What follows belongs to an exercise in optimizing a design on an open flow for small area; a production flow would make more cautious choices.
At most, simulation tests tie the RTL to the original design; equivalence was not proved.
The series may have gaps, and a smaller design here may also do less where the tests do not look.
For runs 2 to 4 and 7 to 11, only the layout was checked, not whether the RTL still works.

**flow/design.v**
```verilog
module Snake (CLK_100MHz,Tick,Reset,Go,dir,gameOver,randX,randY,VBlank,HBlank,
			  CurrentX,CurrentY,RED,GREEN,BLUE);
    input CLK_100MHz, Tick, Reset, VBlank, HBlank, Go;
    input [10:0] randX, randY, CurrentX, CurrentY;  
    input [1:0] dir; 
    output reg gameOver;
    output reg [3:0] RED, GREEN, BLUE;
    parameter MAXSIZE = 127;  
    reg displayArea, apple, border, snake, head, temp;
    wire R, G, B;
    reg [10:0] appleX, appleY;
    reg [10:0] snakeX[0:MAXSIZE];  
    reg [10:0] snakeY[0:MAXSIZE];  
    reg [10:0] snakeX2[0:MAXSIZE];  
    reg [10:0] snakeY2[0:MAXSIZE];  
    reg pause;
    reg [6:0] size;  
    integer i, j ,k, m; 
    always@(posedge CLK_100MHz) begin
        if (Go) pause <= 0;
        if(Reset || gameOver) begin  
            appleX <= 400;
            appleY <= 300;
            snakeX2[0] <= 100;
            snakeY2[0] <= 500;
            pause <= 1;
            size <= 3;
            for(i=1; i<=MAXSIZE; i=i+1) begin
                snakeX2[i] <= 0;
                snakeY2[i] <= 0;
            end
        end
        else if (~pause) begin 
            case(dir)  
                2'b00: begin snakeY2[0] <= snakeY[0] - 20;  
                             snakeX2[0] <= snakeX[0]; end
                2'b01: begin snakeX2[0] <= snakeX[0] + 20;  
                             snakeY2[0] <= snakeY[0]; end
                2'b10: begin snakeY2[0] <= snakeY[0] + 20;  
                             snakeX2[0] <= snakeX[0]; end
                2'b11: begin snakeX2[0] <= snakeX[0] - 20;  
                             snakeY2[0] <= snakeY[0]; end
                default: begin snakeY2[0] <= snakeY[0] - 20;  
                               snakeX2[0] <= snakeX[0]; end
            endcase
            for(j=1; j<=MAXSIZE; j=j+1) begin
                snakeX2[j] <= snakeX[j-1];
                snakeY2[j] <= snakeY[j-1];
            end
        end
        else begin  
            for (i=0; i<=MAXSIZE; i=i+1) begin
                snakeX2[i] <= snakeX2[i];
                snakeY2[i] <= snakeY2[i];
            end
        end
        if(apple && head) begin  
            appleX <= randX;
            appleY <= randY;
            size <= (size<MAXSIZE) ? size+4: size; 
	end  
        if(Reset)
            gameOver <= 0;
        else if((border && head) || (head && snake))
            gameOver <= 1;
        else 
            gameOver <= 0;
    end
    always@(posedge CLK_100MHz) begin 
        if (Reset) begin
          snakeX[0] <= 100;
          snakeY[0] <= 500;
          for(m=1; m<=MAXSIZE; m=m+1) begin
            snakeX[m] <= 0;
            snakeY[m] <= 0;
          end
        end
        else if (Tick) begin
          for(m=0; m<=MAXSIZE; m=m+1) begin
            snakeX[m] <= snakeX2[m];
            snakeY[m] <= snakeY2[m];
          end
        end
	end
    always@(*) begin
		border = (CurrentX <= 20) || (CurrentX >= 780) || (CurrentY <= 20) || (CurrentY >= 580);
		apple  = (CurrentX > appleX && CurrentX < (appleX+20)) && (CurrentY > appleY & CurrentY < (appleY+20));
        head   = (CurrentX > snakeX[0] && CurrentX < (snakeX[0]+20)) && (CurrentY > snakeY[0] && CurrentY < (snakeY[0]+20));
		temp   = 0;
		for (k=1; k<=MAXSIZE; k=k+1) 
			if (k<=size)
				temp = temp || ((CurrentX > snakeX[k] && CurrentX < snakeX[k]+20) && (CurrentY > snakeY[k] && CurrentY < snakeY[k]+20));
		snake = temp;
    end
    assign R = apple && ~snake;
    assign G = (head || snake) && ~border;
    assign B = border;
    always@(posedge CLK_100MHz) 
    begin
        if(VBlank || HBlank) 
			{RED,GREEN,BLUE} <= 0; 
         else
			{RED,GREEN,BLUE}  <= {{4{R}},{4{G}},{4{B}}}; 
    end             
endmodule 
```
**flow/run.sh**
```bash
#!/bin/bash
# synth_recipe.tcl (not shown) runs the flow's synth.tcl, then flattens the netlist and writes it again
# the make line also repeats each setting of config.mk as NAME=value (left out here)
make -C /OpenROAD-flow-scripts/flow DESIGN_CONFIG=/design/flow/config.mk WORK_HOME=/design/flow/orfs CLKGATE_MAP_FILE= SYNTH_SCRIPT=/design/flow/synth_recipe.tcl finish
```
**flow/config.mk**
```make
export PLATFORM = sky130hd
export DESIGN_NAME = Snake
export DESIGN_NICKNAME = Snake
export VERILOG_FILES = /design/flow/design.v
export SDC_FILE = /design/flow/constraint.sdc
export NUM_CORES = 8
export LEC_CHECK = 0
export CAP_MARGIN = 20
export CORE_MARGIN = 2
export CORE_UTILIZATION = 40
export SLEW_MARGIN = 20
```
**flow/constraint.sdc**
```tcl
create_clock -name core_clock -period 10.0 [get_ports {CLK_100MHz}]
set_input_delay 2.0000 -clock core_clock [delete_from_list [all_inputs] [get_ports {CLK_100MHz}]]
set_output_delay 2.0000 -clock core_clock [all_outputs]
set_load 0.01 [all_outputs]
```
Fig. 1: run 1, M2 wires
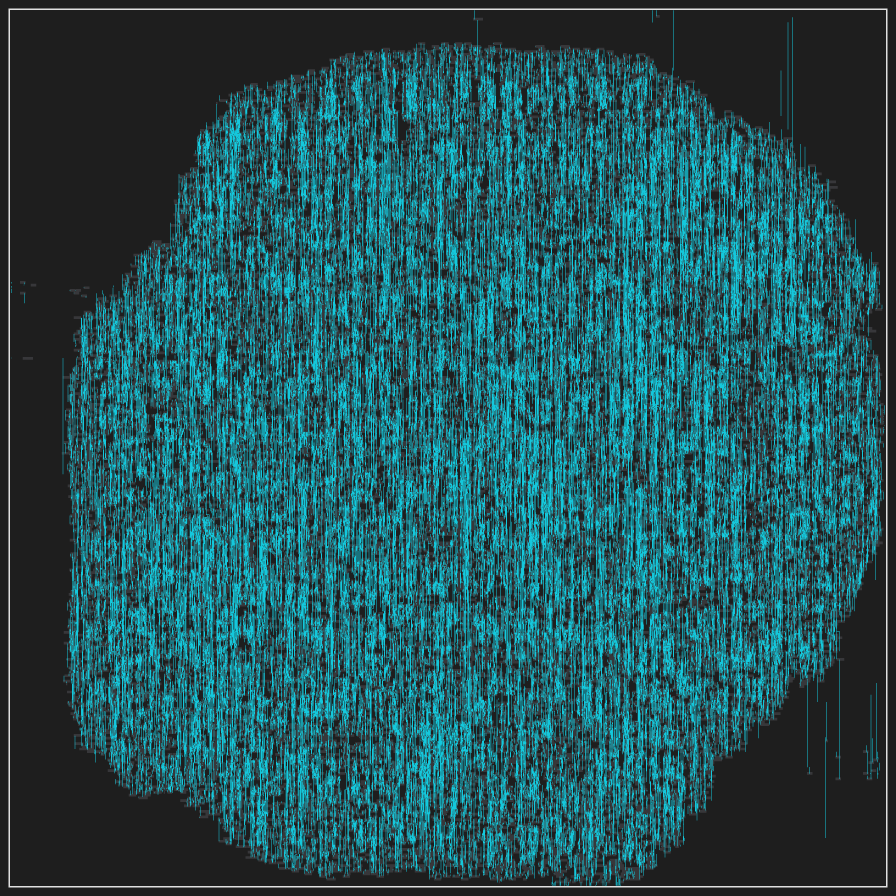
nets with wire on the layer: 31286
main direction: vertical
longest straight run: 245 microns
grt met2 use: 40.4%
Via Count: 251000
Post-Route WL: 1010 mm

Fig. 2: run 1, nets reached from selected ports
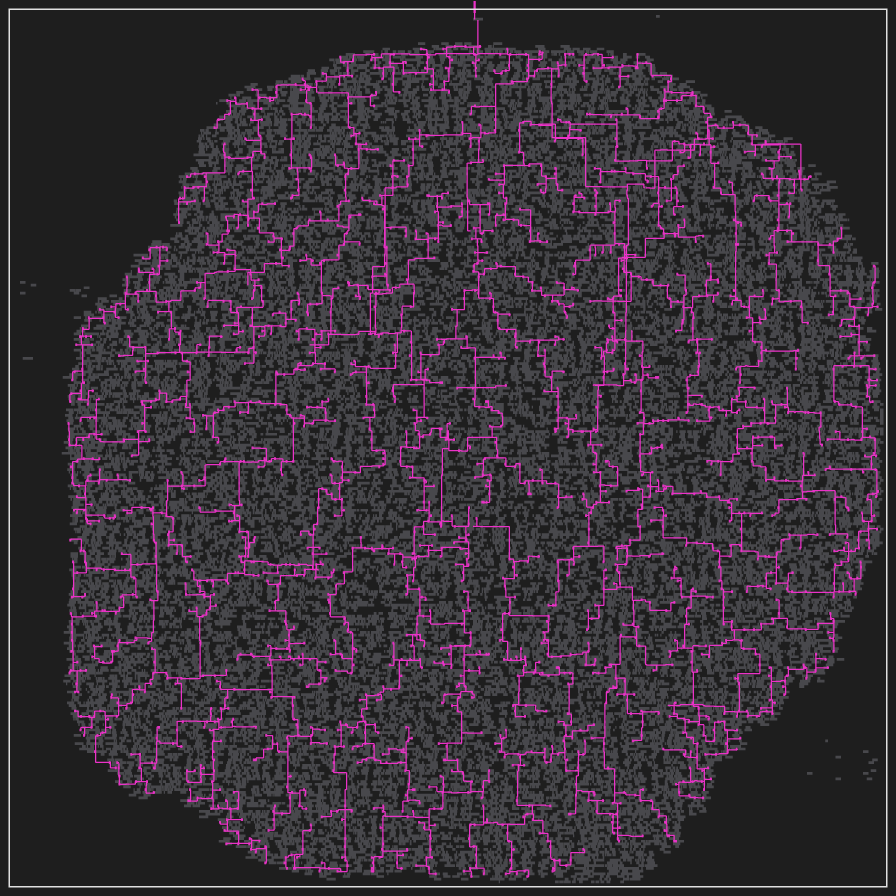
[Reset] magenta | direction: input | edge: top | end cells: 2303 | buffers: 30 | wire: 29.9 mm
IO Port Bufs: 64
io pins: 65

Fig. 3: run 1, signal wires on met3
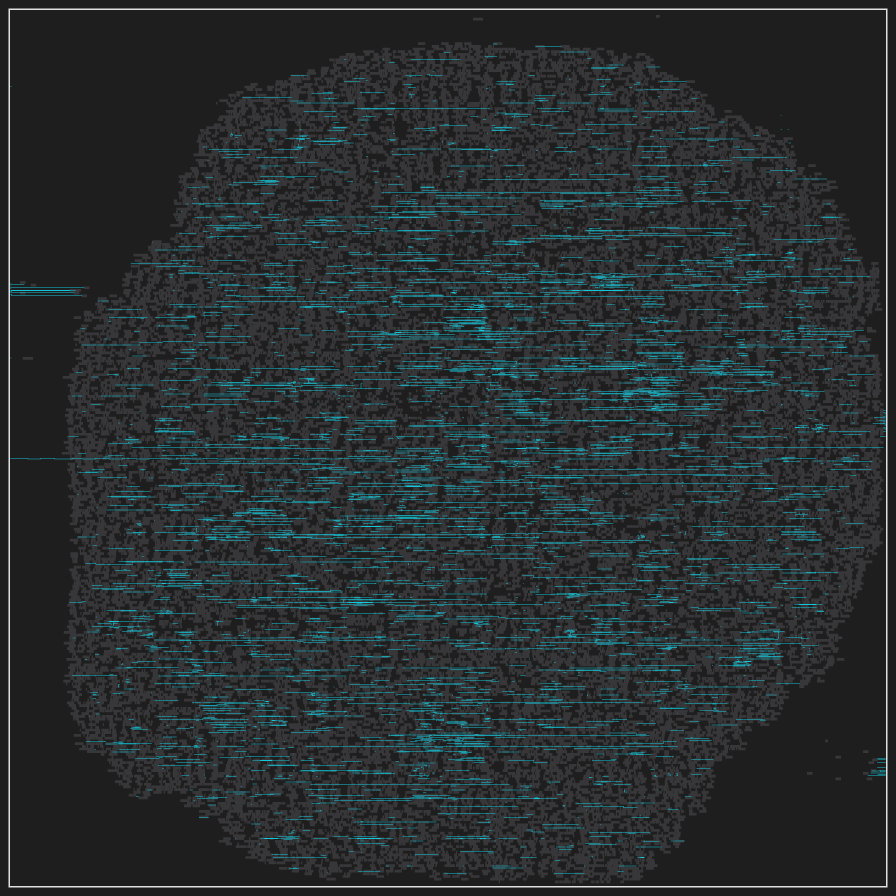
share of all routed wire: 5.8%
nets with wire on the layer: 1893
wire length on this layer: 58.4 mm
main direction: horizontal
GRT met3 Usage: 3.21%

==> summary.txt, run 1 <==
* Hold path depth at 2
* Residual DRC at 0
* # setup viols final at 0
* Tot GR Track Use at 25.1%
* Max Buffers Root-to-Sink at 4
* PostCTS Resize Cnt at 0
* Ys flop type: dfxtp_1
* WHS Endpoint: snakeX[26][3]$_SDFFE_PP0P_
* Max-slew headroom at 19.6%
* Simple logic cell fraction of the synthesized area at between 10% and 20%
* Final core utilization at 44.3%
* Worst min path class: reg2reg
* Routed len/inst at 22.6 microns
* #MultiIn Comb at 25700
* M1 WL at 461 mm
* Reg2reg setup slack at 3.57 ns
* First-pass DRT Iterations at 6
* Synth-to-layout area growth at 10.5%
* Synth Area in Compound Gates at between 10% and 20%
* Bufs w/o clock at 503
* # rows at 321
* CP Class: in2reg
* Logic inverters at 2717
* R2R depth at 15
* Htree depth at 6
* Core area at roughly 760000 sq um
* Clock network share of area at 5.53%
* Detailed Route Iter0 Violations at 18600
* Synth Register Bits at 4648
* HPWL Detailed at roughly 710 mm
* Max-Cap Viols at 0
* Gp weighted congestion at 0.918
* Post-CTS Hold Fix Bufs at 0
* Total CTS buffers at 548
* Via-per-instance ratio at roughly 5.6
* Netlist Area Pre-Place at a little over 300000 sq um
* CLK BUF at about 750
* Post-synthesis xor/xnor area fraction at approximately 5.2%
* Setup crit start kind: input port
* Reg2Reg Launch Point: snakeX[0][1]$_SDFFE_PP0P_
* Most frequent cell after synthesis: nor2_1
* Status: complete, no violations
* Antenna Nets Post-Route at 0
* Num tapcells at 10200
* Initial antenna violation count at 84
* Filler instances at 73600
* Fin crit period at 7.75 ns
* First-pass GRT wire length at 1530 mm
## run 1: per-stage QoR
step           instance area [sq um]  worst slack (ns)  hold WS, ns
2_1_floorplan                 306000              4.75        0.441
3_3_place_gp                  319000              1.08        0.454
3_5_place_dp                  319000              1.25        0.462
4_1_cts                       338000              2.46        0.472
5_1_grt                       338000              2.39        0.494
6_report                      338000              2.25        0.472
## run 1: critical path, cell delays in order
cell	delay, ns
clkdlybuf4s50_1	0.79
ha_4	0.52
nand2b_4	0.37
nand2_4	0.79
buf_4	0.67
a221oi_1	0.19
o211ai_1	0.26
a21oi_1	0.11
o2111a_1	0.27
nor4_2	0.87
nand4_1	0.37
nor4_1	0.79
buf_4	0.26
and4_1	0.23
and4_1	0.20
## run 1: cell families after synthesis
| family | Yosys count |
|---|---|
| xor gates and xnor gates | 1822 |
| buffers and inverters | 4058 |
| muxes | 4595 |
| adders and majority gates | 4916 |
| and+or+nand+nor | 9060 |
| DFF | 4648 |
| AOI/OAI and AO/OA | 5281 |
## Run 2: files that changed since run 1, shown whole
removed: flow/run.sh
==> flow/design.v <==
module Snake (CLK_100MHz,Tick,Reset,Go,dir,gameOver,randX,randY,VBlank,HBlank,
              CurrentX,CurrentY,RED,GREEN,BLUE);
    input CLK_100MHz, Tick, Reset, VBlank, HBlank, Go;
    input [10:0] randX, randY, CurrentX, CurrentY;
    input [1:0] dir;
    output reg gameOver;
    output [3:0] RED, GREEN, BLUE;
    localparam NBLK = 8;    
    localparam BS   = 16;   
    reg        r_q, g_q, b_q;
    assign RED   = {4{r_q}};
    assign GREEN = {4{g_q}};
    assign BLUE  = {4{b_q}};
    reg  [8:0]  hx, hy;             
    reg  [8:0]  ancx [1:NBLK-1];    
    reg  [8:0]  ancy [1:NBLK-1];
    reg  [127:1] sa, sb;            
    reg  [6:0]  nvalid;             
    reg  [4:0]  sz;                 
    reg  [10:0] appleX, appleY;
    reg         pause, zflag;
    reg  [1:0]  ldir;
    wire [10:0] cx = CurrentX, cy = CurrentY;
    wire border = (cx <= 20) || (cx >= 780) || (cy <= 20) || (cy >= 580);
    wire apple  = (cx > appleX) && ({1'b0,cx} < {1'b0,appleX} + 12'd20) &&
                  (cy > appleY) && ({1'b0,cy} < {1'b0,appleY} + 12'd20);
    wire box00  = (cx != 0) && (cx < 20) && (cy != 0) && (cy < 20);
    wire [8:0] cqx = cx[10:2], cqy = cy[10:2];
    wire [8:0] zcx = cqx * 9'd205;
    wire [8:0] zcy = cqy * 9'd205;
    wire lox = (cx[1:0] == 2'b00), loy = (cy[1:0] == 2'b00);
    wire [4:0] rokx, roky;
    genvar r;
    generate
        for (r = 0; r < 5; r = r + 1) begin : rk
            assign rokx[r] = (r >= 1 || !lox) && (cqx >= r);
            assign roky[r] = (r >= 1 || !loy) && (cqy >= r);
        end
    endgenerate
    wire [NBLK-1:0] blk_ok, blk_pi;
    wire [3:0] ta [0:NBLK-1];
    wire [3:0] tb [0:NBLK-1];
    wire [127:0] hit;               
    genvar m, i;
    generate
        for (m = 0; m < NBLK; m = m + 1) begin : blk
            wire [8:0] axm, aym;
            if (m == 0) begin : h
                assign axm = hx;
                assign aym = hy;
            end else begin : a
                assign axm = ancx[m];
                assign aym = ancy[m];
            end
            wire okx, oky;
            wire [4:0] nx5, ny5;
            Snake_axis ax_(.zc(zcx), .za(axm), .rok(rokx), .ok(okx), .n(nx5));
            Snake_axis ay_(.zc(zcy), .za(aym), .rok(roky), .ok(oky), .n(ny5));
            wire [5:0] nx = {nx5[4], nx5};
            wire [5:0] ny = {ny5[4], ny5};
            wire [5:0] ps = nx + ny;
            wire [5:0] qs = nx - ny;
            wire pin = ($signed(ps) >= -15) && ($signed(ps) <= 15);
            wire qin = ($signed(qs) >= -15) && ($signed(qs) <= 15);
            assign blk_ok[m] = okx && oky && pin && qin;
            assign blk_pi[m] = ps[0];
            wire [5:0] pr = ps + {5'd0, ps[0]};
            wire [5:0] qr = qs + {5'd0, ps[0]};
            assign ta[m] = pr[4:1];
            assign tb[m] = qr[4:1];
            wire [3:0] ca [0:BS-1];
            wire [3:0] cb [0:BS-1];
            assign ca[0] = 4'd0;
            assign cb[0] = 4'd0;
            assign hit[BS*m] = blk_ok[m] && !blk_pi[m] && (ta[m] == 4'd0) && (tb[m] == 4'd0);
            for (i = 1; i < BS; i = i + 1) begin : ent
                if (BS*m + i <= 127) begin : e
                    assign ca[i] = ca[i-1] + {3'd0, sa[BS*m+i]} - ((i % 2 == 0) ? 4'd1 : 4'd0);
                    assign cb[i] = cb[i-1] + {3'd0, sb[BS*m+i]} - ((i % 2 == 0) ? 4'd1 : 4'd0);
                    assign hit[BS*m+i] = blk_ok[m] && (blk_pi[m] == (i % 2)) &&
                                         (ca[i] == ta[m]) && (cb[i] == tb[m]);
                end
            end
        end
    endgenerate
    wire head = hit[0];
    wire [6:0] size = {sz, 2'b11};
    wire [6:0] lim = (size < nvalid) ? size : nvalid;
    reg  snake_body;
    integer k;
    always @(*) begin
        snake_body = 1'b0;
        for (k = 1; k <= 127; k = k + 1)
            if (k <= lim) snake_body = snake_body | hit[k];
    end
    wire snake = snake_body | ((size > nvalid) && box00);
    wire restart = Reset || gameOver;
    wire eat = apple && head;
    wire zload = Reset || (Tick && zflag);
    wire [8:0] nhx = hx + ((ldir == 2'd1) ? 9'd1 : (ldir == 2'd3) ? 9'd511 : 9'd0);
    wire [8:0] nhy = hy + ((ldir == 2'd2) ? 9'd1 : (ldir == 2'd0) ? 9'd511 : 9'd0);
    wire na = (ldir == 2'd1) || (ldir == 2'd2);
    wire nb = (ldir == 2'd1) || (ldir == 2'd0);
    always @(posedge CLK_100MHz) begin
        ldir <= dir;
        if (restart) begin
            pause <= 1'b1;
            zflag <= 1'b1;
        end else begin
            if (Go) pause <= 1'b0;
            if (!pause) zflag <= 1'b0;
        end
        if (eat) begin
            appleX <= randX;
            appleY <= randY;
            if (sz != 5'd31) sz <= sz + 5'd1;
        end else if (restart) begin
            appleX <= 11'd400;
            appleY <= 11'd300;
            sz <= 5'd0;
        end
        gameOver <= !Reset && head && (border || snake);
        if (zload) begin
            hx <= 9'd5;       
            hy <= 9'd25;      
            nvalid <= 7'd0;
        end else if (Tick) begin
            hx <= nhx;
            hy <= nhy;
            if (nvalid != 7'd127) nvalid <= nvalid + 7'd1;
        end
        if (Tick) begin
            sa <= {sa[126:1], na};
            sb <= {sb[126:1], nb};
        end
        if (VBlank || HBlank) begin
            r_q <= 1'b0; g_q <= 1'b0; b_q <= 1'b0;
        end else begin
            r_q <= apple && !snake;
            g_q <= (head || snake) && !border;
            b_q <= border;
        end
    end
    generate
        for (m = 1; m < NBLK; m = m + 1) begin : anc
            wire a_ = sa[BS*m], b_ = sb[BS*m];
            wire xs = (a_ == b_);
            wire [8:0] ux = ancx[m] + (xs ? (a_ ? 9'd1 : 9'd511) : 9'd0);
            wire [8:0] uy = ancy[m] + (!xs ? (a_ ? 9'd1 : 9'd511) : 9'd0);
            wire v = (nvalid >= BS*m);
            always @(posedge CLK_100MHz)
                if (Tick) begin
                    ancx[m] <= v ? ux : 9'd5;
                    ancy[m] <= v ? uy : 9'd25;
                end
        end
    endgenerate
endmodule
module Snake_axis(zc, za, rok, ok, n);
    input  [8:0] zc, za;
    input  [4:0] rok;
    output ok;
    output [4:0] n;
    wire [8:0] d = zc - za;
    wire [8:0] e0 = d + 9'd15;
    wire [8:0] e1 = d + 9'd322;
    wire [8:0] e2 = d + 9'd117;
    wire [8:0] e3 = d + 9'd424;
    wire [8:0] e4 = d + 9'd219;
    wire s0 = rok[0] && (e0 < 9'd31);
    wire s1 = rok[1] && (e1 < 9'd31);
    wire s2 = rok[2] && (e2 < 9'd31);
    wire s3 = rok[3] && (e3 < 9'd31);
    wire s4 = rok[4] && (e4 < 9'd31);
    assign ok = s0 | s1 | s2 | s3 | s4;
    wire [4:0] e = ({5{s0}} & e0[4:0]) | ({5{s1}} & e1[4:0]) | ({5{s2}} & e2[4:0]) |
                   ({5{s3}} & e3[4:0]) | ({5{s4}} & e4[4:0]);
    assign n = {e[4], ~e[3:0]};
endmodule
==> flow/flow/run.sh <==
#!/bin/bash
# Own flow: the standard layout, with a synthesis that skips Yosys's full/half
# adder extraction (extract_fa) and maps with ABC's default area-recovering
# script.  Registers, their names and cell types are those of the standard
# synthesis (same RTL passes, same flop mapping); only the combinational
# mapping differs.
set -euo pipefail
W=$PWD
sed "s#SYNTH_SCRIPT=[^ ]*#SYNTH_SCRIPT=$W/flow/synth.tcl#" standard.sh > own_synth.sh
bash own_synth.sh synth > synth_make.log 2>&1
bash standard.sh > layout_make.log 2>&1
==> flow/flow/synth.tcl <==
# The standard synthesis script (synth_recipe.tcl) with two changes made by
# overriding commands: extract_fa does nothing, and abc maps with Yosys's
# default ABC script (no ORFS speed script, no delay target or drive constraints).
proc synth {args} { yosys synth -nofsm -noshare {*}$args }
proc extract_fa {args} { puts "own flow: extract_fa skipped" }
proc abc {args} {
  foreach k {-script -constr -D} {
    set i [lsearch -exact $args $k]
    if {$i >= 0} { set args [lreplace $args $i [expr {$i + 1}]] }
  }
  puts "own flow: abc $args"
  yosys abc {*}$args
}
source $::env(SCRIPTS_DIR)/synth.tcl
# left out here: clear keep_hierarchy, flatten, clean up, hide names made inside functions, write 1_2_yosys.v
==> flow/standard.sh <==
#!/bin/bash
# synth_recipe.tcl (not shown) runs the flow's synth.tcl, then flattens the netlist and writes it again
# the make line also repeats each setting of config.mk as NAME=value (left out here)
make -C /OpenROAD-flow-scripts/flow DESIGN_CONFIG=/design/flow/config.mk WORK_HOME=/design/flow/orfs CLKGATE_MAP_FILE= SYNTH_SCRIPT=/design/flow/synth_recipe.tcl "${@:-finish}"
Fig. 4: run 2, nets reached from selected ports
Scale: 1 px per micron.
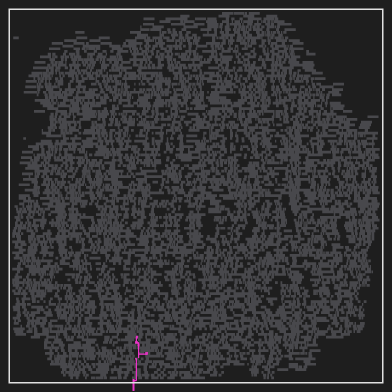
[Reset] magenta | direction: input | edge: bottom | end cells: 4 | buffers: 1 | wire: 58.8 microns

==> summary.txt, run 2 <==
* Ys flop type: edfxtp_1 (was dfxtp_1)
* Cell family with most CP delay: simple AND/OR/NAND/NOR gates (unchanged)
* WHS Endpoint: zflag$_SDFFE_PP1N_ (was snakeX[26][3]$_SDFFE_PP0P_)
* R2R depth at 29 (was 15)
* Via Count at 55600 (was 251000)
* Simple logic cell fraction of the synthesized area at 21.9% (was 13.1%)
* First-pass DRT Iterations at 6 (unchanged)
* Status: complete, no violations (unchanged)
* Reg2reg setup slack at 1.39 ns (was 3.57 ns)
* WP buf/inv at 6 (was 3)
* Via-per-instance ratio at 5.62 (about the same)
* M1 WL at 86.2 mm (was 461 mm)
* Final core utilization at 52.7% (was 44.3%)
* Post-synthesis xor/xnor area fraction at 31.3% (was 5.22%)
* Max-Cap Viols at 0 (unchanged)
* Fin crit period at 9.77 ns (was 7.75 ns)
* Max Buffers Root-to-Sink at 3 (was 4)
* Post-CTS Hold Fix Bufs at 0 (unchanged)
* Residual DRC at 0 (unchanged)
* CP peak stage delay at 0.52 ns (was 0.87 ns)
* Synth-to-layout area growth at 31.3% (was 10.5%)
* Hold path depth at 2 (unchanged)
* Filler instances at 12700 (was 73600)
* PostCTS Resize Cnt at 80 (was 0)
* CP max-delay cell: or4_1 (was nor4_2)
* HPWL Detailed at 156 mm (was 711 mm)
* Max-slew headroom at 19.5% (was 19.6%)
* First-pass GRT wire length at 305 mm (was 1530 mm)
* Core area at 135000 sq um (was 763000 sq um)
* Area post-placement at 67400 sq um (was 319000 sq um)
* Worst min path class: reg2reg (unchanged)
* CP Class: in2reg (unchanged)
* # setup viols final at 0 (unchanged)
* GRT met3 Usage at 3.48% (was 3.21%)
* Gp weighted congestion at 0.969 (was 0.918)
* IO Port Bufs at 64 (unchanged)
* Antenna Nets Post-Route at 0 (unchanged)
* Design Area, Final at 71100 sq um (was 338000 sq um)
* # rows at 135 (was 321)
* Synth Register Bits at 440 (was 4648)
* Setup WS post-layout at 0.231 ns (was 2.25 ns)
* Htree depth at 2 (was 6)
* WHS at 0.449 ns (was 0.472 ns)
* Worst slack, placed at -2.13 ns (was 1.25 ns)
* Netlist Area Pre-Place at 54200 sq um (was 306000 sq um)
* Initial antenna violation count at 10 (was 84)
Fig. 5: run 2, signal routing as the flow saved it
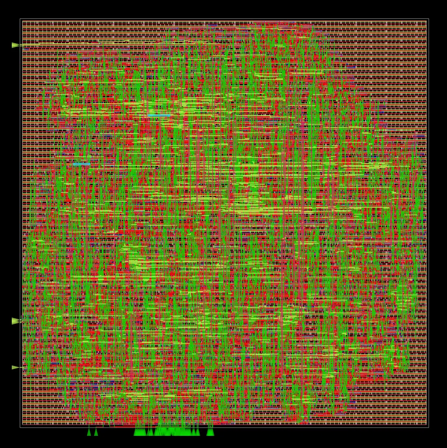
Post-Route WL: 198 mm
routed len/inst: 20.0 microns
Tot GR Track Use: 27.9%
top sig layer: met5

run 2: cell types whose count changed in the layout (fill, tap and decap cells not counted), moves of 1038 or more:
cell and delta:
inv_1 -2713, a21oi_1 -1038, nor2_1 -4747, mux2i_1 -4573
dfxtp_1 -4587, ha_1 -4914, o21ai_0 -1106
run 2: worst max path at each step:
stage	startpoint	end	slack (ns)	cells past startpoint
6_report	CurrentX[4]	gameOver$_DFF_P_	0.23	32
5_1_grt	CurrentX[4]	gameOver$_DFF_P_	-0.04	35
2_1_floorplan	CurrentX[3]	r_q$_SDFF_PP0_	0.01	26
4_1_cts	CurrentX[4]	gameOver$_DFF_P_	0.0008	35
3_5_place_dp	CurrentY[3]	gameOver$_DFF_P_	-2.13	35
3_3_place_gp	CurrentY[3]	gameOver$_DFF_P_	-2.01	34
run 2: final cells by class:
class	count	area share, %
clock buffers	72	2.22
clock inverters	41	0.630
well taps	1781	3.13
inverters	135	0.714
diodes	3	0.0106
repair buffers	1376	15.6
multi-input cells	6051	59.5
flip-flops and latches	440	18.1
## Run 3: files that changed since run 2, shown whole
==> flow/design.v <==
module Snake (CLK_100MHz,Tick,Reset,Go,dir,gameOver,randX,randY,VBlank,HBlank,
              CurrentX,CurrentY,RED,GREEN,BLUE);
    input CLK_100MHz, Tick, Reset, VBlank, HBlank, Go;
    input [10:0] randX, randY, CurrentX, CurrentY;
    input [1:0] dir;
    output reg gameOver;
    output [3:0] RED, GREEN, BLUE;
    reg        r_q, g_q, b_q;
    assign RED   = {4{r_q}};
    assign GREEN = {4{g_q}};
    assign BLUE  = {4{b_q}};
    reg  [8:0]   hx, hy;            
    reg  [8:0]   ancx [1:2];        
    reg  [8:0]   ancy [1:2];
    reg  [127:1] sa, sb;            
    reg  [6:0]   nvalid;            
    reg  [4:0]   sz;                
    reg  [10:0]  appleX, appleY;
    reg          pause, zflag;
    reg  [1:0]   ldir;
    wire [10:0] cx = CurrentX, cy = CurrentY;
    wire border = (cx <= 20) || (cx >= 780) || (cy <= 20) || (cy >= 580);
    wire apple  = (cx > appleX) && ({1'b0,cx} < {1'b0,appleX} + 12'd20) &&
                  (cy > appleY) && ({1'b0,cy} < {1'b0,appleY} + 12'd20);
    wire box00  = (cx != 0) && (cx < 20) && (cy != 0) && (cy < 20);
    wire [8:0] cqx = cx[10:2], cqy = cy[10:2];
    wire lox = (cx[1:0] == 2'b00), loy = (cy[1:0] == 2'b00);
    wire [4:0] rokx, roky;
    genvar r;
    generate
        for (r = 0; r < 5; r = r + 1) begin : rk
            assign rokx[r] = (r >= 1 || !lox) && (cqx >= r);
            assign roky[r] = (r >= 1 || !loy) && (cqy >= r);
        end
    endgenerate
    wire [8:0] zsx, zcx_, zsy, zcy_;
    Snake_csa5 mx(.c(cqx), .s(zsx), .k(zcx_));
    Snake_csa5 my(.c(cqy), .s(zsy), .k(zcy_));
    wire [2:0] okx, oky;
    wire [6:0] ex [0:2];
    wire [6:0] ey [0:2];
    genvar m, i;
    generate
        for (m = 0; m < 3; m = m + 1) begin : big
            wire [8:0] axm, aym;
            if (m == 0) begin : h
                assign axm = hx;
                assign aym = hy;
            end else begin : a
                assign axm = ancx[m];
                assign aym = ancy[m];
            end
            Snake_axis ax_(.zs(zsx), .zk(zcx_), .za(axm), .rok(rokx), .ok(okx[m]), .e(ex[m]));
            Snake_axis ay_(.zs(zsy), .zk(zcy_), .za(aym), .rok(roky), .ok(oky[m]), .e(ey[m]));
        end
    endgenerate
    wire [6:0] size = {sz, 2'b11};
    wire [6:0] lim = (size < nvalid) ? size : nvalid;
    wire [4:0] ea [0:7];            
    wire [4:0] eb [0:7];
    wire [5:0] offa [0:7];          
    wire [5:0] offb [0:7];
    wire [7:0] sub_any;             
    wire head;
    generate
        for (m = 0; m < 8; m = m + 1) begin : sub
            localparam BIG = m / 3;
            if (m % 3 == 0) begin : o0
                assign offa[m] = 6'd0;
                assign offb[m] = 6'd0;
            end else begin : o1
                assign offa[m] = offa[m-1] + {ea[m-1][4], ea[m-1]};
                assign offb[m] = offb[m-1] + {eb[m-1][4], eb[m-1]};
            end
            wire [8:0] sA = {2'b00, ex[BIG]} + {2'b00, ey[BIG]} + {offa[m][5], offa[m][5], offa[m], 1'b0};
            wire [8:0] sB = {2'b00, ey[BIG]} - {2'b00, ex[BIG]} + 9'd1 - {offb[m][5], offb[m][5], offb[m], 1'b0};
            wire rin = ($signed(sA) >= 78) && ($signed(sA) <= 109) &&
                       ($signed(sB) >= -14) && ($signed(sB) <= 17);
            wire ok = okx[BIG] && oky[BIG] && rin;
            wire pi = sA[0];
            wire [3:0] ta = ~sA[4:1];
            wire [3:0] tb = sB[4:1];
            wire [4:0] ca [0:16];
            wire [4:0] cb [0:16];
            assign ca[0] = 5'd0;
            assign cb[0] = 5'd0;
            wire [15:0] mt;             
            assign mt[0] = (ta == 4'd0) && (tb == 4'd0) && ((m == 0) ? 1'b1 : (16*m <= lim));
            for (i = 1; i <= 16; i = i + 1) begin : ent
                if (16*m + i <= 127) begin : e
                    assign ca[i] = ca[i-1] + {4'd0, sa[16*m+i]} - ((i % 2 == 0) ? 5'd1 : 5'd0);
                    assign cb[i] = cb[i-1] + {4'd0, sb[16*m+i]} - ((i % 2 == 0) ? 5'd1 : 5'd0);
                    if (i < 16) begin : h
                        assign mt[i] = (ca[i][3:0] == ta) && (cb[i][3:0] == tb) && (16*m + i <= lim);
                    end
                end else begin : z
                    assign ca[i] = 5'd0;
                    assign cb[i] = 5'd0;
                end
            end
            assign ea[m] = ca[16];
            assign eb[m] = cb[16];
            wire even_any = (m == 0) ? (|{mt[14], mt[12], mt[10], mt[8], mt[6], mt[4], mt[2]})
                                     : (|{mt[14], mt[12], mt[10], mt[8], mt[6], mt[4], mt[2], mt[0]});
            wire odd_any  = |{mt[15], mt[13], mt[11], mt[9], mt[7], mt[5], mt[3], mt[1]};
            assign sub_any[m] = ok && (pi ? odd_any : even_any);
            if (m == 0) begin : hd
                assign head = ok && !pi && mt[0];
            end
        end
    endgenerate
    wire snake = (|sub_any) | ((size > nvalid) && box00);
    wire restart = Reset || gameOver;
    wire eat = apple && head;
    wire zload = Reset || (Tick && zflag);
    wire [8:0] nhx = hx + ((ldir == 2'd1) ? 9'd1 : (ldir == 2'd3) ? 9'd511 : 9'd0);
    wire [8:0] nhy = hy + ((ldir == 2'd2) ? 9'd1 : (ldir == 2'd0) ? 9'd511 : 9'd0);
    wire na = (ldir == 2'd1) || (ldir == 2'd2);
    wire nb = (ldir == 2'd1) || (ldir == 2'd0);
    always @(posedge CLK_100MHz) begin
        ldir <= dir;
        if (restart) begin
            pause <= 1'b1;
            zflag <= 1'b1;
        end else begin
            if (Go) pause <= 1'b0;
            if (!pause) zflag <= 1'b0;
        end
        if (eat) begin
            appleX <= randX;
            appleY <= randY;
            if (sz != 5'd31) sz <= sz + 5'd1;
        end else if (restart) begin
            appleX <= 11'd400;
            appleY <= 11'd300;
            sz <= 5'd0;
        end
        gameOver <= !Reset && head && (border || snake);
        if (zload) begin
            hx <= 9'd5;       
            hy <= 9'd25;      
            nvalid <= 7'd0;
        end else if (Tick) begin
            hx <= nhx;
            hy <= nhy;
            if (nvalid != 7'd127) nvalid <= nvalid + 7'd1;
        end
        if (Tick) begin
            sa <= {sa[126:1], na};
            sb <= {sb[126:1], nb};
        end
        if (VBlank || HBlank) begin
            r_q <= 1'b0; g_q <= 1'b0; b_q <= 1'b0;
        end else begin
            r_q <= apple && !snake;
            g_q <= (head || snake) && !border;
            b_q <= border;
        end
    end
    generate
        for (m = 1; m < 3; m = m + 1) begin : anc
            wire a_ = sa[48*m], b_ = sb[48*m];
            wire xs = (a_ == b_);
            wire [8:0] ux = ancx[m] + (xs ? (a_ ? 9'd1 : 9'd511) : 9'd0);
            wire [8:0] uy = ancy[m] + (!xs ? (a_ ? 9'd1 : 9'd511) : 9'd0);
            wire v = (nvalid >= 48*m);
            always @(posedge CLK_100MHz)
                if (Tick) begin
                    ancx[m] <= v ? ux : 9'd5;
                    ancy[m] <= v ? uy : 9'd25;
                end
        end
    endgenerate
endmodule
module Snake_csa5(c, s, k);
    input  [8:0] c;
    output [8:0] s, k;
    wire [8:0] p0 = c, p1 = {c[6:0], 2'b0}, p2 = {c[5:0], 3'b0},
               p3 = {c[2:0], 6'b0}, p4 = {c[1:0], 7'b0};
    wire [8:0] s1 = p0 ^ p1 ^ p2;
    wire [8:0] k1 = {((p0 & p1) | (p0 & p2) | (p1 & p2)), 1'b0};
    wire [8:0] s2 = s1 ^ p3 ^ p4;
    wire [8:0] k2 = {((s1 & p3) | (s1 & p4) | (p3 & p4)), 1'b0};
    assign s = s2 ^ k1 ^ k2;
    assign k = {((s2 & k1) | (s2 & k2) | (k1 & k2)), 1'b0};
endmodule
module Snake_axis(zs, zk, za, rok, ok, e);
    input  [8:0] zs, zk, za;
    input  [4:0] rok;
    output ok;
    output [6:0] e;
    wire [8:0] d = zs + zk - za;
    wire [8:0] e0 = d + 9'd47;
    wire [8:0] e1 = d + 9'd354;
    wire [8:0] e2 = d + 9'd149;
    wire [8:0] e3 = d + 9'd456;
    wire [8:0] e4 = d + 9'd251;
    wire s0 = rok[0] && (e0 <= 9'd94);
    wire s1 = rok[1] && (e1 <= 9'd94);
    wire s2 = rok[2] && (e2 <= 9'd94);
    wire s3 = rok[3] && (e3 <= 9'd94);
    wire s4 = rok[4] && (e4 <= 9'd94);
    assign ok = s0 | s1 | s2 | s3 | s4;
    assign e = ({7{s0}} & e0[6:0]) | ({7{s1}} & e1[6:0]) | ({7{s2}} & e2[6:0]) |
               ({7{s3}} & e3[6:0]) | ({7{s4}} & e4[6:0]);
endmodule
Fig. 6: run 3, signal wires on met3
Scale: 1.5 px per micron.
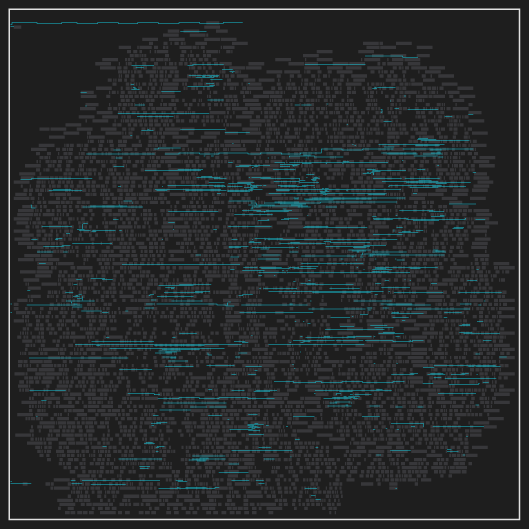
nets with wire on the layer: 394
longest straight run: 111 microns
share of all routed wire: 5.0%
main direction: horizontal
wire length on this layer: 7510 microns
Post-Route WL: 151 mm
Via Count: 43400
GRT met3 Usage: 3.25%

==> summary.txt, run 3 <==
* Signal buf overhead at 14.0% (was 15.6%)
* FFs & Latches at 350 (was 440)
* Top sig layer: met5 (unchanged)
* Logic inverters at 91 (was 135)
* IO Port Bufs at 64 (unchanged)
* Status: complete, no violations (unchanged)
* First-pass DRT Iterations at 5 (was 6)
* Tot GR Track Use at 25.2% (was 27.9%)
* Filler instances at 10600 (was 12700)
* Antenna Nets Post-Route at 0 (unchanged)
* Post-CTS Hold Fix Bufs at 0 (unchanged)
* # setup viols final at 0 (unchanged)
* Residual DRC at 0 (unchanged)
* Detailed Route Iter0 Violations at 3198 (was 4853)
* Setup WS post-layout at 0.210 ns (was 0.231 ns)
* M1 WL at 69.5 mm (was 86.2 mm)
* Number of inserted diodes at 1 (was 3)
* Worst min path class: reg2reg (unchanged)
* Vias in the first global route at 41300 (was 53900)
* Worst slack, placed at -1.62 ns (was -2.13 ns)
* Sequential fraction of total cell area at 17.6% (was 18.1%)
* HPWL Detailed at 120 mm (was 156 mm)
* Gp weighted congestion at 0.971 (was 0.969)
* Clock network share of area at 2.87% (was 2.85%)
* CP max-delay cell: or4_4 (was or4_1)
* Post-synthesis xor/xnor area fraction at 37.1% (was 31.3%)
* Max-slew headroom at 23.9% (was 19.5%)
* Max-Cap Viols at 0 (unchanged)
* Via-per-instance ratio at 5.48 (was 5.62)
* Htree depth at 2 (unchanged)
* Synth Area in Compound Gates at 16.6% (was 18.3%)
* Reg2reg setup slack at 0.85 ns (was 1.39 ns)
* Top cell category: multi-input gates (unchanged)
* Synth-to-layout area growth at 28.7% (was 31.3%)
* Area post-placement at 54900 sq um (was 67400 sq um)
* Simple logic cell fraction of the synthesized area at 19.3% (was 21.9%)
* WHS at 0.456 ns (was 0.449 ns)
* First-pass GRT wire length at 232 mm (was 305 mm)
* Total CTS buffers at 49 (was 61)
* Routed len/inst at 19.0 microns (was 20.0 microns)
* Initial antenna violation count at 5 (was 10)
* # rows at 122 (was 135)
* CP dominant cell by count: buf_4
* Ys flop type: edfxtp_1 (unchanged)
* Bufs w/o clock at 1022 (was 1376)
* Fin crit period at 9.79 ns (was 9.77 ns)
* Max Buffers Root-to-Sink at 3 (unchanged)
* CP peak stage delay at 0.53 ns (was 0.52 ns)
Fig. 7: run 3, gate-type map
Scale: 1.5 px per micron.
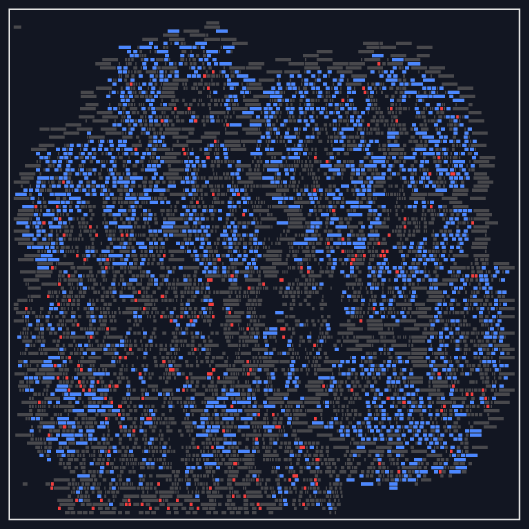
[xor and xnor cells] blue | cells: 1687 | most used: xnor2_1 | where: spread over the die
[and/or cells] red | cells: 209 | most used: and2_0 | where: spread over the die
final non-filler cell total: 7925
commonest non-fill, non-tap cell in the layout: xnor2_1
fraction of area in multi-input gates: 61.7%

run 3: cell types whose count changed after synthesis, moves of 50 or more:
cell and delta:
a21oi_1 -50, xor2_1 -179, o21ai_0 -127, edfxtp_1 -90, nor2b_1 -60, nand2_1 -233
xnor3_1 +73
run 3: worst paths after layout:
kind | startpoint | end | cells after the start
max | CurrentX[5] | gameOver$_DFF_P_ | 37
max reg2reg | sb[65]$_DFFE_PP_ | gameOver$_DFF_P_ | 31
min | pause$_SDFFE_PP1P_ | zflag$_SDFFE_PP1N_ | 2
min reg2reg | pause$_SDFFE_PP1P_ | zflag$_SDFFE_PP1N_ | 2
run 3: cells by family after synthesis:
group / Yosys count
XOR/XNOR: 1686
AND/OR/NAND/NOR: 1893
multiplexers: 29
flip-flops: 350
adder cells (fa/ha/maj): 116
AO/OA/AOI/OAI: 1158
buffers and inverters: 103
run 3: critical path, delay by kind of cell:
family	cells	cell delay (ns)
adder cells (fa/ha/maj)	3	1.12
multiplexers	1	0.26
buffers and inverters	10	1.80
AO/OA/AOI/OAI	9	1.29
XOR/XNOR	6	1.42
AND/OR/NAND/NOR	8	2.43
==> inputs of run 4 (changes only) <==
--- a/flow/config.mk
+++ b/flow/config.mk
@@ -10,2 +10,4 @@
 export CORE_UTILIZATION = 40
+export GPL_TIMING_DRIVEN = 0
+export SETUP_SLACK_MARGIN = 0.3
 export SLEW_MARGIN = 20
Fig. 8: run 4, signal routing as the flow saved it
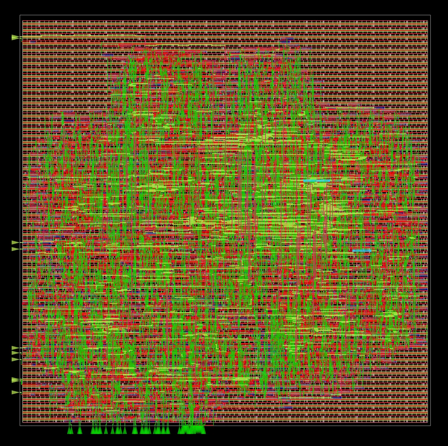
met2 routed WL: 67.1 mm
Via Count: 41300

==> summary.txt, run 4 <==
* Capture point of the worst reg-to-reg path: gameOver$_DFF_P_ (unchanged)
* First-pass GRT wire length at 222 mm (was 232 mm)
* Setup WS post-layout at 0.447 ns (was 0.210 ns)
* # setup viols final at 0 (unchanged)
* Most frequent cell after synthesis: xnor2_1 (unchanged)
* Tot GR Track Use at 24.0% (was 25.2%)
* Max-slew headroom at 15.8% (was 23.9%)
* IO Port Bufs at 64 (unchanged)
* Max Buffers Root-to-Sink at 3 (unchanged)
* Setup crit start kind: input port (unchanged)
* Crit. Startpoint: CurrentY[7] (was CurrentX[5])
* Hold Startpoint: pause$_SDFFE_PP1P_ (unchanged)
* CP Class: in2reg (unchanged)
* Commonest non-fill, non-tap cell in the layout: xnor2_1 (unchanged)
* Reg2reg setup slack at 0.77 ns (was 0.85 ns)
* Status: complete, no violations (unchanged)
* Synth-to-layout area growth at 21.2% (was 28.7%)
* M1 WL at 64.3 mm (was 69.5 mm)
* WHS Endpoint: zflag$_SDFFE_PP1N_ (unchanged)
* Initial antenna violation count at 4 (was 5)
* Via-per-instance ratio at 5.72 (was 5.48)
* First-pass DRT Iterations at 6 (was 5)
* Top sig layer: met5 (unchanged)
* Routed len/inst at 20.1 microns (was 19.0 microns)
* GRT met3 Usage at 2.90% (was 3.25%)
* Cell family with most CP delay: simple AND/OR/NAND/NOR gates (unchanged)
* Io pins at 65 (unchanged)
* HPWL Detailed at 106 mm (was 120 mm)
* Antenna Nets Post-Route at 0 (unchanged)
* Filler instances at 10600 (about the same)
* Worst slack, placed at -3.68 ns (was -1.62 ns)
* Max-Cap Viols at 0 (unchanged)
* Post-synthesis xor/xnor area fraction at 37.1% (unchanged)
* Reg2Reg Launch Point: sb[49]$_DFFE_PP_ (was sb[65]$_DFFE_PP_)
* Detailed Route Iter0 Violations at 3598 (was 3198)
* CP peak stage delay at 0.53 ns (about the same)
* Levels on crit path at 31 (was 37)
* Grt met2 use at 39.8% (was 42.0%)
Fig. 9: run 4, gate-type map
Scale: 1.5 px per micron.
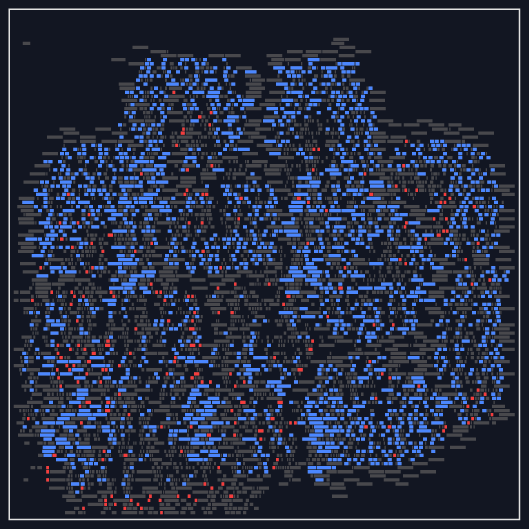
[xor and xnor cells] blue | cells: 1697 | most used: xnor2_1 | where: spread over the die
[and/or cells] red | cells: 209 | most used: and2_0
fraction of area in multi-input gates: 68.9%
final non-filler cell total: 7209

-- run 4: cell counts after synthesis --
Identical to the previous run, type by type.
-- run 4: repair_timing --
item,4_1_cts,5_1_grt
pin swaps,77,85
buffers inserted,92,96
gates resized for setup,330,194
endpoints found under the setup margin,57,45
gates cloned,7,7
endpoints found under the hold margin,0,0
-- run 4: final cells by class --
class / instances / share of cell area (%)
Buffer: 12 / 0.165
Clock buffer: 59 / 2.36
Clock inverter: 30 / 0.765
Tap cell: 1488 / 3.42
Inverter: 91 / 0.639
Multi-Input combinational cell: 4894 / 68.9
Timing Repair Buffer: 285 / 5.05
Sequential cell: 350 / 18.7
-- run 4: through the flow --
stage | instance area (sq um) | utilization (%)
6_report | 54400 | 49.1
5_1_grt | 54400 | 49.1
4_1_cts | 52700 | 47.5
3_5_place_dp | 48700 | 43.9
3_3_place_gp | 47900 | 43.1
2_1_floorplan | 45400 | -
==> inputs of run 5 (changes only) <==
--- a/flow/design.v
+++ b/flow/design.v
@@ -74,30 +74,32 @@
             end
-            wire [8:0] sA = {2'b00, ex[BIG]} + {2'b00, ey[BIG]} + {offa[m][5], offa[m][5], offa[m], 1'b0};
-            wire [8:0] sB = {2'b00, ey[BIG]} - {2'b00, ex[BIG]} + 9'd1 - {offb[m][5], offb[m][5], offb[m], 1'b0};
-            wire rin = ($signed(sA) >= 78) && ($signed(sA) <= 109) &&
-                       ($signed(sB) >= -14) && ($signed(sB) <= 17);
+            wire [8:0] sA = {2'b00, ex[BIG]} + {2'b00, ey[BIG]} + {offa[m][5], offa[m][5], offa[m], 1'b0} - 9'd78;
+            wire [8:0] sB = {2'b00, ey[BIG]} - {2'b00, ex[BIG]} + 9'd15 - {offb[m][5], offb[m][5], offb[m], 1'b0};
+            wire rin = (sA[8:5] == 4'd0) && (sB[8:5] == 4'd0);
             wire ok = okx[BIG] && oky[BIG] && rin;
             wire pi = sA[0];
-            wire [3:0] ta = ~sA[4:1];
+            wire [3:0] ta = sA[4:1];
             wire [3:0] tb = sB[4:1];
-            wire [4:0] ca [0:16];
-            wire [4:0] cb [0:16];
-            assign ca[0] = 5'd0;
-            assign cb[0] = 5'd0;
+            wire [3:0] ca [0:15];
+            wire [3:0] cb [0:15];
+            assign ca[0] = 4'd8;
+            assign cb[0] = 4'd7;
             wire [15:0] mt;             
-            assign mt[0] = (ta == 4'd0) && (tb == 4'd0) && ((m == 0) ? 1'b1 : (16*m <= lim));
-            for (i = 1; i <= 16; i = i + 1) begin : ent
+            assign mt[0] = (ta == 4'd8) && (tb == 4'd7) && ((m == 0) ? 1'b1 : (16*m <= lim));
+            for (i = 1; i <= 15; i = i + 1) begin : ent
                 if (16*m + i <= 127) begin : e
-                    assign ca[i] = ca[i-1] + {4'd0, sa[16*m+i]} - ((i % 2 == 0) ? 5'd1 : 5'd0);
-                    assign cb[i] = cb[i-1] + {4'd0, sb[16*m+i]} - ((i % 2 == 0) ? 5'd1 : 5'd0);
-                    if (i < 16) begin : h
-                        assign mt[i] = (ca[i][3:0] == ta) && (cb[i][3:0] == tb) && (16*m + i <= lim);
-                    end
+                    assign ca[i] = ca[i-1] - {3'd0, sa[16*m+i]} + ((i % 2 == 0) ? 4'd1 : 4'd0);
+                    assign cb[i] = cb[i-1] + {3'd0, sb[16*m+i]} - ((i % 2 == 0) ? 4'd1 : 4'd0);
+                    assign mt[i] = (ca[i] == ta) && (cb[i] == tb) && (16*m + i <= lim);
                 end else begin : z
-                    assign ca[i] = 5'd0;
-                    assign cb[i] = 5'd0;
+                    assign ca[i] = 4'd0;
+                    assign cb[i] = 4'd0;
                 end
             end
-            assign ea[m] = ca[16];
-            assign eb[m] = cb[16];
+            if (16*m + 16 <= 127) begin : nx
+                assign ea[m] = 5'd7 - {1'b0, ca[15]} + {4'd0, sa[16*m+16]};
+                assign eb[m] = {1'b0, cb[15]} - 5'd8 + {4'd0, sb[16*m+16]};
+            end else begin : nn
+                assign ea[m] = 5'd0;
+                assign eb[m] = 5'd0;
+            end
             wire even_any = (m == 0) ? (|{mt[14], mt[12], mt[10], mt[8], mt[6], mt[4], mt[2]})
@@ -197,7 +199,7 @@
     wire [8:0] e4 = d + 9'd251;
-    wire s0 = rok[0] && (e0 <= 9'd94);
-    wire s1 = rok[1] && (e1 <= 9'd94);
-    wire s2 = rok[2] && (e2 <= 9'd94);
-    wire s3 = rok[3] && (e3 <= 9'd94);
-    wire s4 = rok[4] && (e4 <= 9'd94);
+    wire s0 = rok[0] && (e0 < 9'd96);
+    wire s1 = rok[1] && (e1 < 9'd96);
+    wire s2 = rok[2] && (e2 < 9'd96);
+    wire s3 = rok[3] && (e3 < 9'd96);
+    wire s4 = rok[4] && (e4 < 9'd96);
     assign ok = s0 | s1 | s2 | s3 | s4;
--- a/flow/config.mk
+++ b/flow/config.mk
@@ -10,2 +10,4 @@
 export CORE_UTILIZATION = 40
+export CTS_BUF_LIST = sky130_fd_sc_hd__clkbuf_4 sky130_fd_sc_hd__clkbuf_8
+export CTS_CLUSTER_SIZE = 20
 export GPL_TIMING_DRIVEN = 0
Fig. 10: run 5, signal wires on met3
Scale: 1.5 px per micron.
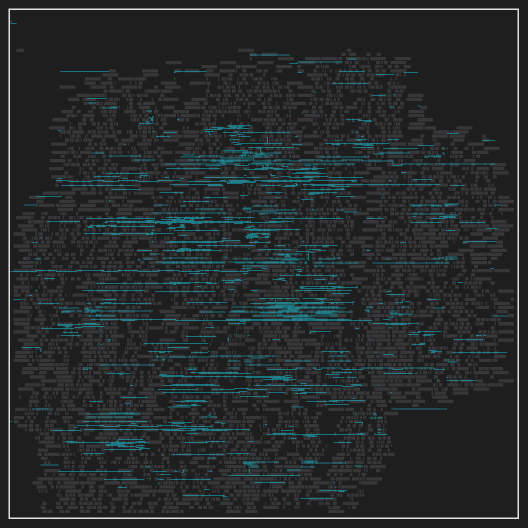
Via Count: 41400
GRT met3 Usage: 3.55%
Post-Route WL: 146 mm

==> summary.txt, run 5 <==
* Status: complete, no violations (unchanged)
* CP Class: in2reg (unchanged)
* Logic inverters at 92 (was 91)
* Signal buf overhead at 4.90% (was 5.22%)
* Tot GR Track Use at 24.4% (was 24.0%)
* Max Buffers Root-to-Sink at 3 (unchanged)
* Fin crit period at 9.58 ns (was 9.55 ns)
* WP buf/inv at 3 (was 4)
* Final non-filler cell total at 7162 (was 7209)
* Htree depth at 3 (was 2)
* Max-Cap Viols at 0 (unchanged)
* Grt met2 use at 39.5% (was 39.8%)
* Area post-placement at 48400 sq um (was 48700 sq um)
* Post-CTS Hold Fix Bufs at 0 (unchanged)
* Most frequent cell after synthesis: xnor2_1 (unchanged)
* IO Port Bufs at 64 (unchanged)
* Gp weighted congestion at 0.939 (was 0.936)
* Via-per-instance ratio at 5.78 (was 5.72)
* CLK BUF at 96 (was 59)
* FFs & Latches at 350 (unchanged)
* M1 WL at 65.4 mm (was 64.3 mm)
* First-pass GRT wire length at 223 mm (was 222 mm)
* # setup viols final at 0 (unchanged)
* Residual DRC at 0 (unchanged)
* Top cell category: multi-input gates (unchanged)
* First-pass DRT Iterations at 7 (was 6)
* Setup WS post-layout at 0.416 ns (was 0.447 ns)
* Netlist Area Pre-Place at 44700 sq um (was 44900 sq um)
* Synth Register Bits at 350 (unchanged)
* Setup crit start kind: input port (unchanged)
* #MultiIn Comb at 4814 (was 4894)
* HPWL Detailed at 108 mm (was 106 mm)
* Fraction of area in multi-input gates at 69.1% (was 68.9%)
* Met2 routed WL at 66.9 mm (was 67.1 mm)
* Synth-to-layout area growth at 19.9% (was 21.2%)
* Top sig layer: met4 (was met5)
* Total CTS buffers at 74 (was 49)
Fig. 11: run 5, nets reached from selected ports
Scale: 1.5 px per micron.
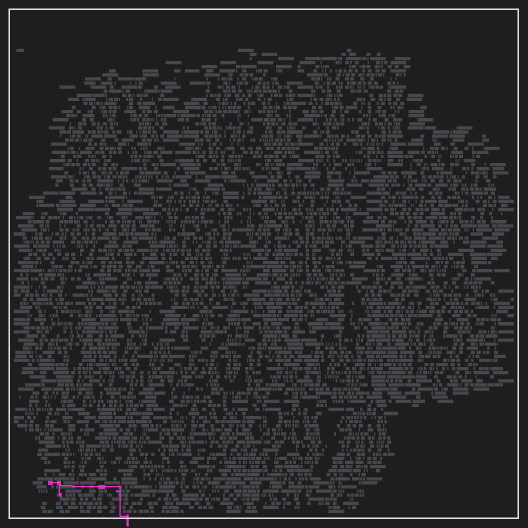
[Reset] magenta | direction: input | edge: bottom | end cells: 4 | buffers: 1 | wire: 82.5 microns

==> run 5: changes by cell type in the layout (fill, tap and decap cells not counted), moves of 20 or more <==
cell,previous run,this run
and3_1,28,55
clkbuf_16,52,2
clkbuf_4,0,20
clkbuf_8,0,79
nand2_1,538,603
nand2b_1,63,88
nor2_1,615,504
o211ai_1,24,49
o21ai_0,242,278
xnor2_1,894,780
xor2_1,509,450
xor3_1,10,30
==> run 5: path summary, 6_finish.rpt <==
path	start	end	slack (ns)	cells after the start
worst max-delay path	CurrentX[5]	gameOver$_DFF_P_	0.42	29
worst min-delay path	pause$_SDFFE_PP1P_	zflag$_SDFFE_PP1N_	0.44	2
worst max register to register	sa[49]$_DFFE_PP_	gameOver$_DFF_P_	0.88	27
worst min register to register	pause$_SDFFE_PP1P_	zflag$_SDFFE_PP1N_	0.44	2
==> run 5: cells by family after synthesis <==
family,count (synthesis),share of synthesized area [%]
xor+xnor,1525,35.3
compound gates,1239,18.0
buf+inv,104,0.974
mux,33,0.758
fa+ha+maj,98,2.19
flops,350,22.8
simple gates,1912,20.0
==> run 5: what timing repair did <==
action,CTS,global route
gates resized for setup,299,195
endpoints found under the setup margin,55,30
pin swaps,62,88
cloned,5,3
setup buffers,76,96
==> inputs of run 6 (changes only) <==
--- a/flow/config.mk
+++ b/flow/config.mk
@@ -10,4 +10,2 @@
 export CORE_UTILIZATION = 40
-export CTS_BUF_LIST = sky130_fd_sc_hd__clkbuf_4 sky130_fd_sc_hd__clkbuf_8
-export CTS_CLUSTER_SIZE = 20
 export GPL_TIMING_DRIVEN = 0
Fig. 12: run 6, signal wires on met3
Scale: 1.5 px per micron.
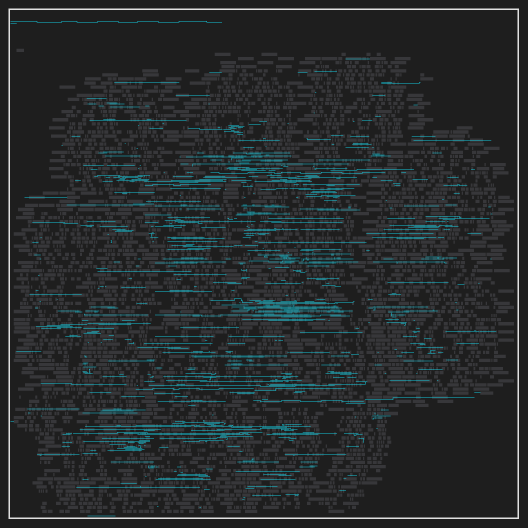
main direction: horizontal
share of all routed wire: 6.8%
wire length on this layer: 9980 microns
nets with wire on the layer: 485
GRT met3 Usage: 3.32%
Post-Route WL: 148 mm
Via Count: 41600

==> summary.txt, run 6 <==
* Status: complete, no violations (unchanged)
* Vias in the first global route at 38500 (was 38600)
* Hold path depth at 2 (unchanged)
* Htree depth at 2 (was 3)
* Worst min path class: reg2reg (unchanged)
* Commonest non-fill, non-tap cell in the layout: xnor2_1 (unchanged)
* Antenna Nets Post-Route at 0 (unchanged)
* First-pass DRT Iterations at 6 (was 7)
* Fin crit period at 9.63 ns (was 9.58 ns)
* Cell family with most CP delay: adder cells (was simple AND/OR/NAND/NOR gates)
* Final non-filler cell total at 7162 (unchanged)
* Multiplexer share of the synthesized area at 0.758% (unchanged)
* Detailed Route Iter0 Violations at 3597 (was 3649)
* Residual DRC at 0 (unchanged)
* Max-Cap Viols at 0 (unchanged)
* Routed len/inst at 20.6 microns (was 20.4 microns)
* Grt met2 use at 39.6% (was 39.5%)
* Crit. Startpoint: CurrentX[5] (unchanged)
* Io pins at 65 (unchanged)
* Via-per-instance ratio at 5.81 (was 5.78)
* CP Class: in2reg (unchanged)
* WHS at 0.440 ns (was 0.441 ns)
* Setup WS post-layout at 0.373 ns (was 0.416 ns)
* Area post-placement at 48400 sq um (unchanged)
* Design Area, Final at 54400 sq um (was 53600 sq um)
* Synth Area in Adders at 2.19% (unchanged)
* CP max-delay cell: xnor3_2 (was or4_4)
* Initial antenna violation count at 4 (was 3)
* First-pass GRT wire length at 224 mm (was 223 mm)
* Synth-to-layout area growth at 21.6% (was 19.9%)
* WP buf/inv at 3 (unchanged)
* Gp weighted congestion at 0.939 (unchanged)
* Levels on crit path at 27 (was 29)
* # setup viols final at 0 (unchanged)
* IO Port Bufs at 64 (unchanged)
* Most frequent cell after synthesis: xnor2_1 (unchanged)
* Capture point of the worst reg-to-reg path: gameOver$_DFF_P_ (unchanged)
* Simple logic cell fraction of the synthesized area at 20.0% (unchanged)
* Main combinational cell family by area after synthesis: XOR/XNOR gates (unchanged)
* Netlist Area Pre-Place at 44700 sq um (unchanged)
* # rows at 122 (unchanged)
* R2R depth at 25 (was 27)
* Setup crit start kind: input port (unchanged)
* Post-CTS Repair Setup Buffers at 85 (was 76)
* Synth Area in Compound Gates at 18.0% (unchanged)
* Hold Startpoint: pause$_SDFFE_PP1P_ (unchanged)
* PostCTS Resize Cnt at 333 (was 299)
Fig. 13: run 6, signal routing as the flow saved it
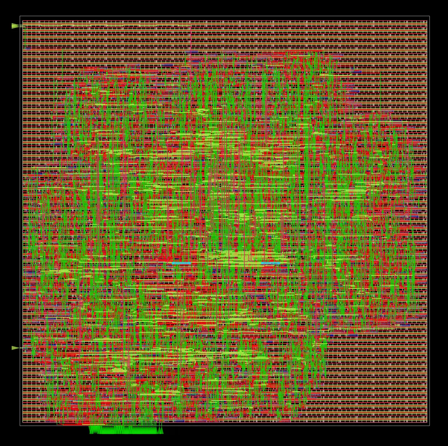
met3 WL: 9.98 mm
M1 WL: 65.0 mm
Tot GR Track Use: 24.3%

## run 6: cell counts after synthesis
No cell type changed its count.
## run 6: cell type report
class / count / area, sq um
Inverter: 92 / 358
Multi-Input combinational cell: 4817 / 37300
Clock buffer: 54 / 1250
Clock inverter: 34 / 392
Timing Repair Buffer: 314 / 2960
Antenna cell: 1 / 2.50
Fill cell: 10500 / 56400
Sequential cell: 350 / 10200
Tap cell: 1488 / 1860
Buffer: 12 / 90.1
## run 6: cells by family (layout without fill, tap and decap cells)
kind of cell	after synthesis	in the layout
simple gates	1912	1913
xor+xnor	1525	1534
compound gates	1239	1239
flops	350	350
buf+inv	104	506
fa+ha+maj	98	98
mux	33	33
other cells	0	1
## run 6: worst min-delay path, stage by stage (launching register included)
cell	delay (ns)
dfxtp_1	0.31
nand2_1	0.05
nand2_1	0.04
==> inputs of run 7 (changes only) <==
--- a/flow/design.v
+++ b/flow/design.v
@@ -194,15 +194,10 @@
     wire [8:0] d = zs + zk - za;
-    wire [8:0] e0 = d + 9'd47;
-    wire [8:0] e1 = d + 9'd354;
-    wire [8:0] e2 = d + 9'd149;
-    wire [8:0] e3 = d + 9'd456;
-    wire [8:0] e4 = d + 9'd251;
-    wire s0 = rok[0] && (e0 < 9'd96);
-    wire s1 = rok[1] && (e1 < 9'd96);
-    wire s2 = rok[2] && (e2 < 9'd96);
-    wire s3 = rok[3] && (e3 < 9'd96);
-    wire s4 = rok[4] && (e4 < 9'd96);
+    wire s0 = rok[0] && ((d + 9'd47) < 9'd96);
+    wire s1 = rok[1] && ((d + 9'd354) < 9'd96);
+    wire s2 = rok[2] && ((d + 9'd149) < 9'd96);
+    wire s3 = rok[3] && ((d + 9'd456) < 9'd96);
+    wire s4 = rok[4] && ((d + 9'd251) < 9'd96);
     assign ok = s0 | s1 | s2 | s3 | s4;
-    assign e = ({7{s0}} & e0[6:0]) | ({7{s1}} & e1[6:0]) | ({7{s2}} & e2[6:0]) |
-               ({7{s3}} & e3[6:0]) | ({7{s4}} & e4[6:0]);
+    wire [6:0] k = ({7{s0}} & 7'd47) | ({7{s1}} & 7'd98) | ({7{s2}} & 7'd21) | ({7{s3}} & 7'd72) | ({7{s4}} & 7'd123);
+    assign e = d[6:0] + k;
 endmodule
--- a/flow/config.mk
+++ b/flow/config.mk
@@ -10,2 +10,4 @@
 export CORE_UTILIZATION = 40
+export CTS_BUF_LIST = sky130_fd_sc_hd__clkbuf_4 sky130_fd_sc_hd__clkbuf_8
+export CTS_CLUSTER_SIZE = 20
 export GPL_TIMING_DRIVEN = 0
Fig. 14: run 7, signal wires on met3
Scale: 1.5 px per micron.
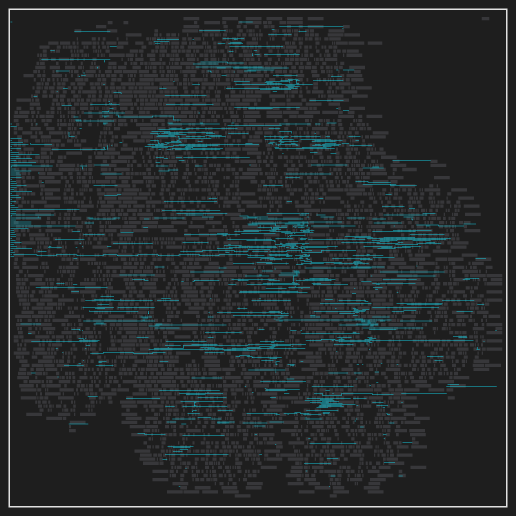
wire length on this layer: 8840 microns
main direction: horizontal
share of all routed wire: 6.3%
nets with wire on the layer: 498
GRT met3 Usage: 3.43%
Post-Route WL: 140 mm
Via Count: 39600

==> summary.txt, run 7 <==
* CP peak stage delay at 0.57 ns (was 0.56 ns)
* Setup WS post-layout at 0.297 ns (was 0.373 ns)
* R2R depth at 28 (was 25)
* CP Class: in2reg (unchanged)
* Status: complete, no violations (unchanged)
* Via-per-instance ratio at 5.72 (was 5.81)
* Residual DRC at 0 (unchanged)
* Main combinational cell family by area after synthesis: XOR/XNOR gates (unchanged)
* Synth Area in Adders at 3.21% (was 2.19%)
* Synth-to-layout area growth at 25.2% (was 21.6%)
* Reg2reg setup slack at 0.89 ns (was 0.96 ns)
* Htree depth at 3 (was 2)
* # rows at 119 (was 122)
* Io pins at 65 (unchanged)
* Area post-placement at 46600 sq um (was 48400 sq um)
* Ys flop type: edfxtp_1 (unchanged)
* Commonest non-fill, non-tap cell in the layout: xnor2_1 (unchanged)
* Simple logic cell fraction of the synthesized area at 18.8% (was 20.0%)
* First-pass GRT wire length at 212 mm (was 224 mm)
* HPWL Detailed at 101 mm (was 108 mm)
* CP max-delay cell: a2111oi_4 (was xnor3_2)
* Post-synthesis xor/xnor area fraction at 35.3% (about the same)
* # setup viols final at 0 (unchanged)
Fig. 15: run 7, signal routing as the flow saved it
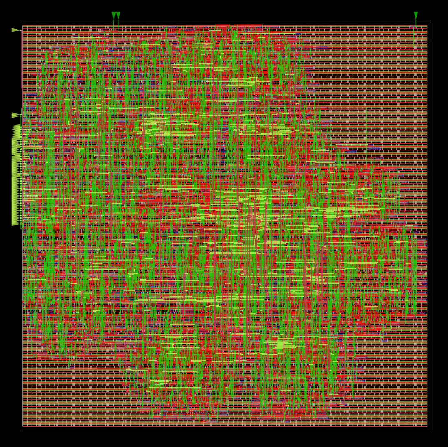
top sig layer: met4
met2 routed WL: 64.4 mm

run 7: cell types whose count changed after synthesis, moves of 15 or more:
cell,before,now
maj3_1,98,137
clkinv_1,92,107
and3_1,57,30
nand2b_1,91,60
xor2_1,490,525
xnor3_1,134,97
nor4_1,56,40
nand2_1,608,577
nor2_1,531,516
o22ai_1,56,39
or2_0,72,42
a21oi_1,315,275
run 7: how the worst min path moves through the flow:
stage / end / slack [ns] / cells past startpoint
after floorplan: zflag$_SDFFE_PP1N_ / 0.43 / 2
after global placement: zflag$_SDFFE_PP1N_ / 0.44 / 2
after detailed placement: zflag$_SDFFE_PP1N_ / 0.44 / 2
after CTS: zflag$_SDFFE_PP1N_ / 0.44 / 2
after global routing: zflag$_SDFFE_PP1N_ / 0.47 / 2
final: zflag$_SDFFE_PP1N_ / 0.44 / 2
run 7: area by class of cell:
class | instances | area [sq um]
multi-input cells | 4562 | 36100
plain buffers | 12 | 90.1
fillers | 9790 | 52100
clock inverters | 30 | 328
well taps | 1391 | 1740
diodes | 3 | 7.51
repair buffers | 351 | 3330
flip-flops and latches | 350 | 10200
inverters | 107 | 423
clock buffers | 105 | 1280
==> inputs of run 8 (changes only) <==
--- a/flow/config.mk
+++ b/flow/config.mk
@@ -13,3 +13,3 @@
 export GPL_TIMING_DRIVEN = 0
-export SETUP_SLACK_MARGIN = 0.3
+export SETUP_SLACK_MARGIN = 0.15
 export SLEW_MARGIN = 20
Fig. 16: run 8, M2 wires
Scale: 1 px per micron.
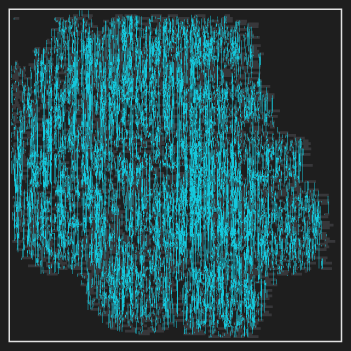
longest straight run: 126 microns
share of all routed wire: 45%
main direction: vertical
nets with wire on the layer: 4750
wire length on this layer: 62.5 mm
Via Count: 39300
Post-Route WL: 138 mm

==> summary.txt, run 8 <==
* Status: complete, no violations (unchanged)
* Detailed Route Iter0 Violations at 3387 (was 3515)
* # rows at 119 (unchanged)
* CP max-delay cell: xnor3_4 (was a2111oi_4)
* Via-per-instance ratio at 5.72 (about the same)
* First-pass DRT Iterations at 6 (unchanged)
* Vias in the first global route at 37200 (was 36900)
* Antenna Nets Post-Route at 0 (unchanged)
* Io pins at 65 (unchanged)
* PostCTS Resize Cnt at 357 (was 361)
* Hold path depth at 2 (unchanged)
* Max Buffers Root-to-Sink at 3 (unchanged)
* Fin crit period at 9.78 ns (was 9.70 ns)
* WHS at 0.463 ns (was 0.440 ns)
* Hold Startpoint: pause$_SDFFE_PP1P_ (unchanged)
* Post-CTS Hold Fix Bufs at 0 (unchanged)
* R2R depth at 29 (was 28)
* Filler instances at 9890 (was 9790)
* Netlist Area Pre-Place at 42700 sq um (unchanged)
* Max-Cap Viols at 0 (unchanged)
* Synth-to-layout area growth at 23.4% (was 25.2%)
* Htree depth at 3 (unchanged)
* CP Class: in2reg (unchanged)
* Crit. Startpoint: CurrentX[3] (unchanged)
* WP buf/inv at 4 (was 1)
* # setup viols final at 0 (unchanged)
* Worst Setup EP: gameOver$_DFF_P_ (was r_q$_SDFF_PP0_)
* Worst min path class: reg2reg (unchanged)
* Reg2Reg Launch Point: sa[1]$_DFFE_PP_ (was sa[2]$_DFFE_PP_)
* Tot GR Track Use at 24.6% (was 24.5%)
* Capture point of the worst reg-to-reg path: gameOver$_DFF_P_ (was r_q$_SDFF_PP0_)
* Final non-filler cell total at 6868 (was 6911)
* HPWL Detailed at 101 mm (about the same)
* Setup WS post-layout at 0.224 ns (was 0.297 ns)
* Total CTS buffers at 74 (was 75)
* Setup crit start kind: input port (unchanged)
* Most frequent cell after synthesis: xnor2_1 (unchanged)
* Design Area, Final at 52700 sq um (was 53500 sq um)
* First-pass GRT wire length at 212 mm (about the same)
* Core area at 106000 sq um (unchanged)
* Area post-placement at 46400 sq um (was 46600 sq um)
* Gp weighted congestion at 0.931 (was 0.920)
* Cell family with most CP delay: XOR/XNOR gates (unchanged)
Fig. 17: run 8, signal wires on met3
Scale: 1.5 px per micron.
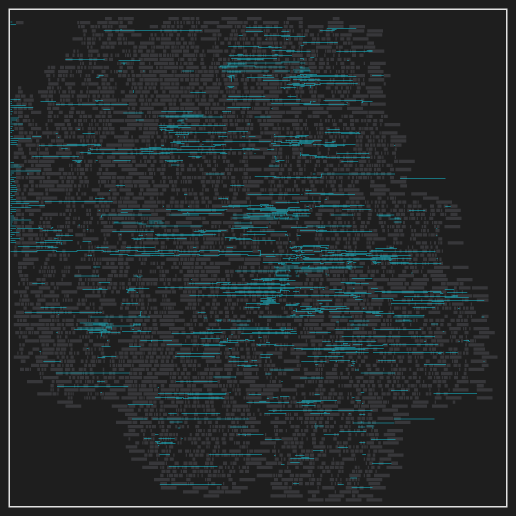
main direction: horizontal
share of all routed wire: 6.8%
longest straight run: 113 microns
wire length on this layer: 9410 microns
GRT met3 Usage: 3.33%

==> run 8: cell counts after synthesis <==
Identical to the previous run, type by type.
==> run 8: metal layers <==
metal	vias to the layer above	GRT usage, %	wire length (microns)	part of all wire (%)
li1	18900	-	-	-
met1	18700	33.0	60300	44
met5	-	0	0	0
met4	0	10.5	5970	4.3
met3	295	3.33	9410	6.8
met2	1328	39.5	62500	45
==> run 8: layout make-up <==
class / instances / area [sq um] / area share [%]
buffer: 12 / 90.1 / 0.171
clock inverter: 36 / 417 / 0.791
timing repair buffer: 312 / 2840 / 5.40
inverter: 107 / 412 / 0.781
antenna: 3 / 7.51 / 0.0142
multi-input combinational: 4560 / 35700 / 67.9
tap: 1391 / 1740 / 3.30
sequential: 350 / 10200 / 19.3
clock buffer: 97 / 1250 / 2.37
==> run 8: logic make-up after synthesis <==
| family | count (synthesis) | synth area share [%] |
|---|---|---|
| AOI/OAI and AO/OA | 1118 | 16.9 |
| xor gates and xnor gates | 1517 | 35.3 |
| adders and majority gates | 137 | 3.21 |
| and+or+nand+nor | 1752 | 18.8 |
| buffers and inverters | 119 | 1.15 |
| DFF | 350 | 23.8 |
| muxes | 30 | 0.727 |
==> inputs of run 9 (changes only) <==
--- a/flow/config.mk
+++ b/flow/config.mk
@@ -13,3 +13,3 @@
 export GPL_TIMING_DRIVEN = 0
-export SETUP_SLACK_MARGIN = 0.15
+export SETUP_SLACK_MARGIN = 0.08
 export SLEW_MARGIN = 20
Fig. 18: run 9, gate-type map
Scale: 1.5 px per micron.
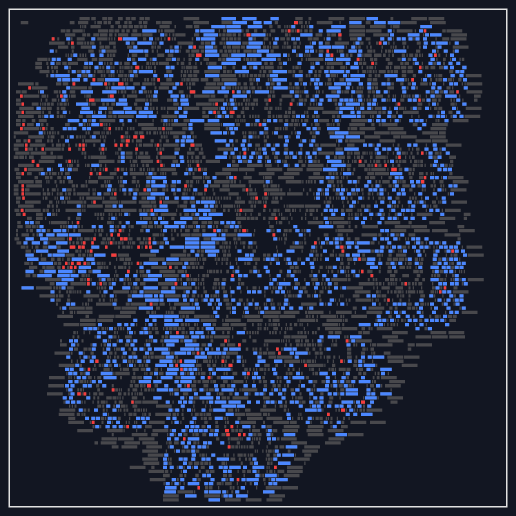
[xor and xnor cells] blue | cells: 1522 | most used: xnor2_1 | where: spread over the die
[and/or cells] red | cells: 205 | most used: and2_0 | where: spread over the die
final non-filler cell total: 6851
fraction of area in multi-input gates: 68.1%

==> summary.txt, run 9 <==
* Status: complete, no violations (unchanged)
* Worst slack, placed at -4.14 ns (was -4.07 ns)
* Number of inserted diodes at 3 (unchanged)
* Num tapcells at 1391 (unchanged)
* FFs & Latches at 350 (unchanged)
* HPWL Detailed at 102 mm (was 101 mm)
* First-pass GRT wire length at 212 mm (about the same)
* Bufs w/o clock at 306 (was 324)
* WP buf/inv at 1 (was 4)
* GR peak layer: met2 (unchanged)
* Htree depth at 3 (unchanged)
* Multiplexer share of the synthesized area at 0.727% (unchanged)
* Antenna Nets Post-Route at 0 (unchanged)
* Setup crit start kind: input port (unchanged)
* Signal buf overhead at 5.37% (was 5.57%)
* Commonest non-fill, non-tap cell in the layout: xnor2_1 (unchanged)
* Most frequent cell after synthesis: xnor2_1 (unchanged)
* Post-Route WL at 140 mm (was 138 mm)
* CP peak stage delay at 0.58 ns (was 0.50 ns)
* Grt met1 use at 34.0% (was 33.0%)
* Via-per-instance ratio at 5.73 (was 5.72)
* First-pass DRT Iterations at 6 (unchanged)
* Main combinational cell family by area after synthesis: XOR/XNOR gates (unchanged)
* Setup WS post-layout at 0.207 ns (was 0.224 ns)
* Filler instances at 9877 (was 9890)
* CLK BUF at 104 (was 97)
* Detailed Route Iter0 Violations at 3670 (was 3387)
Fig. 19: run 9, signal routing as the flow saved it
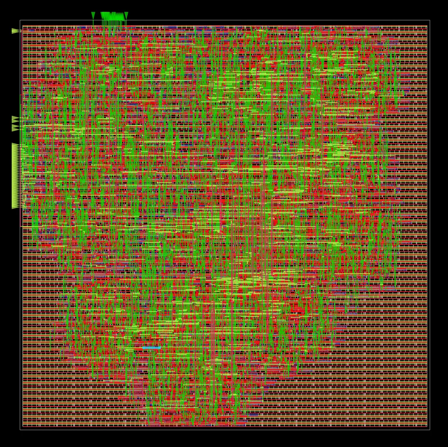
M1 WL: 63.3 mm
Tot GR Track Use: 24.6%
Via Count: 39200
routed len/inst: 20.4 microns

## run 9: through the flow
stage,instance area (sq um),TNS (ns)
CTS,50900,0
finish,52300,0
global placement,45800,-1677.29
global route,52300,-0.0155
floorplan,43400,0
detailed placement,46400,-169.00
## run 9: worst paths after layout
check                           from  slack (ns)  cells after the start            endpoint
hold / removal    pause$_SDFFE_PP1P_        0.45                      2  zflag$_SDFFE_PP1N_
hold reg to reg   pause$_SDFFE_PP1P_        0.45                      2  zflag$_SDFFE_PP1N_
setup reg to reg     sa[2]$_DFFE_PP_        0.68                     29      r_q$_SDFF_PP0_
setup / recovery         CurrentX[2]        0.21                     28      r_q$_SDFF_PP0_
## run 9: what timing repair did
item / CTS / global route
setup buffers: 137 / 69
gates cloned: 4 / 3
pin swaps: 98 / 111
resized for setup: 350 / 172
endpoints found under the setup margin: 57 / 39
## run 9: cell families after synthesis
kind of cell / Yosys count
AO/OA/AOI/OAI: 1118
XOR/XNOR: 1517
adder cells (fa/ha/maj): 137
buffers and inverters: 119
flip-flops: 350
multiplexers: 30
AND/OR/NAND/NOR: 1752
==> inputs of run 10 (changes only) <==
--- a/flow/flow/synth.tcl
+++ b/flow/flow/synth.tcl
@@ -2,3 +2,3 @@
 # overriding commands: extract_fa does nothing, and abc maps with Yosys's
-# default ABC script (no ORFS speed script, no delay target or drive constraints).
+# default ABC script (no ORFS speed script, no delay target).
 proc synth {args} { yosys synth -nofsm -noshare {*}$args }
@@ -6,3 +6,3 @@
 proc abc {args} {
-  foreach k {-script -constr -D} {
+  foreach k {-script -D} {
     set i [lsearch -exact $args $k]
--- a/flow/config.mk
+++ b/flow/config.mk
@@ -13,3 +13,3 @@
 export GPL_TIMING_DRIVEN = 0
-export SETUP_SLACK_MARGIN = 0.08
+export SETUP_SLACK_MARGIN = 0.15
 export SLEW_MARGIN = 20
Fig. 20: run 10, signal wires on met3
Scale: 1.5 px per micron.
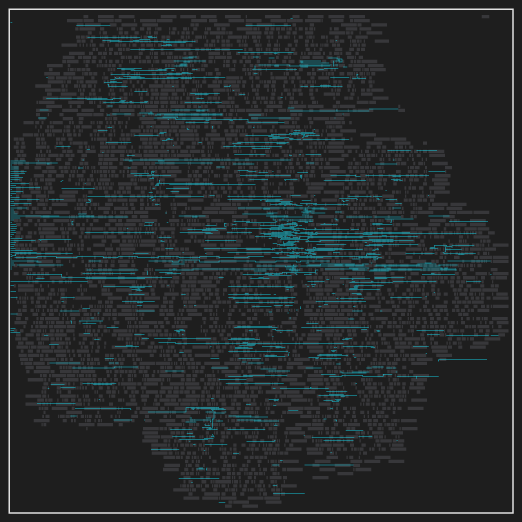
share of all routed wire: 6.5%
longest straight run: 112 microns
wire length on this layer: 9160 microns
GRT met3 Usage: 3.69%
Post-Route WL: 142 mm
Via Count: 39700

==> summary.txt, run 10 <==
* Area post-placement at 46300 sq um (was 46400 sq um)
* Design Area, Final at 52300 sq um (about the same)
* Residual DRC at 0 (unchanged)
* Top sig layer: met5 (unchanged)
* Worst slack, placed at -2.94 ns (was -4.14 ns)
* Synth Register Bits at 350 (unchanged)
* Core area at 109000 sq um (was 106000 sq um)
* Setup crit start kind: input port (unchanged)
* Ys flop type: edfxtp_1 (unchanged)
* Detailed Route Iter0 Violations at 3821 (was 3670)
* Netlist Area Pre-Place at 43800 sq um (was 42700 sq um)
* Max-Cap Viols at 0 (unchanged)
* Via-per-instance ratio at 5.70 (was 5.73)
* Gp weighted congestion at 0.947 (was 0.949)
* Most frequent cell after synthesis: xnor2_1 (unchanged)
* IO Port Bufs at 55 (was 64)
* Levels on crit path at 29 (was 28)
* Simple logic cell fraction of the synthesized area at 18.4% (was 18.8%)
* Vias in the first global route at 37500 (was 36700)
* WP buf/inv at 3 (was 1)
* HPWL Detailed at 108 mm (was 102 mm)
* Reg2Reg Launch Point: sb[17]$_DFFE_PP_ (was sa[2]$_DFFE_PP_)
* WHS at 0.453 ns (was 0.447 ns)
* Hold Startpoint: sa[49]$_DFFE_PP_ (was pause$_SDFFE_PP1P_)
* WHS Endpoint: sa[50]$_DFFE_PP_ (was zflag$_SDFFE_PP1N_)
* Filler instances at 10400 (was 9877)
* Grt met1 use at 32.1% (was 34.0%)
* Status: complete, no violations (unchanged)
* Initial antenna violation count at 4 (was 3)
* Fin crit period at 9.79 ns (about the same)
* Worst Setup EP: gameOver$_DFF_P_ (was r_q$_SDFF_PP0_)
* # setup viols final at 0 (unchanged)
* CP peak stage delay at 0.57 ns (was 0.58 ns)
* Max-slew headroom at 16.2% (was 30.6%)
* Final non-filler cell total at 6952 (was 6851)
* Htree depth at 3 (unchanged)
Fig. 21: run 10, signal routing as the flow saved it
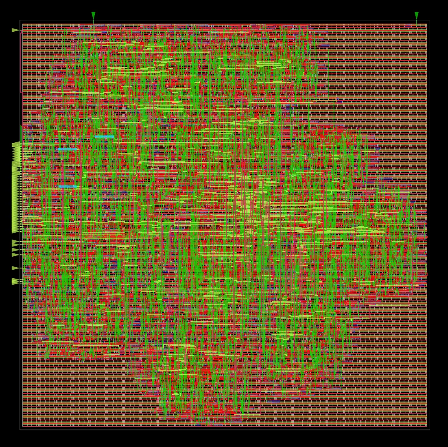
Tot GR Track Use: 24.3%
M1 WL: 61.4 mm
met3 WL: 9.16 mm

==> run 10: cell types whose count changed in the layout (fill, tap and decap cells not counted), moves of 9 or more <==
cell      change
and2_0       -64
and2_1       +65
buf_1        +11
buf_2        +10
buf_4        -21
clkbuf_1     +53
clkbuf_2     +36
clkbuf_4      +9
clkinv_1    -101
inv_1       +104
or2_0        -35
or2_2        +38
==> run 10: cell type report <==
class / count / area, sq um / share of cell area [%]
Timing Repair Buffer: 236 / 2130 / 4.07
Inverter: 107 / 404 / 0.773
Multi-Input combinational cell: 4555 / 35400 / 67.7
Sequential cell: 350 / 10200 / 19.5
Clock buffer: 103 / 1270 / 2.42
Clock inverter: 32 / 313 / 0.598
Antenna cell: 2 / 5.00 / 0.00957
Tap cell: 1414 / 1770 / 3.38
Buffer: 153 / 840 / 1.61
==> run 10: what timing repair did <==
| action | in CTS | in global routing |
|---|---|---|
| buffers inserted | 83 | 93 |
| gates resized for setup | 349 | 213 |
| endpoints found under the setup margin | 57 | 44 |
| cloned | 1 | 0 |
| pin swaps | 91 | 116 |
==> inputs of run 11 (changes only) <==
==> flow/flow/synth.tcl (replaced) <==
# The standard synthesis script (synth_recipe.tcl) with three changes made
# by overriding commands: synth keeps the hierarchy (the design is flattened
# at the end, as in synth_recipe.tcl; only combinational modules are kept, so
# every register keeps its name), extract_fa does nothing, and abc maps each
# module with Yosys's default ABC script (no ORFS speed script, no delay
# target or drive constraints).
proc synth {args} {
  set i [lsearch -exact $args -flatten]
  if {$i >= 0} { set args [lreplace $args $i $i] }
  yosys synth -nofsm -noshare {*}$args
}
proc extract_fa {args} { puts "own flow: extract_fa skipped" }
proc abc {args} {
  foreach k {-script -constr -D} {
    set i [lsearch -exact $args $k]
    if {$i >= 0} { set args [lreplace $args $i [expr {$i + 1}]] }
  }
  puts "own flow: abc $args"
  yosys abc {*}$args
}
source $::env(SCRIPTS_DIR)/synth.tcl
# left out here: clear keep_hierarchy, flatten, clean up, hide names made inside functions, write 1_2_yosys.v
--- a/flow/config.mk
+++ b/flow/config.mk
@@ -13,3 +13,3 @@
 export GPL_TIMING_DRIVEN = 0
-export SETUP_SLACK_MARGIN = 0.15
+export SETUP_SLACK_MARGIN = 0.3
 export SLEW_MARGIN = 20
Fig. 22: run 11, M2 wires
Scale: 1 px per micron.
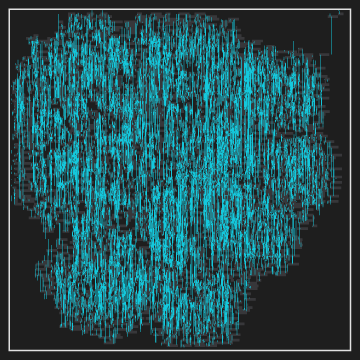
main direction: vertical
wire length on this layer: 64.0 mm
share of all routed wire: 46%
Post-Route WL: 140 mm
Via Count: 40200
grt met2 use: 37.2%

==> summary.txt, run 11 <==
* GRT met3 Usage at 3.79% (was 3.69%)
* WHS at 0.435 ns (was 0.453 ns)
* GR peak layer: met2 (unchanged)
* Total negative slack at 0 ns (unchanged)
* WHS Endpoint: zflag$_SDFFE_PP1N_ (was sa[50]$_DFFE_PP_)
* Simple logic cell fraction of the synthesized area at 18.7% (was 18.4%)
* Register cell area after layout at 10200 sq um (unchanged)
* Crit. Startpoint: CurrentY[3] (was CurrentY[2])
* Synth Area in Adders at 3.86% (was 3.24%)
* Sequential fraction of total cell area at 18.3% (was 19.5%)
* Antenna Nets Post-Route at 0 (unchanged)
* Met2 routed WL at 64.0 mm (was 65.6 mm)
* Worst min path class: reg2reg (unchanged)
* Reg2Reg Launch Point: hy[1]$_SDFFE_PP0P_ (was sb[17]$_DFFE_PP_)
* Capture point of the worst reg-to-reg path: r_q$_SDFF_PP0_ (was gameOver$_DFF_P_)
* Top cell category: multi-input gates (unchanged)
* First-pass DRT Iterations at 8 (unchanged)
* Num tapcells at 1500 (was 1414)
* Area of the multi-input gates at 37900 sq um (was 35400 sq um)
* # setup viols final at 0 (unchanged)
* HPWL Detailed at 104 mm (was 108 mm)
* Status: complete, no violations (unchanged)
* Max Buffers Root-to-Sink at 3 (unchanged)
* Most frequent cell after synthesis: xnor2_1 (unchanged)
* Detailed Route Iter0 Violations at 2998 (was 3821)
* Synth Area in Compound Gates at 15.6% (was 16.6%)
* Vias in the first global route at 37500 (about the same)
* R2R depth at 34 (was 30)
* Multiplexer share of the synthesized area at 0.694% (was 0.708%)
* Signal buf overhead at 6.34% (was 5.67%)
* Post-CTS Hold Fix Bufs at 0 (unchanged)
* Gp weighted congestion at 0.936 (was 0.947)
* Hold path depth at 2 (was 0)
* Residual DRC at 0 (unchanged)
* Synth Register Bits at 350 (unchanged)
* Clock network share of area at 2.89% (was 3.02%)
* M1 WL at 62.8 mm (was 61.4 mm)
* Hold Startpoint: pause$_SDFFE_PP1P_ (was sa[49]$_DFFE_PP_)
* WP buf/inv at 7 (was 3)
* CP peak stage delay at 0.57 ns (about the same)
* IO Port Bufs at 64 (was 55)
* Fraction of area in multi-input gates at 68.0% (was 67.7%)
* Post-synthesis xor/xnor area fraction at 36.8% (was 35.3%)
* Area post-placement at 49500 sq um (was 46300 sq um)
* Filler instances at 10600 (was 10400)
* CP max-delay cell: xnor3_2 (was xor3_2)
* Ys flop type: edfxtp_1 (unchanged)
* #MultiIn Comb at 4674 (was 4555)
* Setup crit start kind: input port (unchanged)
* Setup WS post-layout at 0.238 ns (was 0.208 ns)
* CP Class: in2reg (unchanged)
* Via-per-instance ratio at 5.58 (was 5.70)
* Netlist Area Pre-Place at 45100 sq um (was 43800 sq um)
Fig. 23: run 11, signal routing as the flow saved it
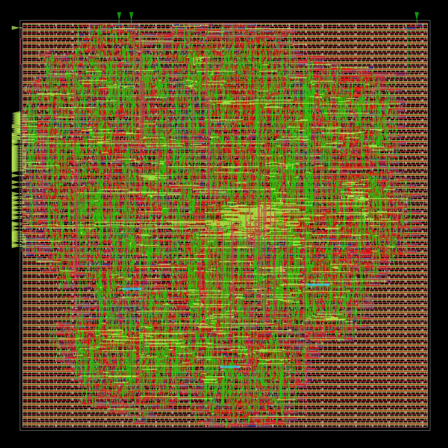
met3 WL: 8.57 mm
top sig layer: met5
Tot GR Track Use: 23.2%

[run 11: cell types whose count changed in the layout (fill, tap and decap cells not counted), sizes merged, moves of 30 or more]
cell / change
maj3: +37
nand2b: +34
buf: +95
xnor2: +47
clkbuf: -93
xor2: -46
inv: -103
a21oi: -30
nor3: -31
clkinv: +156
xnor3: +61
nor2: -41
[run 11: per-stage QoR]
| step | instances | utilization, % |
|---|---|---|
| 2_1_floorplan | 5204 | - |
| 3_3_place_gp | 6768 | 43.6 |
| 3_5_place_dp | 6790 | 44.1 |
| 4_1_cts | 7065 | 47.7 |
| 5_1_grt | 7208 | 49.6 |
| 6_report | 7210 | 49.6 |
[run 11: repair_timing]
item                                    in CTS  in global routing
gates resized for setup                    308                230
endpoints found under the setup margin      57                 49
cloned                                       2                  4
buffers inserted                           137                136
endpoints found under the hold margin        0                  0
pin swaps                                  115                151
[run 11: tightest hold or removal path: stages, from the launching register on]
cell,delay [ns]
dfxtp_1,0.31
nand2_1,0.05
nand2_1,0.04
[run 11: Yosys stat by module (local to each module, per instance)]
module / copies in the design / area, sq um
Snake: 1 / 38600
Snake_axis: 6 / 948
Snake_csa5: 2 / 390
==> inputs of run 12 (changes only) <==
--- a/flow/design.v
+++ b/flow/design.v
@@ -194,9 +194,12 @@
     wire [8:0] d = zs + zk - za;
-    wire s0 = rok[0] && ((d + 9'd47) < 9'd96);
-    wire s1 = rok[1] && ((d + 9'd354) < 9'd96);
-    wire s2 = rok[2] && ((d + 9'd149) < 9'd96);
-    wire s3 = rok[3] && ((d + 9'd456) < 9'd96);
-    wire s4 = rok[4] && ((d + 9'd251) < 9'd96);
+    wire ge56 = (d >= 9'd56), ge158 = (d >= 9'd158), ge261 = (d >= 9'd261),
+         ge363 = (d >= 9'd363), ge465 = (d >= 9'd465);
+    wire s3 = rok[3] &&  ge56  && !ge158;
+    wire s1 = rok[1] &&  ge158 && !ge261;
+    wire s4 = rok[4] &&  ge261 && !ge363;
+    wire s2 = rok[2] &&  ge363 && !ge465;
+    wire s0 = rok[0] && (ge465 || !ge56);
     assign ok = s0 | s1 | s2 | s3 | s4;
-    wire [6:0] k = ({7{s0}} & 7'd47) | ({7{s1}} & 7'd98) | ({7{s2}} & 7'd21) | ({7{s3}} & 7'd72) | ({7{s4}} & 7'd123);
+    wire [6:0] k = ({7{s0}} & 7'd47) | ({7{s1}} & 7'd98) | ({7{s2}} & 7'd21) |
+                   ({7{s3}} & 7'd72) | ({7{s4}} & 7'd123);
     assign e = d[6:0] + k;
==> flow/flow/synth.tcl (replaced) <==
# The standard synthesis script (synth_recipe.tcl) with two changes made by
# overriding commands: extract_fa does nothing, and abc maps with Yosys's
# default ABC script (no ORFS speed script, no delay target or drive constraints).
proc synth {args} { yosys synth -nofsm -noshare {*}$args }
proc extract_fa {args} { puts "own flow: extract_fa skipped" }
proc abc {args} {
  foreach k {-script -constr -D} {
    set i [lsearch -exact $args $k]
    if {$i >= 0} { set args [lreplace $args $i [expr {$i + 1}]] }
  }
  puts "own flow: abc $args"
  yosys abc {*}$args
}
source $::env(SCRIPTS_DIR)/synth.tcl
# left out here: clear keep_hierarchy, flatten, clean up, hide names made inside functions, write 1_2_yosys.v
--- a/flow/config.mk
+++ b/flow/config.mk
@@ -13,3 +13,3 @@
 export GPL_TIMING_DRIVEN = 0
-export SETUP_SLACK_MARGIN = 0.3
+export SETUP_SLACK_MARGIN = 0.15
 export SLEW_MARGIN = 20
Fig. 24: run 12, M2 wires
Scale: 1 px per micron.
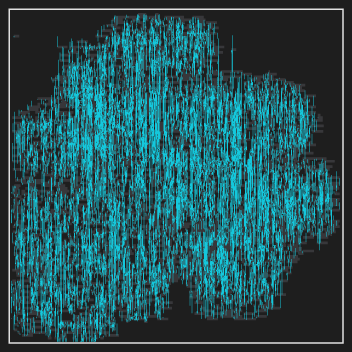
share of all routed wire: 45%
wire length on this layer: 63.0 mm
Via Count: 38900
Post-Route WL: 139 mm

==> summary.txt, run 12 <==
* Max-Cap Viols at 0 (unchanged)
* Ys flop type: edfxtp_1 (unchanged)
* Commonest non-fill, non-tap cell in the layout: xnor2_1 (unchanged)
* Total negative slack at 0 ns (unchanged)
* Detailed Route Iter0 Violations at 3113 (was 2998)
* Io pins at 65 (unchanged)
* Area of the multi-input gates at 35700 sq um (was 37900 sq um)
* Post-synthesis xor/xnor area fraction at 36.4% (was 36.8%)
* Gp weighted congestion at 0.944 (was 0.936)
* Tot GR Track Use at 24.1% (was 23.2%)
* CLK BUF at 100 (was 105)
* CP dominant cell by count: maj3_2 (unchanged)
* Most frequent cell after synthesis: xnor2_1 (unchanged)
* Top cell category: multi-input gates (unchanged)
* Placed cells at 6443 (was 6790)
* #MultiIn Comb at 4489 (was 4674)
* Vias in the first global route at 36700 (was 37500)
* Synth Area in Compound Gates at 17.1% (was 15.6%)
* Main combinational cell family by area after synthesis: XOR/XNOR gates (unchanged)
* Fin crit period at 9.78 ns (was 9.76 ns)
* Antenna Nets Post-Route at 0 (unchanged)
* Bufs w/o clock at 282 (was 387)
* First-pass GRT wire length at 212 mm (was 214 mm)
* Initial antenna violation count at 2 (was 5)
* Worst min path class: reg2reg (unchanged)
* Worst slack, placed at -3.77 ns (was -3.53 ns)
* Final core utilization at 49.0% (was 49.6%)
* Htree depth at 3 (unchanged)
* Status: complete, no violations (unchanged)
* Register cell area after layout at 10200 sq um (unchanged)
* Synth Area in Adders at 3.32% (was 3.86%)
* Area post-placement at 46700 sq um (was 49500 sq um)
* Synth-to-layout area growth at 21.6% (was 23.5%)
* Signal buf overhead at 5.07% (was 6.34%)
* Fraction of area in multi-input gates at 68.3% (was 68.0%)
* Cell family with most CP delay: adder cells (unchanged)
* Max Buffers Root-to-Sink at 3 (unchanged)
* HPWL Detailed at 101 mm (was 104 mm)
* WHS at 0.445 ns (was 0.435 ns)
* FFs & Latches at 350 (unchanged)
* Multiplexer share of the synthesized area at 0.424% (was 0.694%)
* Logic inverters at 106 (was 159)
* Residual DRC at 0 (unchanged)
Fig. 25: run 12, signal wires on met3
Scale: 1.5 px per micron.
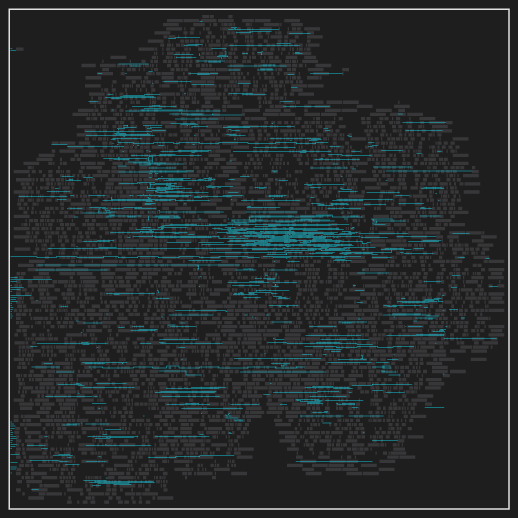
wire length on this layer: 9780 microns
longest straight run: 186 microns
share of all routed wire: 7.1%
GRT met3 Usage: 4.58%

==> run 12: cell count changes in the layout (fill, tap and decap cells not counted), sizes merged, moves of 29 or more <==
cell,change
buf,-108
nand2,-66
xnor2,-58
clkinv,-47
nor2,+41
xor2,+38
a21oi,+33
and2,-32
maj3,-31
xnor3,-29
==> run 12: worst paths after layout <==
kind	from	end	slack (ns)	depth (start not counted)
hold / removal	pause$_SDFFE_PP1P_	zflag$_SDFFE_PP1N_	0.44	2
hold reg to reg	pause$_SDFFE_PP1P_	zflag$_SDFFE_PP1N_	0.44	2
setup reg to reg	sa[1]$_DFFE_PP_	gameOver$_DFF_P_	0.65	28
setup / recovery	CurrentY[2]	gameOver$_DFF_P_	0.22	32
==> run 12: timing repair <==
action,4_1_cts,5_1_grt
endpoints found under the setup margin,57,45
gates resized for setup,318,183
pin swaps,65,95
hold buffers,0,0
buffers inserted,74,104
gates cloned,5,3
==> run 12: per-layer routing <==
metal  up-vias  wire length [microns]  part of all wire, %  GRT usage [%]
met3       298                   9780                  7.1           4.58
met4         0                   5810                  4.2           9.24
met1     18600                  60100                   43           31.9
met2      1286                  63000                   45           39.0
met5         -                      0                    0              0
li1      18700                      -                    -              -
==> inputs of run 13 (changes only) <==
--- a/flow/flow/synth.tcl
+++ b/flow/flow/synth.tcl
@@ -2,3 +2,3 @@
 # overriding commands: extract_fa does nothing, and abc maps with Yosys's
-# default ABC script (no ORFS speed script, no delay target or drive constraints).
+# default ABC script (no ORFS speed script, no delay target).
 proc synth {args} { yosys synth -nofsm -noshare {*}$args }
@@ -6,3 +6,3 @@
 proc abc {args} {
-  foreach k {-script -constr -D} {
+  foreach k {-script -D} {
     set i [lsearch -exact $args $k]
--- a/flow/config.mk
+++ b/flow/config.mk
@@ -11,3 +11,4 @@
 export CTS_BUF_LIST = sky130_fd_sc_hd__clkbuf_4 sky130_fd_sc_hd__clkbuf_8
-export CTS_CLUSTER_SIZE = 20
+export CTS_CLUSTER_DIAMETER = 60
+export CTS_CLUSTER_SIZE = 30
 export GPL_TIMING_DRIVEN = 0
Fig. 26: run 13, signal wires on met3
Scale: 1.5 px per micron.
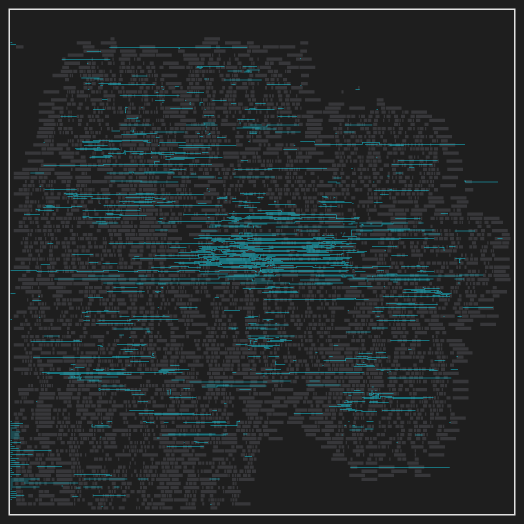
Via Count: 39300
Post-Route WL: 145 mm

==> summary.txt, run 13 <==
* Crit. Startpoint: CurrentY[5] (was CurrentY[2])
* Status: complete, no violations (unchanged)
* Design Area, Final at 51700 sq um (was 52400 sq um)
* Worst min path class: reg2reg (unchanged)
* Simple logic cell fraction of the synthesized area at 17.7% (was 18.0%)
* Synth Register Bits at 350 (unchanged)
* Fin crit period at 9.73 ns (was 9.78 ns)
* Clock network share of area at 2.52% (was 3.09%)
* Multiplexer share of the synthesized area at 0.414% (was 0.424%)
* Synth-to-layout area growth at 17.2% (was 21.6%)
* # rows at 121 (was 120)
* Worst Setup EP: gameOver$_DFF_P_ (unchanged)
* Logic inverters at 106 (unchanged)
* Num tapcells at 1476 (was 1403)
* R2R depth at 29 (was 28)
* IO Port Bufs at 58 (was 64)
* Area post-placement at 46800 sq um (was 46700 sq um)
* Placed cells at 6642 (was 6443)
* Ys flop type: edfxtp_1 (unchanged)
* Reg2reg setup slack at 0.76 ns (was 0.65 ns)
* Total CTS buffers at 53 (was 73)
* Cell family with most CP delay: adder cells (unchanged)
* Detailed Route Iter0 Violations at 3155 (was 3113)
* FFs & Latches at 350 (unchanged)
Fig. 27: run 13, gate-type map
Scale: 1.5 px per micron.
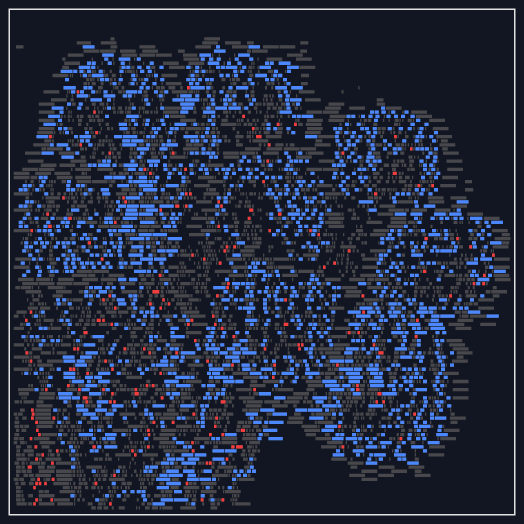
[and/or cells] red | cells: 201 | most used: and2_1
[xor and xnor cells] blue | cells: 1527 | most used: xnor2_1 | where: spread over the die
fraction of area in multi-input gates: 68.1%
final non-filler cell total: 6878

==> run 13: cell types whose count changed after synthesis, sizes merged <==
cell    delta
clkbuf   +117
clkinv   -106
inv      +106
buf       +35
==> run 13: cells by family (layout without fill, tap and decap cells) <==
logic type / after synthesis / count (layout)
AO/OA/AOI/OAI: 1120 / 1121
multiplexers: 18 / 18
AND/OR/NAND/NOR: 1673 / 1673
other: 0 / 4
flip-flops: 350 / 350
adder cells (fa/ha/maj): 143 / 143
XOR/XNOR: 1527 / 1527
buffers and inverters: 270 / 566
==> run 13: layer usage <==
layer	wire, microns	up-vias	global-route usage [%]
li1	-	18700	-
met1	63100	19000	32.7
met2	66000	1338	40.1
met3	10100	278	4.54
met4	5540	4	9.61
met5	141	-	0.851
==> run 13: timing repair <==
action,CTS,global route
resized for setup,322,169
setup endpoints to repair,57,51
cloned,1,0
setup buffers,61,72
pin swaps,80,87
==> inputs of run 14 (changes only) <==
--- a/flow/config.mk
+++ b/flow/config.mk
@@ -12,3 +12,3 @@
 export CTS_CLUSTER_DIAMETER = 60
-export CTS_CLUSTER_SIZE = 30
+export CTS_CLUSTER_SIZE = 40
 export GPL_TIMING_DRIVEN = 0
Fig. 28: run 14, M2 wires
Scale: 1 px per micron.
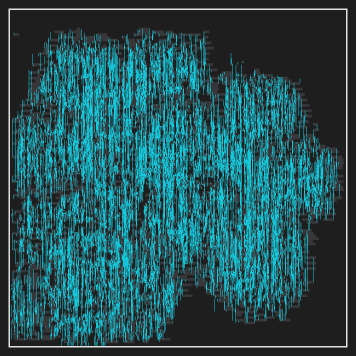
longest straight run: 103 microns
wire length on this layer: 66.0 mm
share of all routed wire: 46%
grt met2 use: 40.1%

==> summary.txt, run 14 <==
* Tot GR Track Use at 24.8% (unchanged)
* M1 WL at 63.1 mm (unchanged)
* Detailed Route Iter0 Violations at 3155 (unchanged)
* WHS at 0.453 ns (unchanged)
* WHS Endpoint: sb[66]$_DFFE_PP_ (unchanged)
* Final non-filler cell total at 6878 (unchanged)
* Total negative slack at 0 ns (unchanged)
* R2R depth at 29 (unchanged)
* Ys flop type: edfxtp_1 (unchanged)
* Status: complete, no violations (unchanged)
* Synth Area in Adders at 3.30% (unchanged)
* Max Buffers Root-to-Sink at 3 (unchanged)
* Worst Setup EP: gameOver$_DFF_P_ (unchanged)
* Vias in the first global route at 37500 (unchanged)
* Residual DRC at 0 (unchanged)
* Gp weighted congestion at 0.970 (unchanged)
* Antenna Nets Post-Route at 0 (unchanged)
* First-pass DRT Iterations at 7 (unchanged)
* Post-CTS Hold Fix Bufs at 0 (unchanged)
* CP peak stage delay at 0.51 ns (about the same)
* Fin crit period at 9.73 ns (unchanged)
* Via Count at 39300 (unchanged)
* Routed len/inst at 21.1 microns (unchanged)
* Max-Cap Viols at 0 (unchanged)
Fig. 29: run 14, nets reached from selected ports
Scale: 1.5 px per micron.
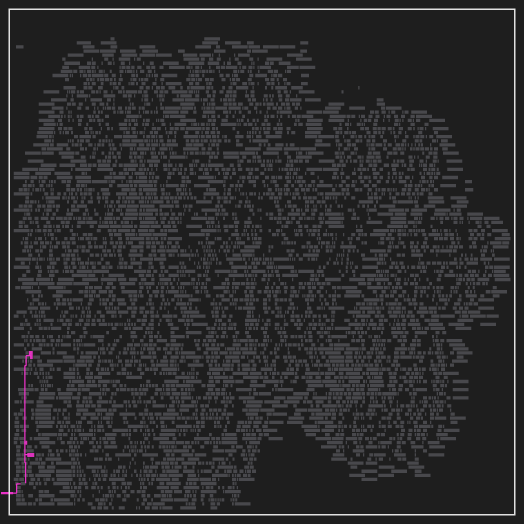
[Reset] magenta | direction: input | edge: left | end cells: 4 | buffers: 1 | wire: 108 microns
IO Port Bufs: 58

==> run 14: routing by layer <==
metal | GRT usage [%] | vias up
met5 | 0.851 | -
met3 | 4.54 | 278
li1 | - | 18700
met1 | 32.7 | 19000
met4 | 9.61 | 4
met2 | 40.1 | 1338
==> run 14: worst max-delay path, delay by kind of cell <==
kind	cells	cell delay (ns)
adder cells (fa/ha/maj)	8	2.80
XOR/XNOR	7	2.21
AO/OA/AOI/OAI	7	1.34
buffers and inverters	7	1.15
AND/OR/NAND/NOR	3	0.71
multiplexers	1	0.19
==> run 14: timing repair <==
action | in CTS | in global routing
hold endpoints to repair | 0 | 0
pin swaps | 80 | 87
cloned | 1 | 0
endpoints found under the setup margin | 57 | 51
gates resized for setup | 322 | 169
buffers inserted | 61 | 72
==> run 14: cell type report <==
type	count	area, sq um
clock buffers	60	795
flip-flops and latches	350	10200
multi-input cells	4482	35200
well taps	1476	1850
plain buffers	162	858
diodes	4	10.0
clock inverters	39	509
fillers	10400	57400
inverters	106	398
repair buffers	199	1870
==> inputs of run 15 (changes only) <==
--- a/flow/config.mk
+++ b/flow/config.mk
@@ -12,4 +12,5 @@
 export CTS_CLUSTER_DIAMETER = 60
-export CTS_CLUSTER_SIZE = 40
+export CTS_CLUSTER_SIZE = 30
 export GPL_TIMING_DRIVEN = 0
+export PLACE_DENSITY = 0.72
 export SETUP_SLACK_MARGIN = 0.15
Fig. 30: run 15, nets reached from selected ports
Scale: 1.5 px per micron.
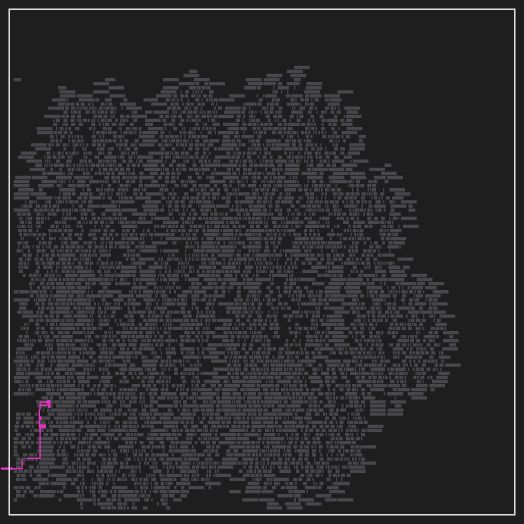
[Reset] magenta | direction: input | edge: left | end cells: 4 | buffers: 1 | wire: 72.9 microns

==> summary.txt, run 15 <==
* Register cell area after layout at 10200 sq um (unchanged)
* CP peak stage delay at 0.64 ns (was 0.51 ns)
* Hold Startpoint: sa[30]$_DFFE_PP_ (was sb[65]$_DFFE_PP_)
* Total negative slack at 0 ns (unchanged)
* Tot GR Track Use at 23.5% (was 24.8%)
* Synth Register Bits at 350 (unchanged)
* Multiplexer share of the synthesized area at 0.414% (unchanged)
* Detailed Route Iter0 Violations at 3867 (was 3155)
* GR peak layer: met2 (unchanged)
* Status: complete, no violations (unchanged)
* Simple logic cell fraction of the synthesized area at 17.7% (unchanged)
* Vias in the first global route at 37800 (was 37500)
* R2R depth at 29 (unchanged)
* Synth-to-layout area growth at 16.8% (was 17.2%)
* Total CTS buffers at 47 (was 53)
* Top sig layer: met5 (unchanged)
* Post-synthesis xor/xnor area fraction at 36.1% (unchanged)
* # setup viols final at 0 (unchanged)
* Max-slew headroom at 17.1% (was 16.5%)
* Filler instances at 10200 (was 10400)
* Gp weighted congestion at 1.00 (was 0.970)
* Antenna Nets Post-Route at 0 (unchanged)
* Core area at 109000 sq um (unchanged)
* WP buf/inv at 3 (was 7)
* Setup WS post-layout at 0.232 ns (was 0.268 ns)
* First-pass DRT Iterations at 6 (was 7)
* Via-per-instance ratio at 5.86 (was 5.72)
* Final core utilization at 47.2% (was 47.4%)
* Met3 WL at 12.5 mm (was 10.1 mm)
* Synth Area in Compound Gates at 16.8% (unchanged)
* CP max-delay cell: xnor3_2 (unchanged)
* HPWL Detailed at 104 mm (was 110 mm)
* Main combinational cell family by area after synthesis: XOR/XNOR gates (unchanged)
* Final non-filler cell total at 6845 (was 6878)
* Synth Area in Adders at 3.30% (unchanged)
* Area post-placement at 46800 sq um (about the same)
* Residual DRC at 0 (unchanged)
* IO Port Bufs at 58 (unchanged)
* WHS Endpoint: sa[31]$_DFFE_PP_ (was sb[66]$_DFFE_PP_)
* Commonest non-fill, non-tap cell in the layout: xnor2_1 (unchanged)
* Reg2Reg Launch Point: sa[49]$_DFFE_PP_ (was sb[2]$_DFFE_PP_)
* WHS at 0.443 ns (was 0.453 ns)
* Worst slack, placed at -2.71 ns (was -3.05 ns)
* Area of the multi-input gates at 35400 sq um (was 35200 sq um)
* GRT met3 Usage at 4.74% (was 4.54%)
* Setup crit start kind: input port (unchanged)
* First-pass GRT wire length at 212 mm (was 220 mm)
Fig. 31: run 15, signal routing as the flow saved it
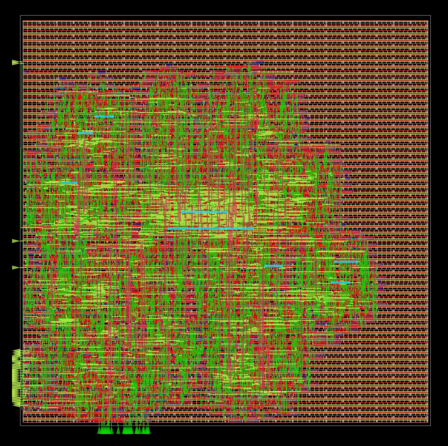
met2 routed WL: 62.3 mm
Post-Route WL: 139 mm
routed len/inst: 20.3 microns

## run 15: cell count changes in the layout (fill, tap and decap cells not counted), sizes merged, moves of 2 or more
cell	before	now
buf	192	169
clkbuf	178	168
clkinv	9	16
diode	4	1
inv	127	124
bufinv	6	4
## run 15: worst max path at each step
stage,from,to,depth (start not counted)
2_1_floorplan,CurrentX[5],r_q$_SDFF_PP0_,31
4_1_cts,CurrentY[2],gameOver$_DFF_P_,31
6_report,CurrentY[2],gameOver$_DFF_P_,28
5_1_grt,CurrentX[6],gameOver$_DFF_P_,32
3_3_place_gp,Tick,hx[6]$_SDFFE_PP0P_,5
3_5_place_dp,CurrentX[3],sz[1]$_SDFFCE_PN0P_,26
## run 15: cell type report
class	instances	share of cell area, %
Tap cell	1476	3.58
Clock buffer	47	1.26
Multi-Input combinational cell	4482	68.6
Buffer	162	1.65
Inverter	106	0.772
Sequential cell	350	19.8
Timing Repair Buffer	180	3.24
Clock inverter	41	1.10
Antenna cell	1	0.00486
## run 15: what timing repair did
action | CTS | global route
gates cloned | 1 | 0
buffers inserted | 55 | 63
hold buffers | 0 | 0
resized for setup | 292 | 213
pin swaps | 63 | 69
endpoints found under the setup margin | 57 | 51
==> inputs of run 16 (changes only) <==
--- a/flow/config.mk
+++ b/flow/config.mk
@@ -11,6 +11,4 @@
 export CTS_BUF_LIST = sky130_fd_sc_hd__clkbuf_4 sky130_fd_sc_hd__clkbuf_8
-export CTS_CLUSTER_DIAMETER = 60
-export CTS_CLUSTER_SIZE = 30
+export CTS_CLUSTER_SIZE = 20
 export GPL_TIMING_DRIVEN = 0
-export PLACE_DENSITY = 0.72
 export SETUP_SLACK_MARGIN = 0.15
Fig. 32: run 16, signal routing as the flow saved it
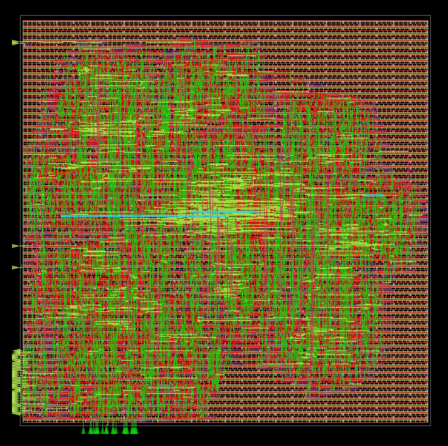
Post-Route WL: 146 mm
met3 WL: 9.57 mm
Via Count: 39800
M1 WL: 64.2 mm

==> summary.txt, run 16 <==
* R2R depth at 29 (unchanged)
* Max-Cap Viols at 0 (unchanged)
* Synth-to-layout area growth at 18.4% (was 16.8%)
* Cell family with most CP delay: XOR/XNOR gates (unchanged)
* IO Port Bufs at 58 (unchanged)
* Most frequent cell after synthesis: xnor2_1 (unchanged)
* Core area at 109000 sq um (unchanged)
* Residual DRC at 0 (unchanged)
* Final Hold Viols at 0 (unchanged)
* Reg2Reg Launch Point: sa[49]$_DFFE_PP_ (unchanged)
* CP peak stage delay at 0.51 ns (was 0.64 ns)
* Post-synthesis xor/xnor area fraction at 36.1% (unchanged)
* Synth Register Bits at 350 (unchanged)
* Setup crit start kind: input port (unchanged)
* Yosys top cell by area: edfxtp_1 (unchanged)
* Levels on crit path at 34 (was 28)
* WHS Endpoint: sb[66]$_DFFE_PP_ (was sa[31]$_DFFE_PP_)
* Vias in the first global route at 37600 (was 37800)
* WHS at 0.448 ns (was 0.443 ns)
* HPWL Detailed at 110 mm (was 104 mm)
* # rows at 121 (unchanged)
* Total CTS buffers at 75 (was 47)
* Capture point of the worst reg-to-reg path: gameOver$_DFF_P_ (was g_q$_SDFF_PP0_)
* Main combinational cell family by area after synthesis: XOR/XNOR gates (unchanged)
* Total negative slack at 0 ns (unchanged)
* Detailed Route Iter0 Violations at 3012 (was 3867)
* Hold Startpoint: sb[65]$_DFFE_PP_ (was sa[30]$_DFFE_PP_)
* Crit. Startpoint: CurrentY[5] (was CurrentY[2])
* Ys flop type: edfxtp_1 (unchanged)
* Initial antenna violation count at 4 (was 10)
* Fin crit period at 9.72 ns (was 9.77 ns)
* Commonest non-fill, non-tap cell in the layout: xnor2_1 (unchanged)
* CP dominant cell by count: maj3_2 (unchanged)
* Design Area, Final at 52200 sq um (was 51500 sq um)
* Antenna Nets Post-Route at 0 (unchanged)
* WP buf/inv at 8 (was 3)
* Gp weighted congestion at 0.970 (was 1.00)
* Worst Setup EP: gameOver$_DFF_P_ (unchanged)
* CP max-delay cell: xnor3_2 (unchanged)
* Placed cells at 6642 (was 6639)
* Worst min path class: reg2reg (unchanged)
* Synth Area in Adders at 3.30% (unchanged)
* Worst slack, placed at -3.05 ns (was -2.71 ns)
* Max-slew headroom at 11.6% (was 17.1%)
* Via-per-instance ratio at 5.74 (was 5.86)
* Setup WS post-layout at 0.277 ns (was 0.232 ns)
* Final non-filler cell total at 6927 (was 6845)
* Io pins at 65 (unchanged)
* Status: complete, no violations (unchanged)
* Post-CTS Hold Fix Bufs at 0 (unchanged)
* Final core utilization at 47.8% (was 47.2%)
* First-pass DRT Iterations at 6 (unchanged)
* Max Buffers Root-to-Sink at 3 (unchanged)
* Area post-placement at 46800 sq um (about the same)
* Number of flops mapped to enable cells by yosys at 317 (unchanged)
Fig. 33: run 16, nets reached from selected ports
Scale: 1.5 px per micron.
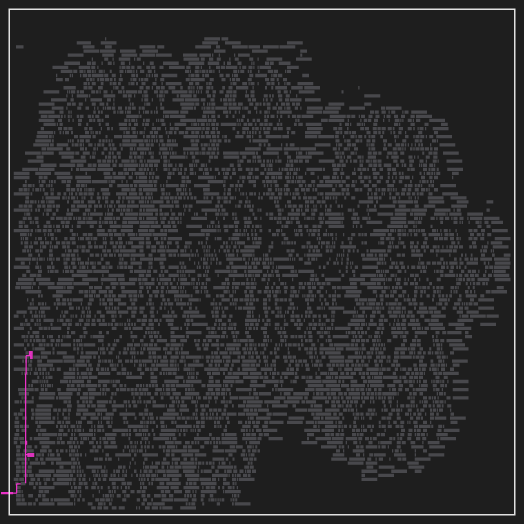
[Reset] magenta | direction: input | edge: left | end cells: 4 | buffers: 1 | wire: 106 microns

run 16: cell counts after synthesis:
Identical to the previous run, type by type.
run 16: layout make-up:
| type | count | area [sq um] |
|---|---|---|
| fillers | 10400 | 56900 |
| multi-input cells | 4482 | 35400 |
| flip-flops and latches | 350 | 10200 |
| repair buffers | 213 | 1970 |
| well taps | 1476 | 1850 |
| clock buffers | 101 | 1250 |
| plain buffers | 162 | 885 |
| inverters | 106 | 398 |
| clock inverters | 34 | 310 |
| diodes | 3 | 7.51 |
run 16: per-layer routing:
metal | global-route usage [%] | wire [microns] | vias to the layer above
met2 | 40.6 | 67000 | 1358
met5 | 0.851 | 200 | -
met1 | 33.1 | 64200 | 19300
li1 | - | - | 18800
met4 | 9.25 | 5020 | 6
met3 | 4.29 | 9570 | 272
run 16: repair_timing:
action,4_1_cts,5_1_grt
setup endpoints to repair,57,51
buffers inserted,59,88
gates resized for setup,319,214
cloned,1,1
pin swaps,81,103
==> inputs of run 17 (changes only) <==
--- a/flow/config.mk
+++ b/flow/config.mk
@@ -10,4 +10,5 @@
 export CORE_UTILIZATION = 40
-export CTS_BUF_LIST = sky130_fd_sc_hd__clkbuf_4 sky130_fd_sc_hd__clkbuf_8
-export CTS_CLUSTER_SIZE = 20
+export CTS_BUF_LIST = sky130_fd_sc_hd__clkbuf_8 sky130_fd_sc_hd__clkbuf_16
+export CTS_CLUSTER_DIAMETER = 80
+export CTS_CLUSTER_SIZE = 40
 export GPL_TIMING_DRIVEN = 0
Fig. 34: run 17, nets reached from selected ports
Scale: 1.5 px per micron.
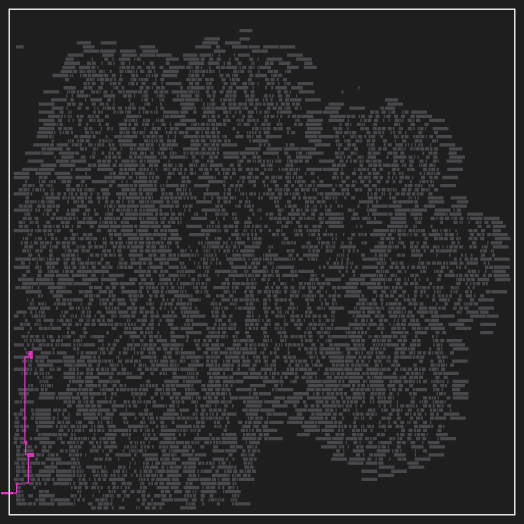
[Reset] magenta | direction: input | edge: left | end cells: 4 | buffers: 1 | wire: 109 microns

==> summary.txt, run 17 <==
* Initial antenna violation count at 3 (was 4)
* CP max-delay cell: or4b_4 (was xnor3_2)
* Reg2Reg Launch Point: sa[49]$_DFFE_PP_ (unchanged)
* Commonest non-fill, non-tap cell in the layout: xnor2_1 (unchanged)
* Yosys top cell by area: edfxtp_1 (unchanged)
* First-pass GRT wire length at 218 mm (was 221 mm)
* CP peak stage delay at 0.53 ns (was 0.51 ns)
* Max-slew headroom at 14.2% (was 11.6%)
* Htree depth at 1 (was 3)
* Main combinational cell family by area after synthesis: XOR/XNOR gates (unchanged)
* Vias in the first global route at 37200 (was 37600)
* WHS at 0.450 ns (was 0.448 ns)
* PostCTS Resize Cnt at 343 (was 319)
* Synth Register Bits at 350 (unchanged)
* Core area at 109000 sq um (unchanged)
* Multiplexer share of the synthesized area at 0.414% (unchanged)
* CP Class: in2reg (unchanged)
* Tot GR Track Use at 24.5% (was 24.9%)
* Routed len/inst at 21.0 microns (was 21.1 microns)
* Io pins at 65 (unchanged)
* GR peak layer: met2 (unchanged)
* # setup viols final at 0 (unchanged)
* First-pass DRT Iterations at 6 (unchanged)
* Design Area, Final at 52000 sq um (was 52200 sq um)
* Synth Area in Compound Gates at 16.8% (unchanged)
* Residual DRC at 0 (unchanged)
* Final Hold Viols at 0 (unchanged)
* Max Buffers Root-to-Sink at 3 (unchanged)
* Post-CTS Hold Fix Bufs at 0 (unchanged)
* CP dominant cell by count: buf_4 (was maj3_2)
* Number of flops mapped to enable cells by yosys at 317 (unchanged)
* Max-Cap Viols at 0 (unchanged)
* Detailed Route Iter0 Violations at 2944 (was 3012)
* Worst min path class: reg2reg (unchanged)
* Final non-filler cell total at 6855 (was 6927)
* Setup WS post-layout at 0.267 ns (was 0.277 ns)
* Status: complete, no violations (unchanged)
* Most frequent cell after synthesis: xnor2_1 (unchanged)
* Setup crit start kind: input port (unchanged)
* Crit. Startpoint: CurrentY[7] (was CurrentY[5])
* R2R depth at 29 (unchanged)
* Gp weighted congestion at 0.970 (unchanged)
* Via-per-instance ratio at 5.73 (was 5.74)
* Worst slack, placed at -3.05 ns (unchanged)
* Hold Startpoint: pause$_SDFFE_PP1P_ (was sb[65]$_DFFE_PP_)
* Synth-to-layout area growth at 17.8% (was 18.4%)
* GRT met3 Usage at 4.15% (was 4.29%)
* Final core utilization at 47.6% (was 47.8%)
* Hold path depth at 2 (was 0)
Fig. 35: run 17, M2 wires
Scale: 1 px per micron.
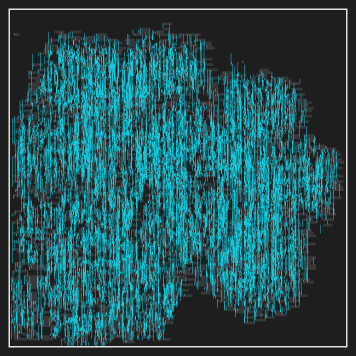
Post-Route WL: 144 mm
Via Count: 39300
grt met2 use: 40.0%

-- run 17: how the worst max path moves through the flow --
| stage | cells after the start | slack, ns | end |
|---|---|---|---|
| 2_1_floorplan | 31 | 0.17 | r_q$_SDFF_PP0_ |
| 3_3_place_gp | 5 | -7.24 | hx[6]$_SDFFE_PP0P_ |
| 3_5_place_dp | 33 | -3.05 | r_q$_SDFF_PP0_ |
| 4_1_cts | 31 | 0.15 | gameOver$_DFF_P_ |
| 5_1_grt | 31 | 0.10 | gameOver$_DFF_P_ |
| 6_report | 31 | 0.27 | gameOver$_DFF_P_ |
-- run 17: area by class of cell --
cell class	instances	area (sq um)
flip-flops and latches	350	10200
clock inverters	27	394
clock buffers	31	776
plain buffers	161	881
fillers	10400	57200
well taps	1476	1850
multi-input cells	4482	35500
repair buffers	222	2040
inverters	106	398
-- run 17: critical path, delay by kind of cell --
kind	cells	cell delay, ns
AOI/OAI and AO/OA	8	1.63
xor gates and xnor gates	6	1.75
adders and majority gates	4	1.54
buffers and inverters	8	1.82
and+or+nand+nor	5	1.58
-- run 17: routing by layer --
layer	part of all wire [%]	wire length, microns
met1	44	63100
met2	46	65500
met3	6.7	9600
met4	3.8	5490
met5	0.088	127

-- what the ideal ports hide --
Ports are ideal in the flow. The routed layouts listed here were re-timed in OpenROAD.
Step 1 assumes that a clkbuf_16 drives the clock port and a buf_2 every other input.
Step 2 times the ports against the registers' clock, not the clock port: input delays grow and output delays shrink by t, the midpoint of the rising clock arrivals with the driver on.
a / b / c = no drivers / after step 1 / after step 2; a / b = the first two.
run | t (ns) | setup slack, ns | hold slack, ns
run 1 | 1.256 | 2.247 / 2.356 / 1.099 | 0.472 / 0.472 / 0.472
run 2 | 0.768 | 0.231 / 0.225 / -0.542 | 0.449 / 0.449 / 0.449
run 3 | 0.730 | 0.210 / 0.257 / -0.472 | 0.456 / 0.456 / 0.456
run 4 | 0.708 | 0.447 / 0.358 / -0.350 | 0.451 / 0.451 / 0.451
run 5 | 0.833 | 0.416 / 0.350 / -0.483 | 0.441 / 0.441 / 0.441
run 6 | 0.729 | 0.373 / 0.304 / -0.425 | 0.440 / 0.440 / 0.440
run 7 | 0.802 | 0.297 / 0.200 / -0.603 | 0.440 / 0.440 / 0.440
run 8 | 0.800 | 0.224 / 0.228 / -0.573 | 0.463 / 0.463 / 0.463
run 9 | 0.788 | 0.207 / 0.121 / -0.667 | 0.447 / 0.447 / 0.447
run 10 | 0.784 | 0.208 / 0.243 / -0.541 | 0.453 / 0.453 / 0.453
run 11 | 0.818 | 0.238 / 0.161 / -0.657 | 0.435 / 0.435 / 0.435
run 12 | 0.810 | 0.216 / 0.215 / -0.596 | 0.445 / 0.445 / 0.445
run 13 | 0.829 | 0.268 / 0.307 / -0.521 | 0.453 / 0.453 / 0.453
run 14 | 0.829 | 0.268 / 0.307 / -0.521 | 0.453 / 0.453 / 0.453
run 15 | 0.806 | 0.232 / 0.257 / -0.549 | 0.443 / 0.443 / 0.443
run 16 | 0.810 | 0.277 / 0.316 / -0.494 | 0.448 / 0.448 / 0.448
run 17 | 0.741 | 0.267 / 0.320 / -0.421 | 0.450 / 0.450 / 0.450
Met with ideal ports but missed after step 2: setup timing in 16 of these runs. For run 1, which loses most, drivers alone change the setup slack by +0.109 ns; drivers and shift together by -1.148 ns.
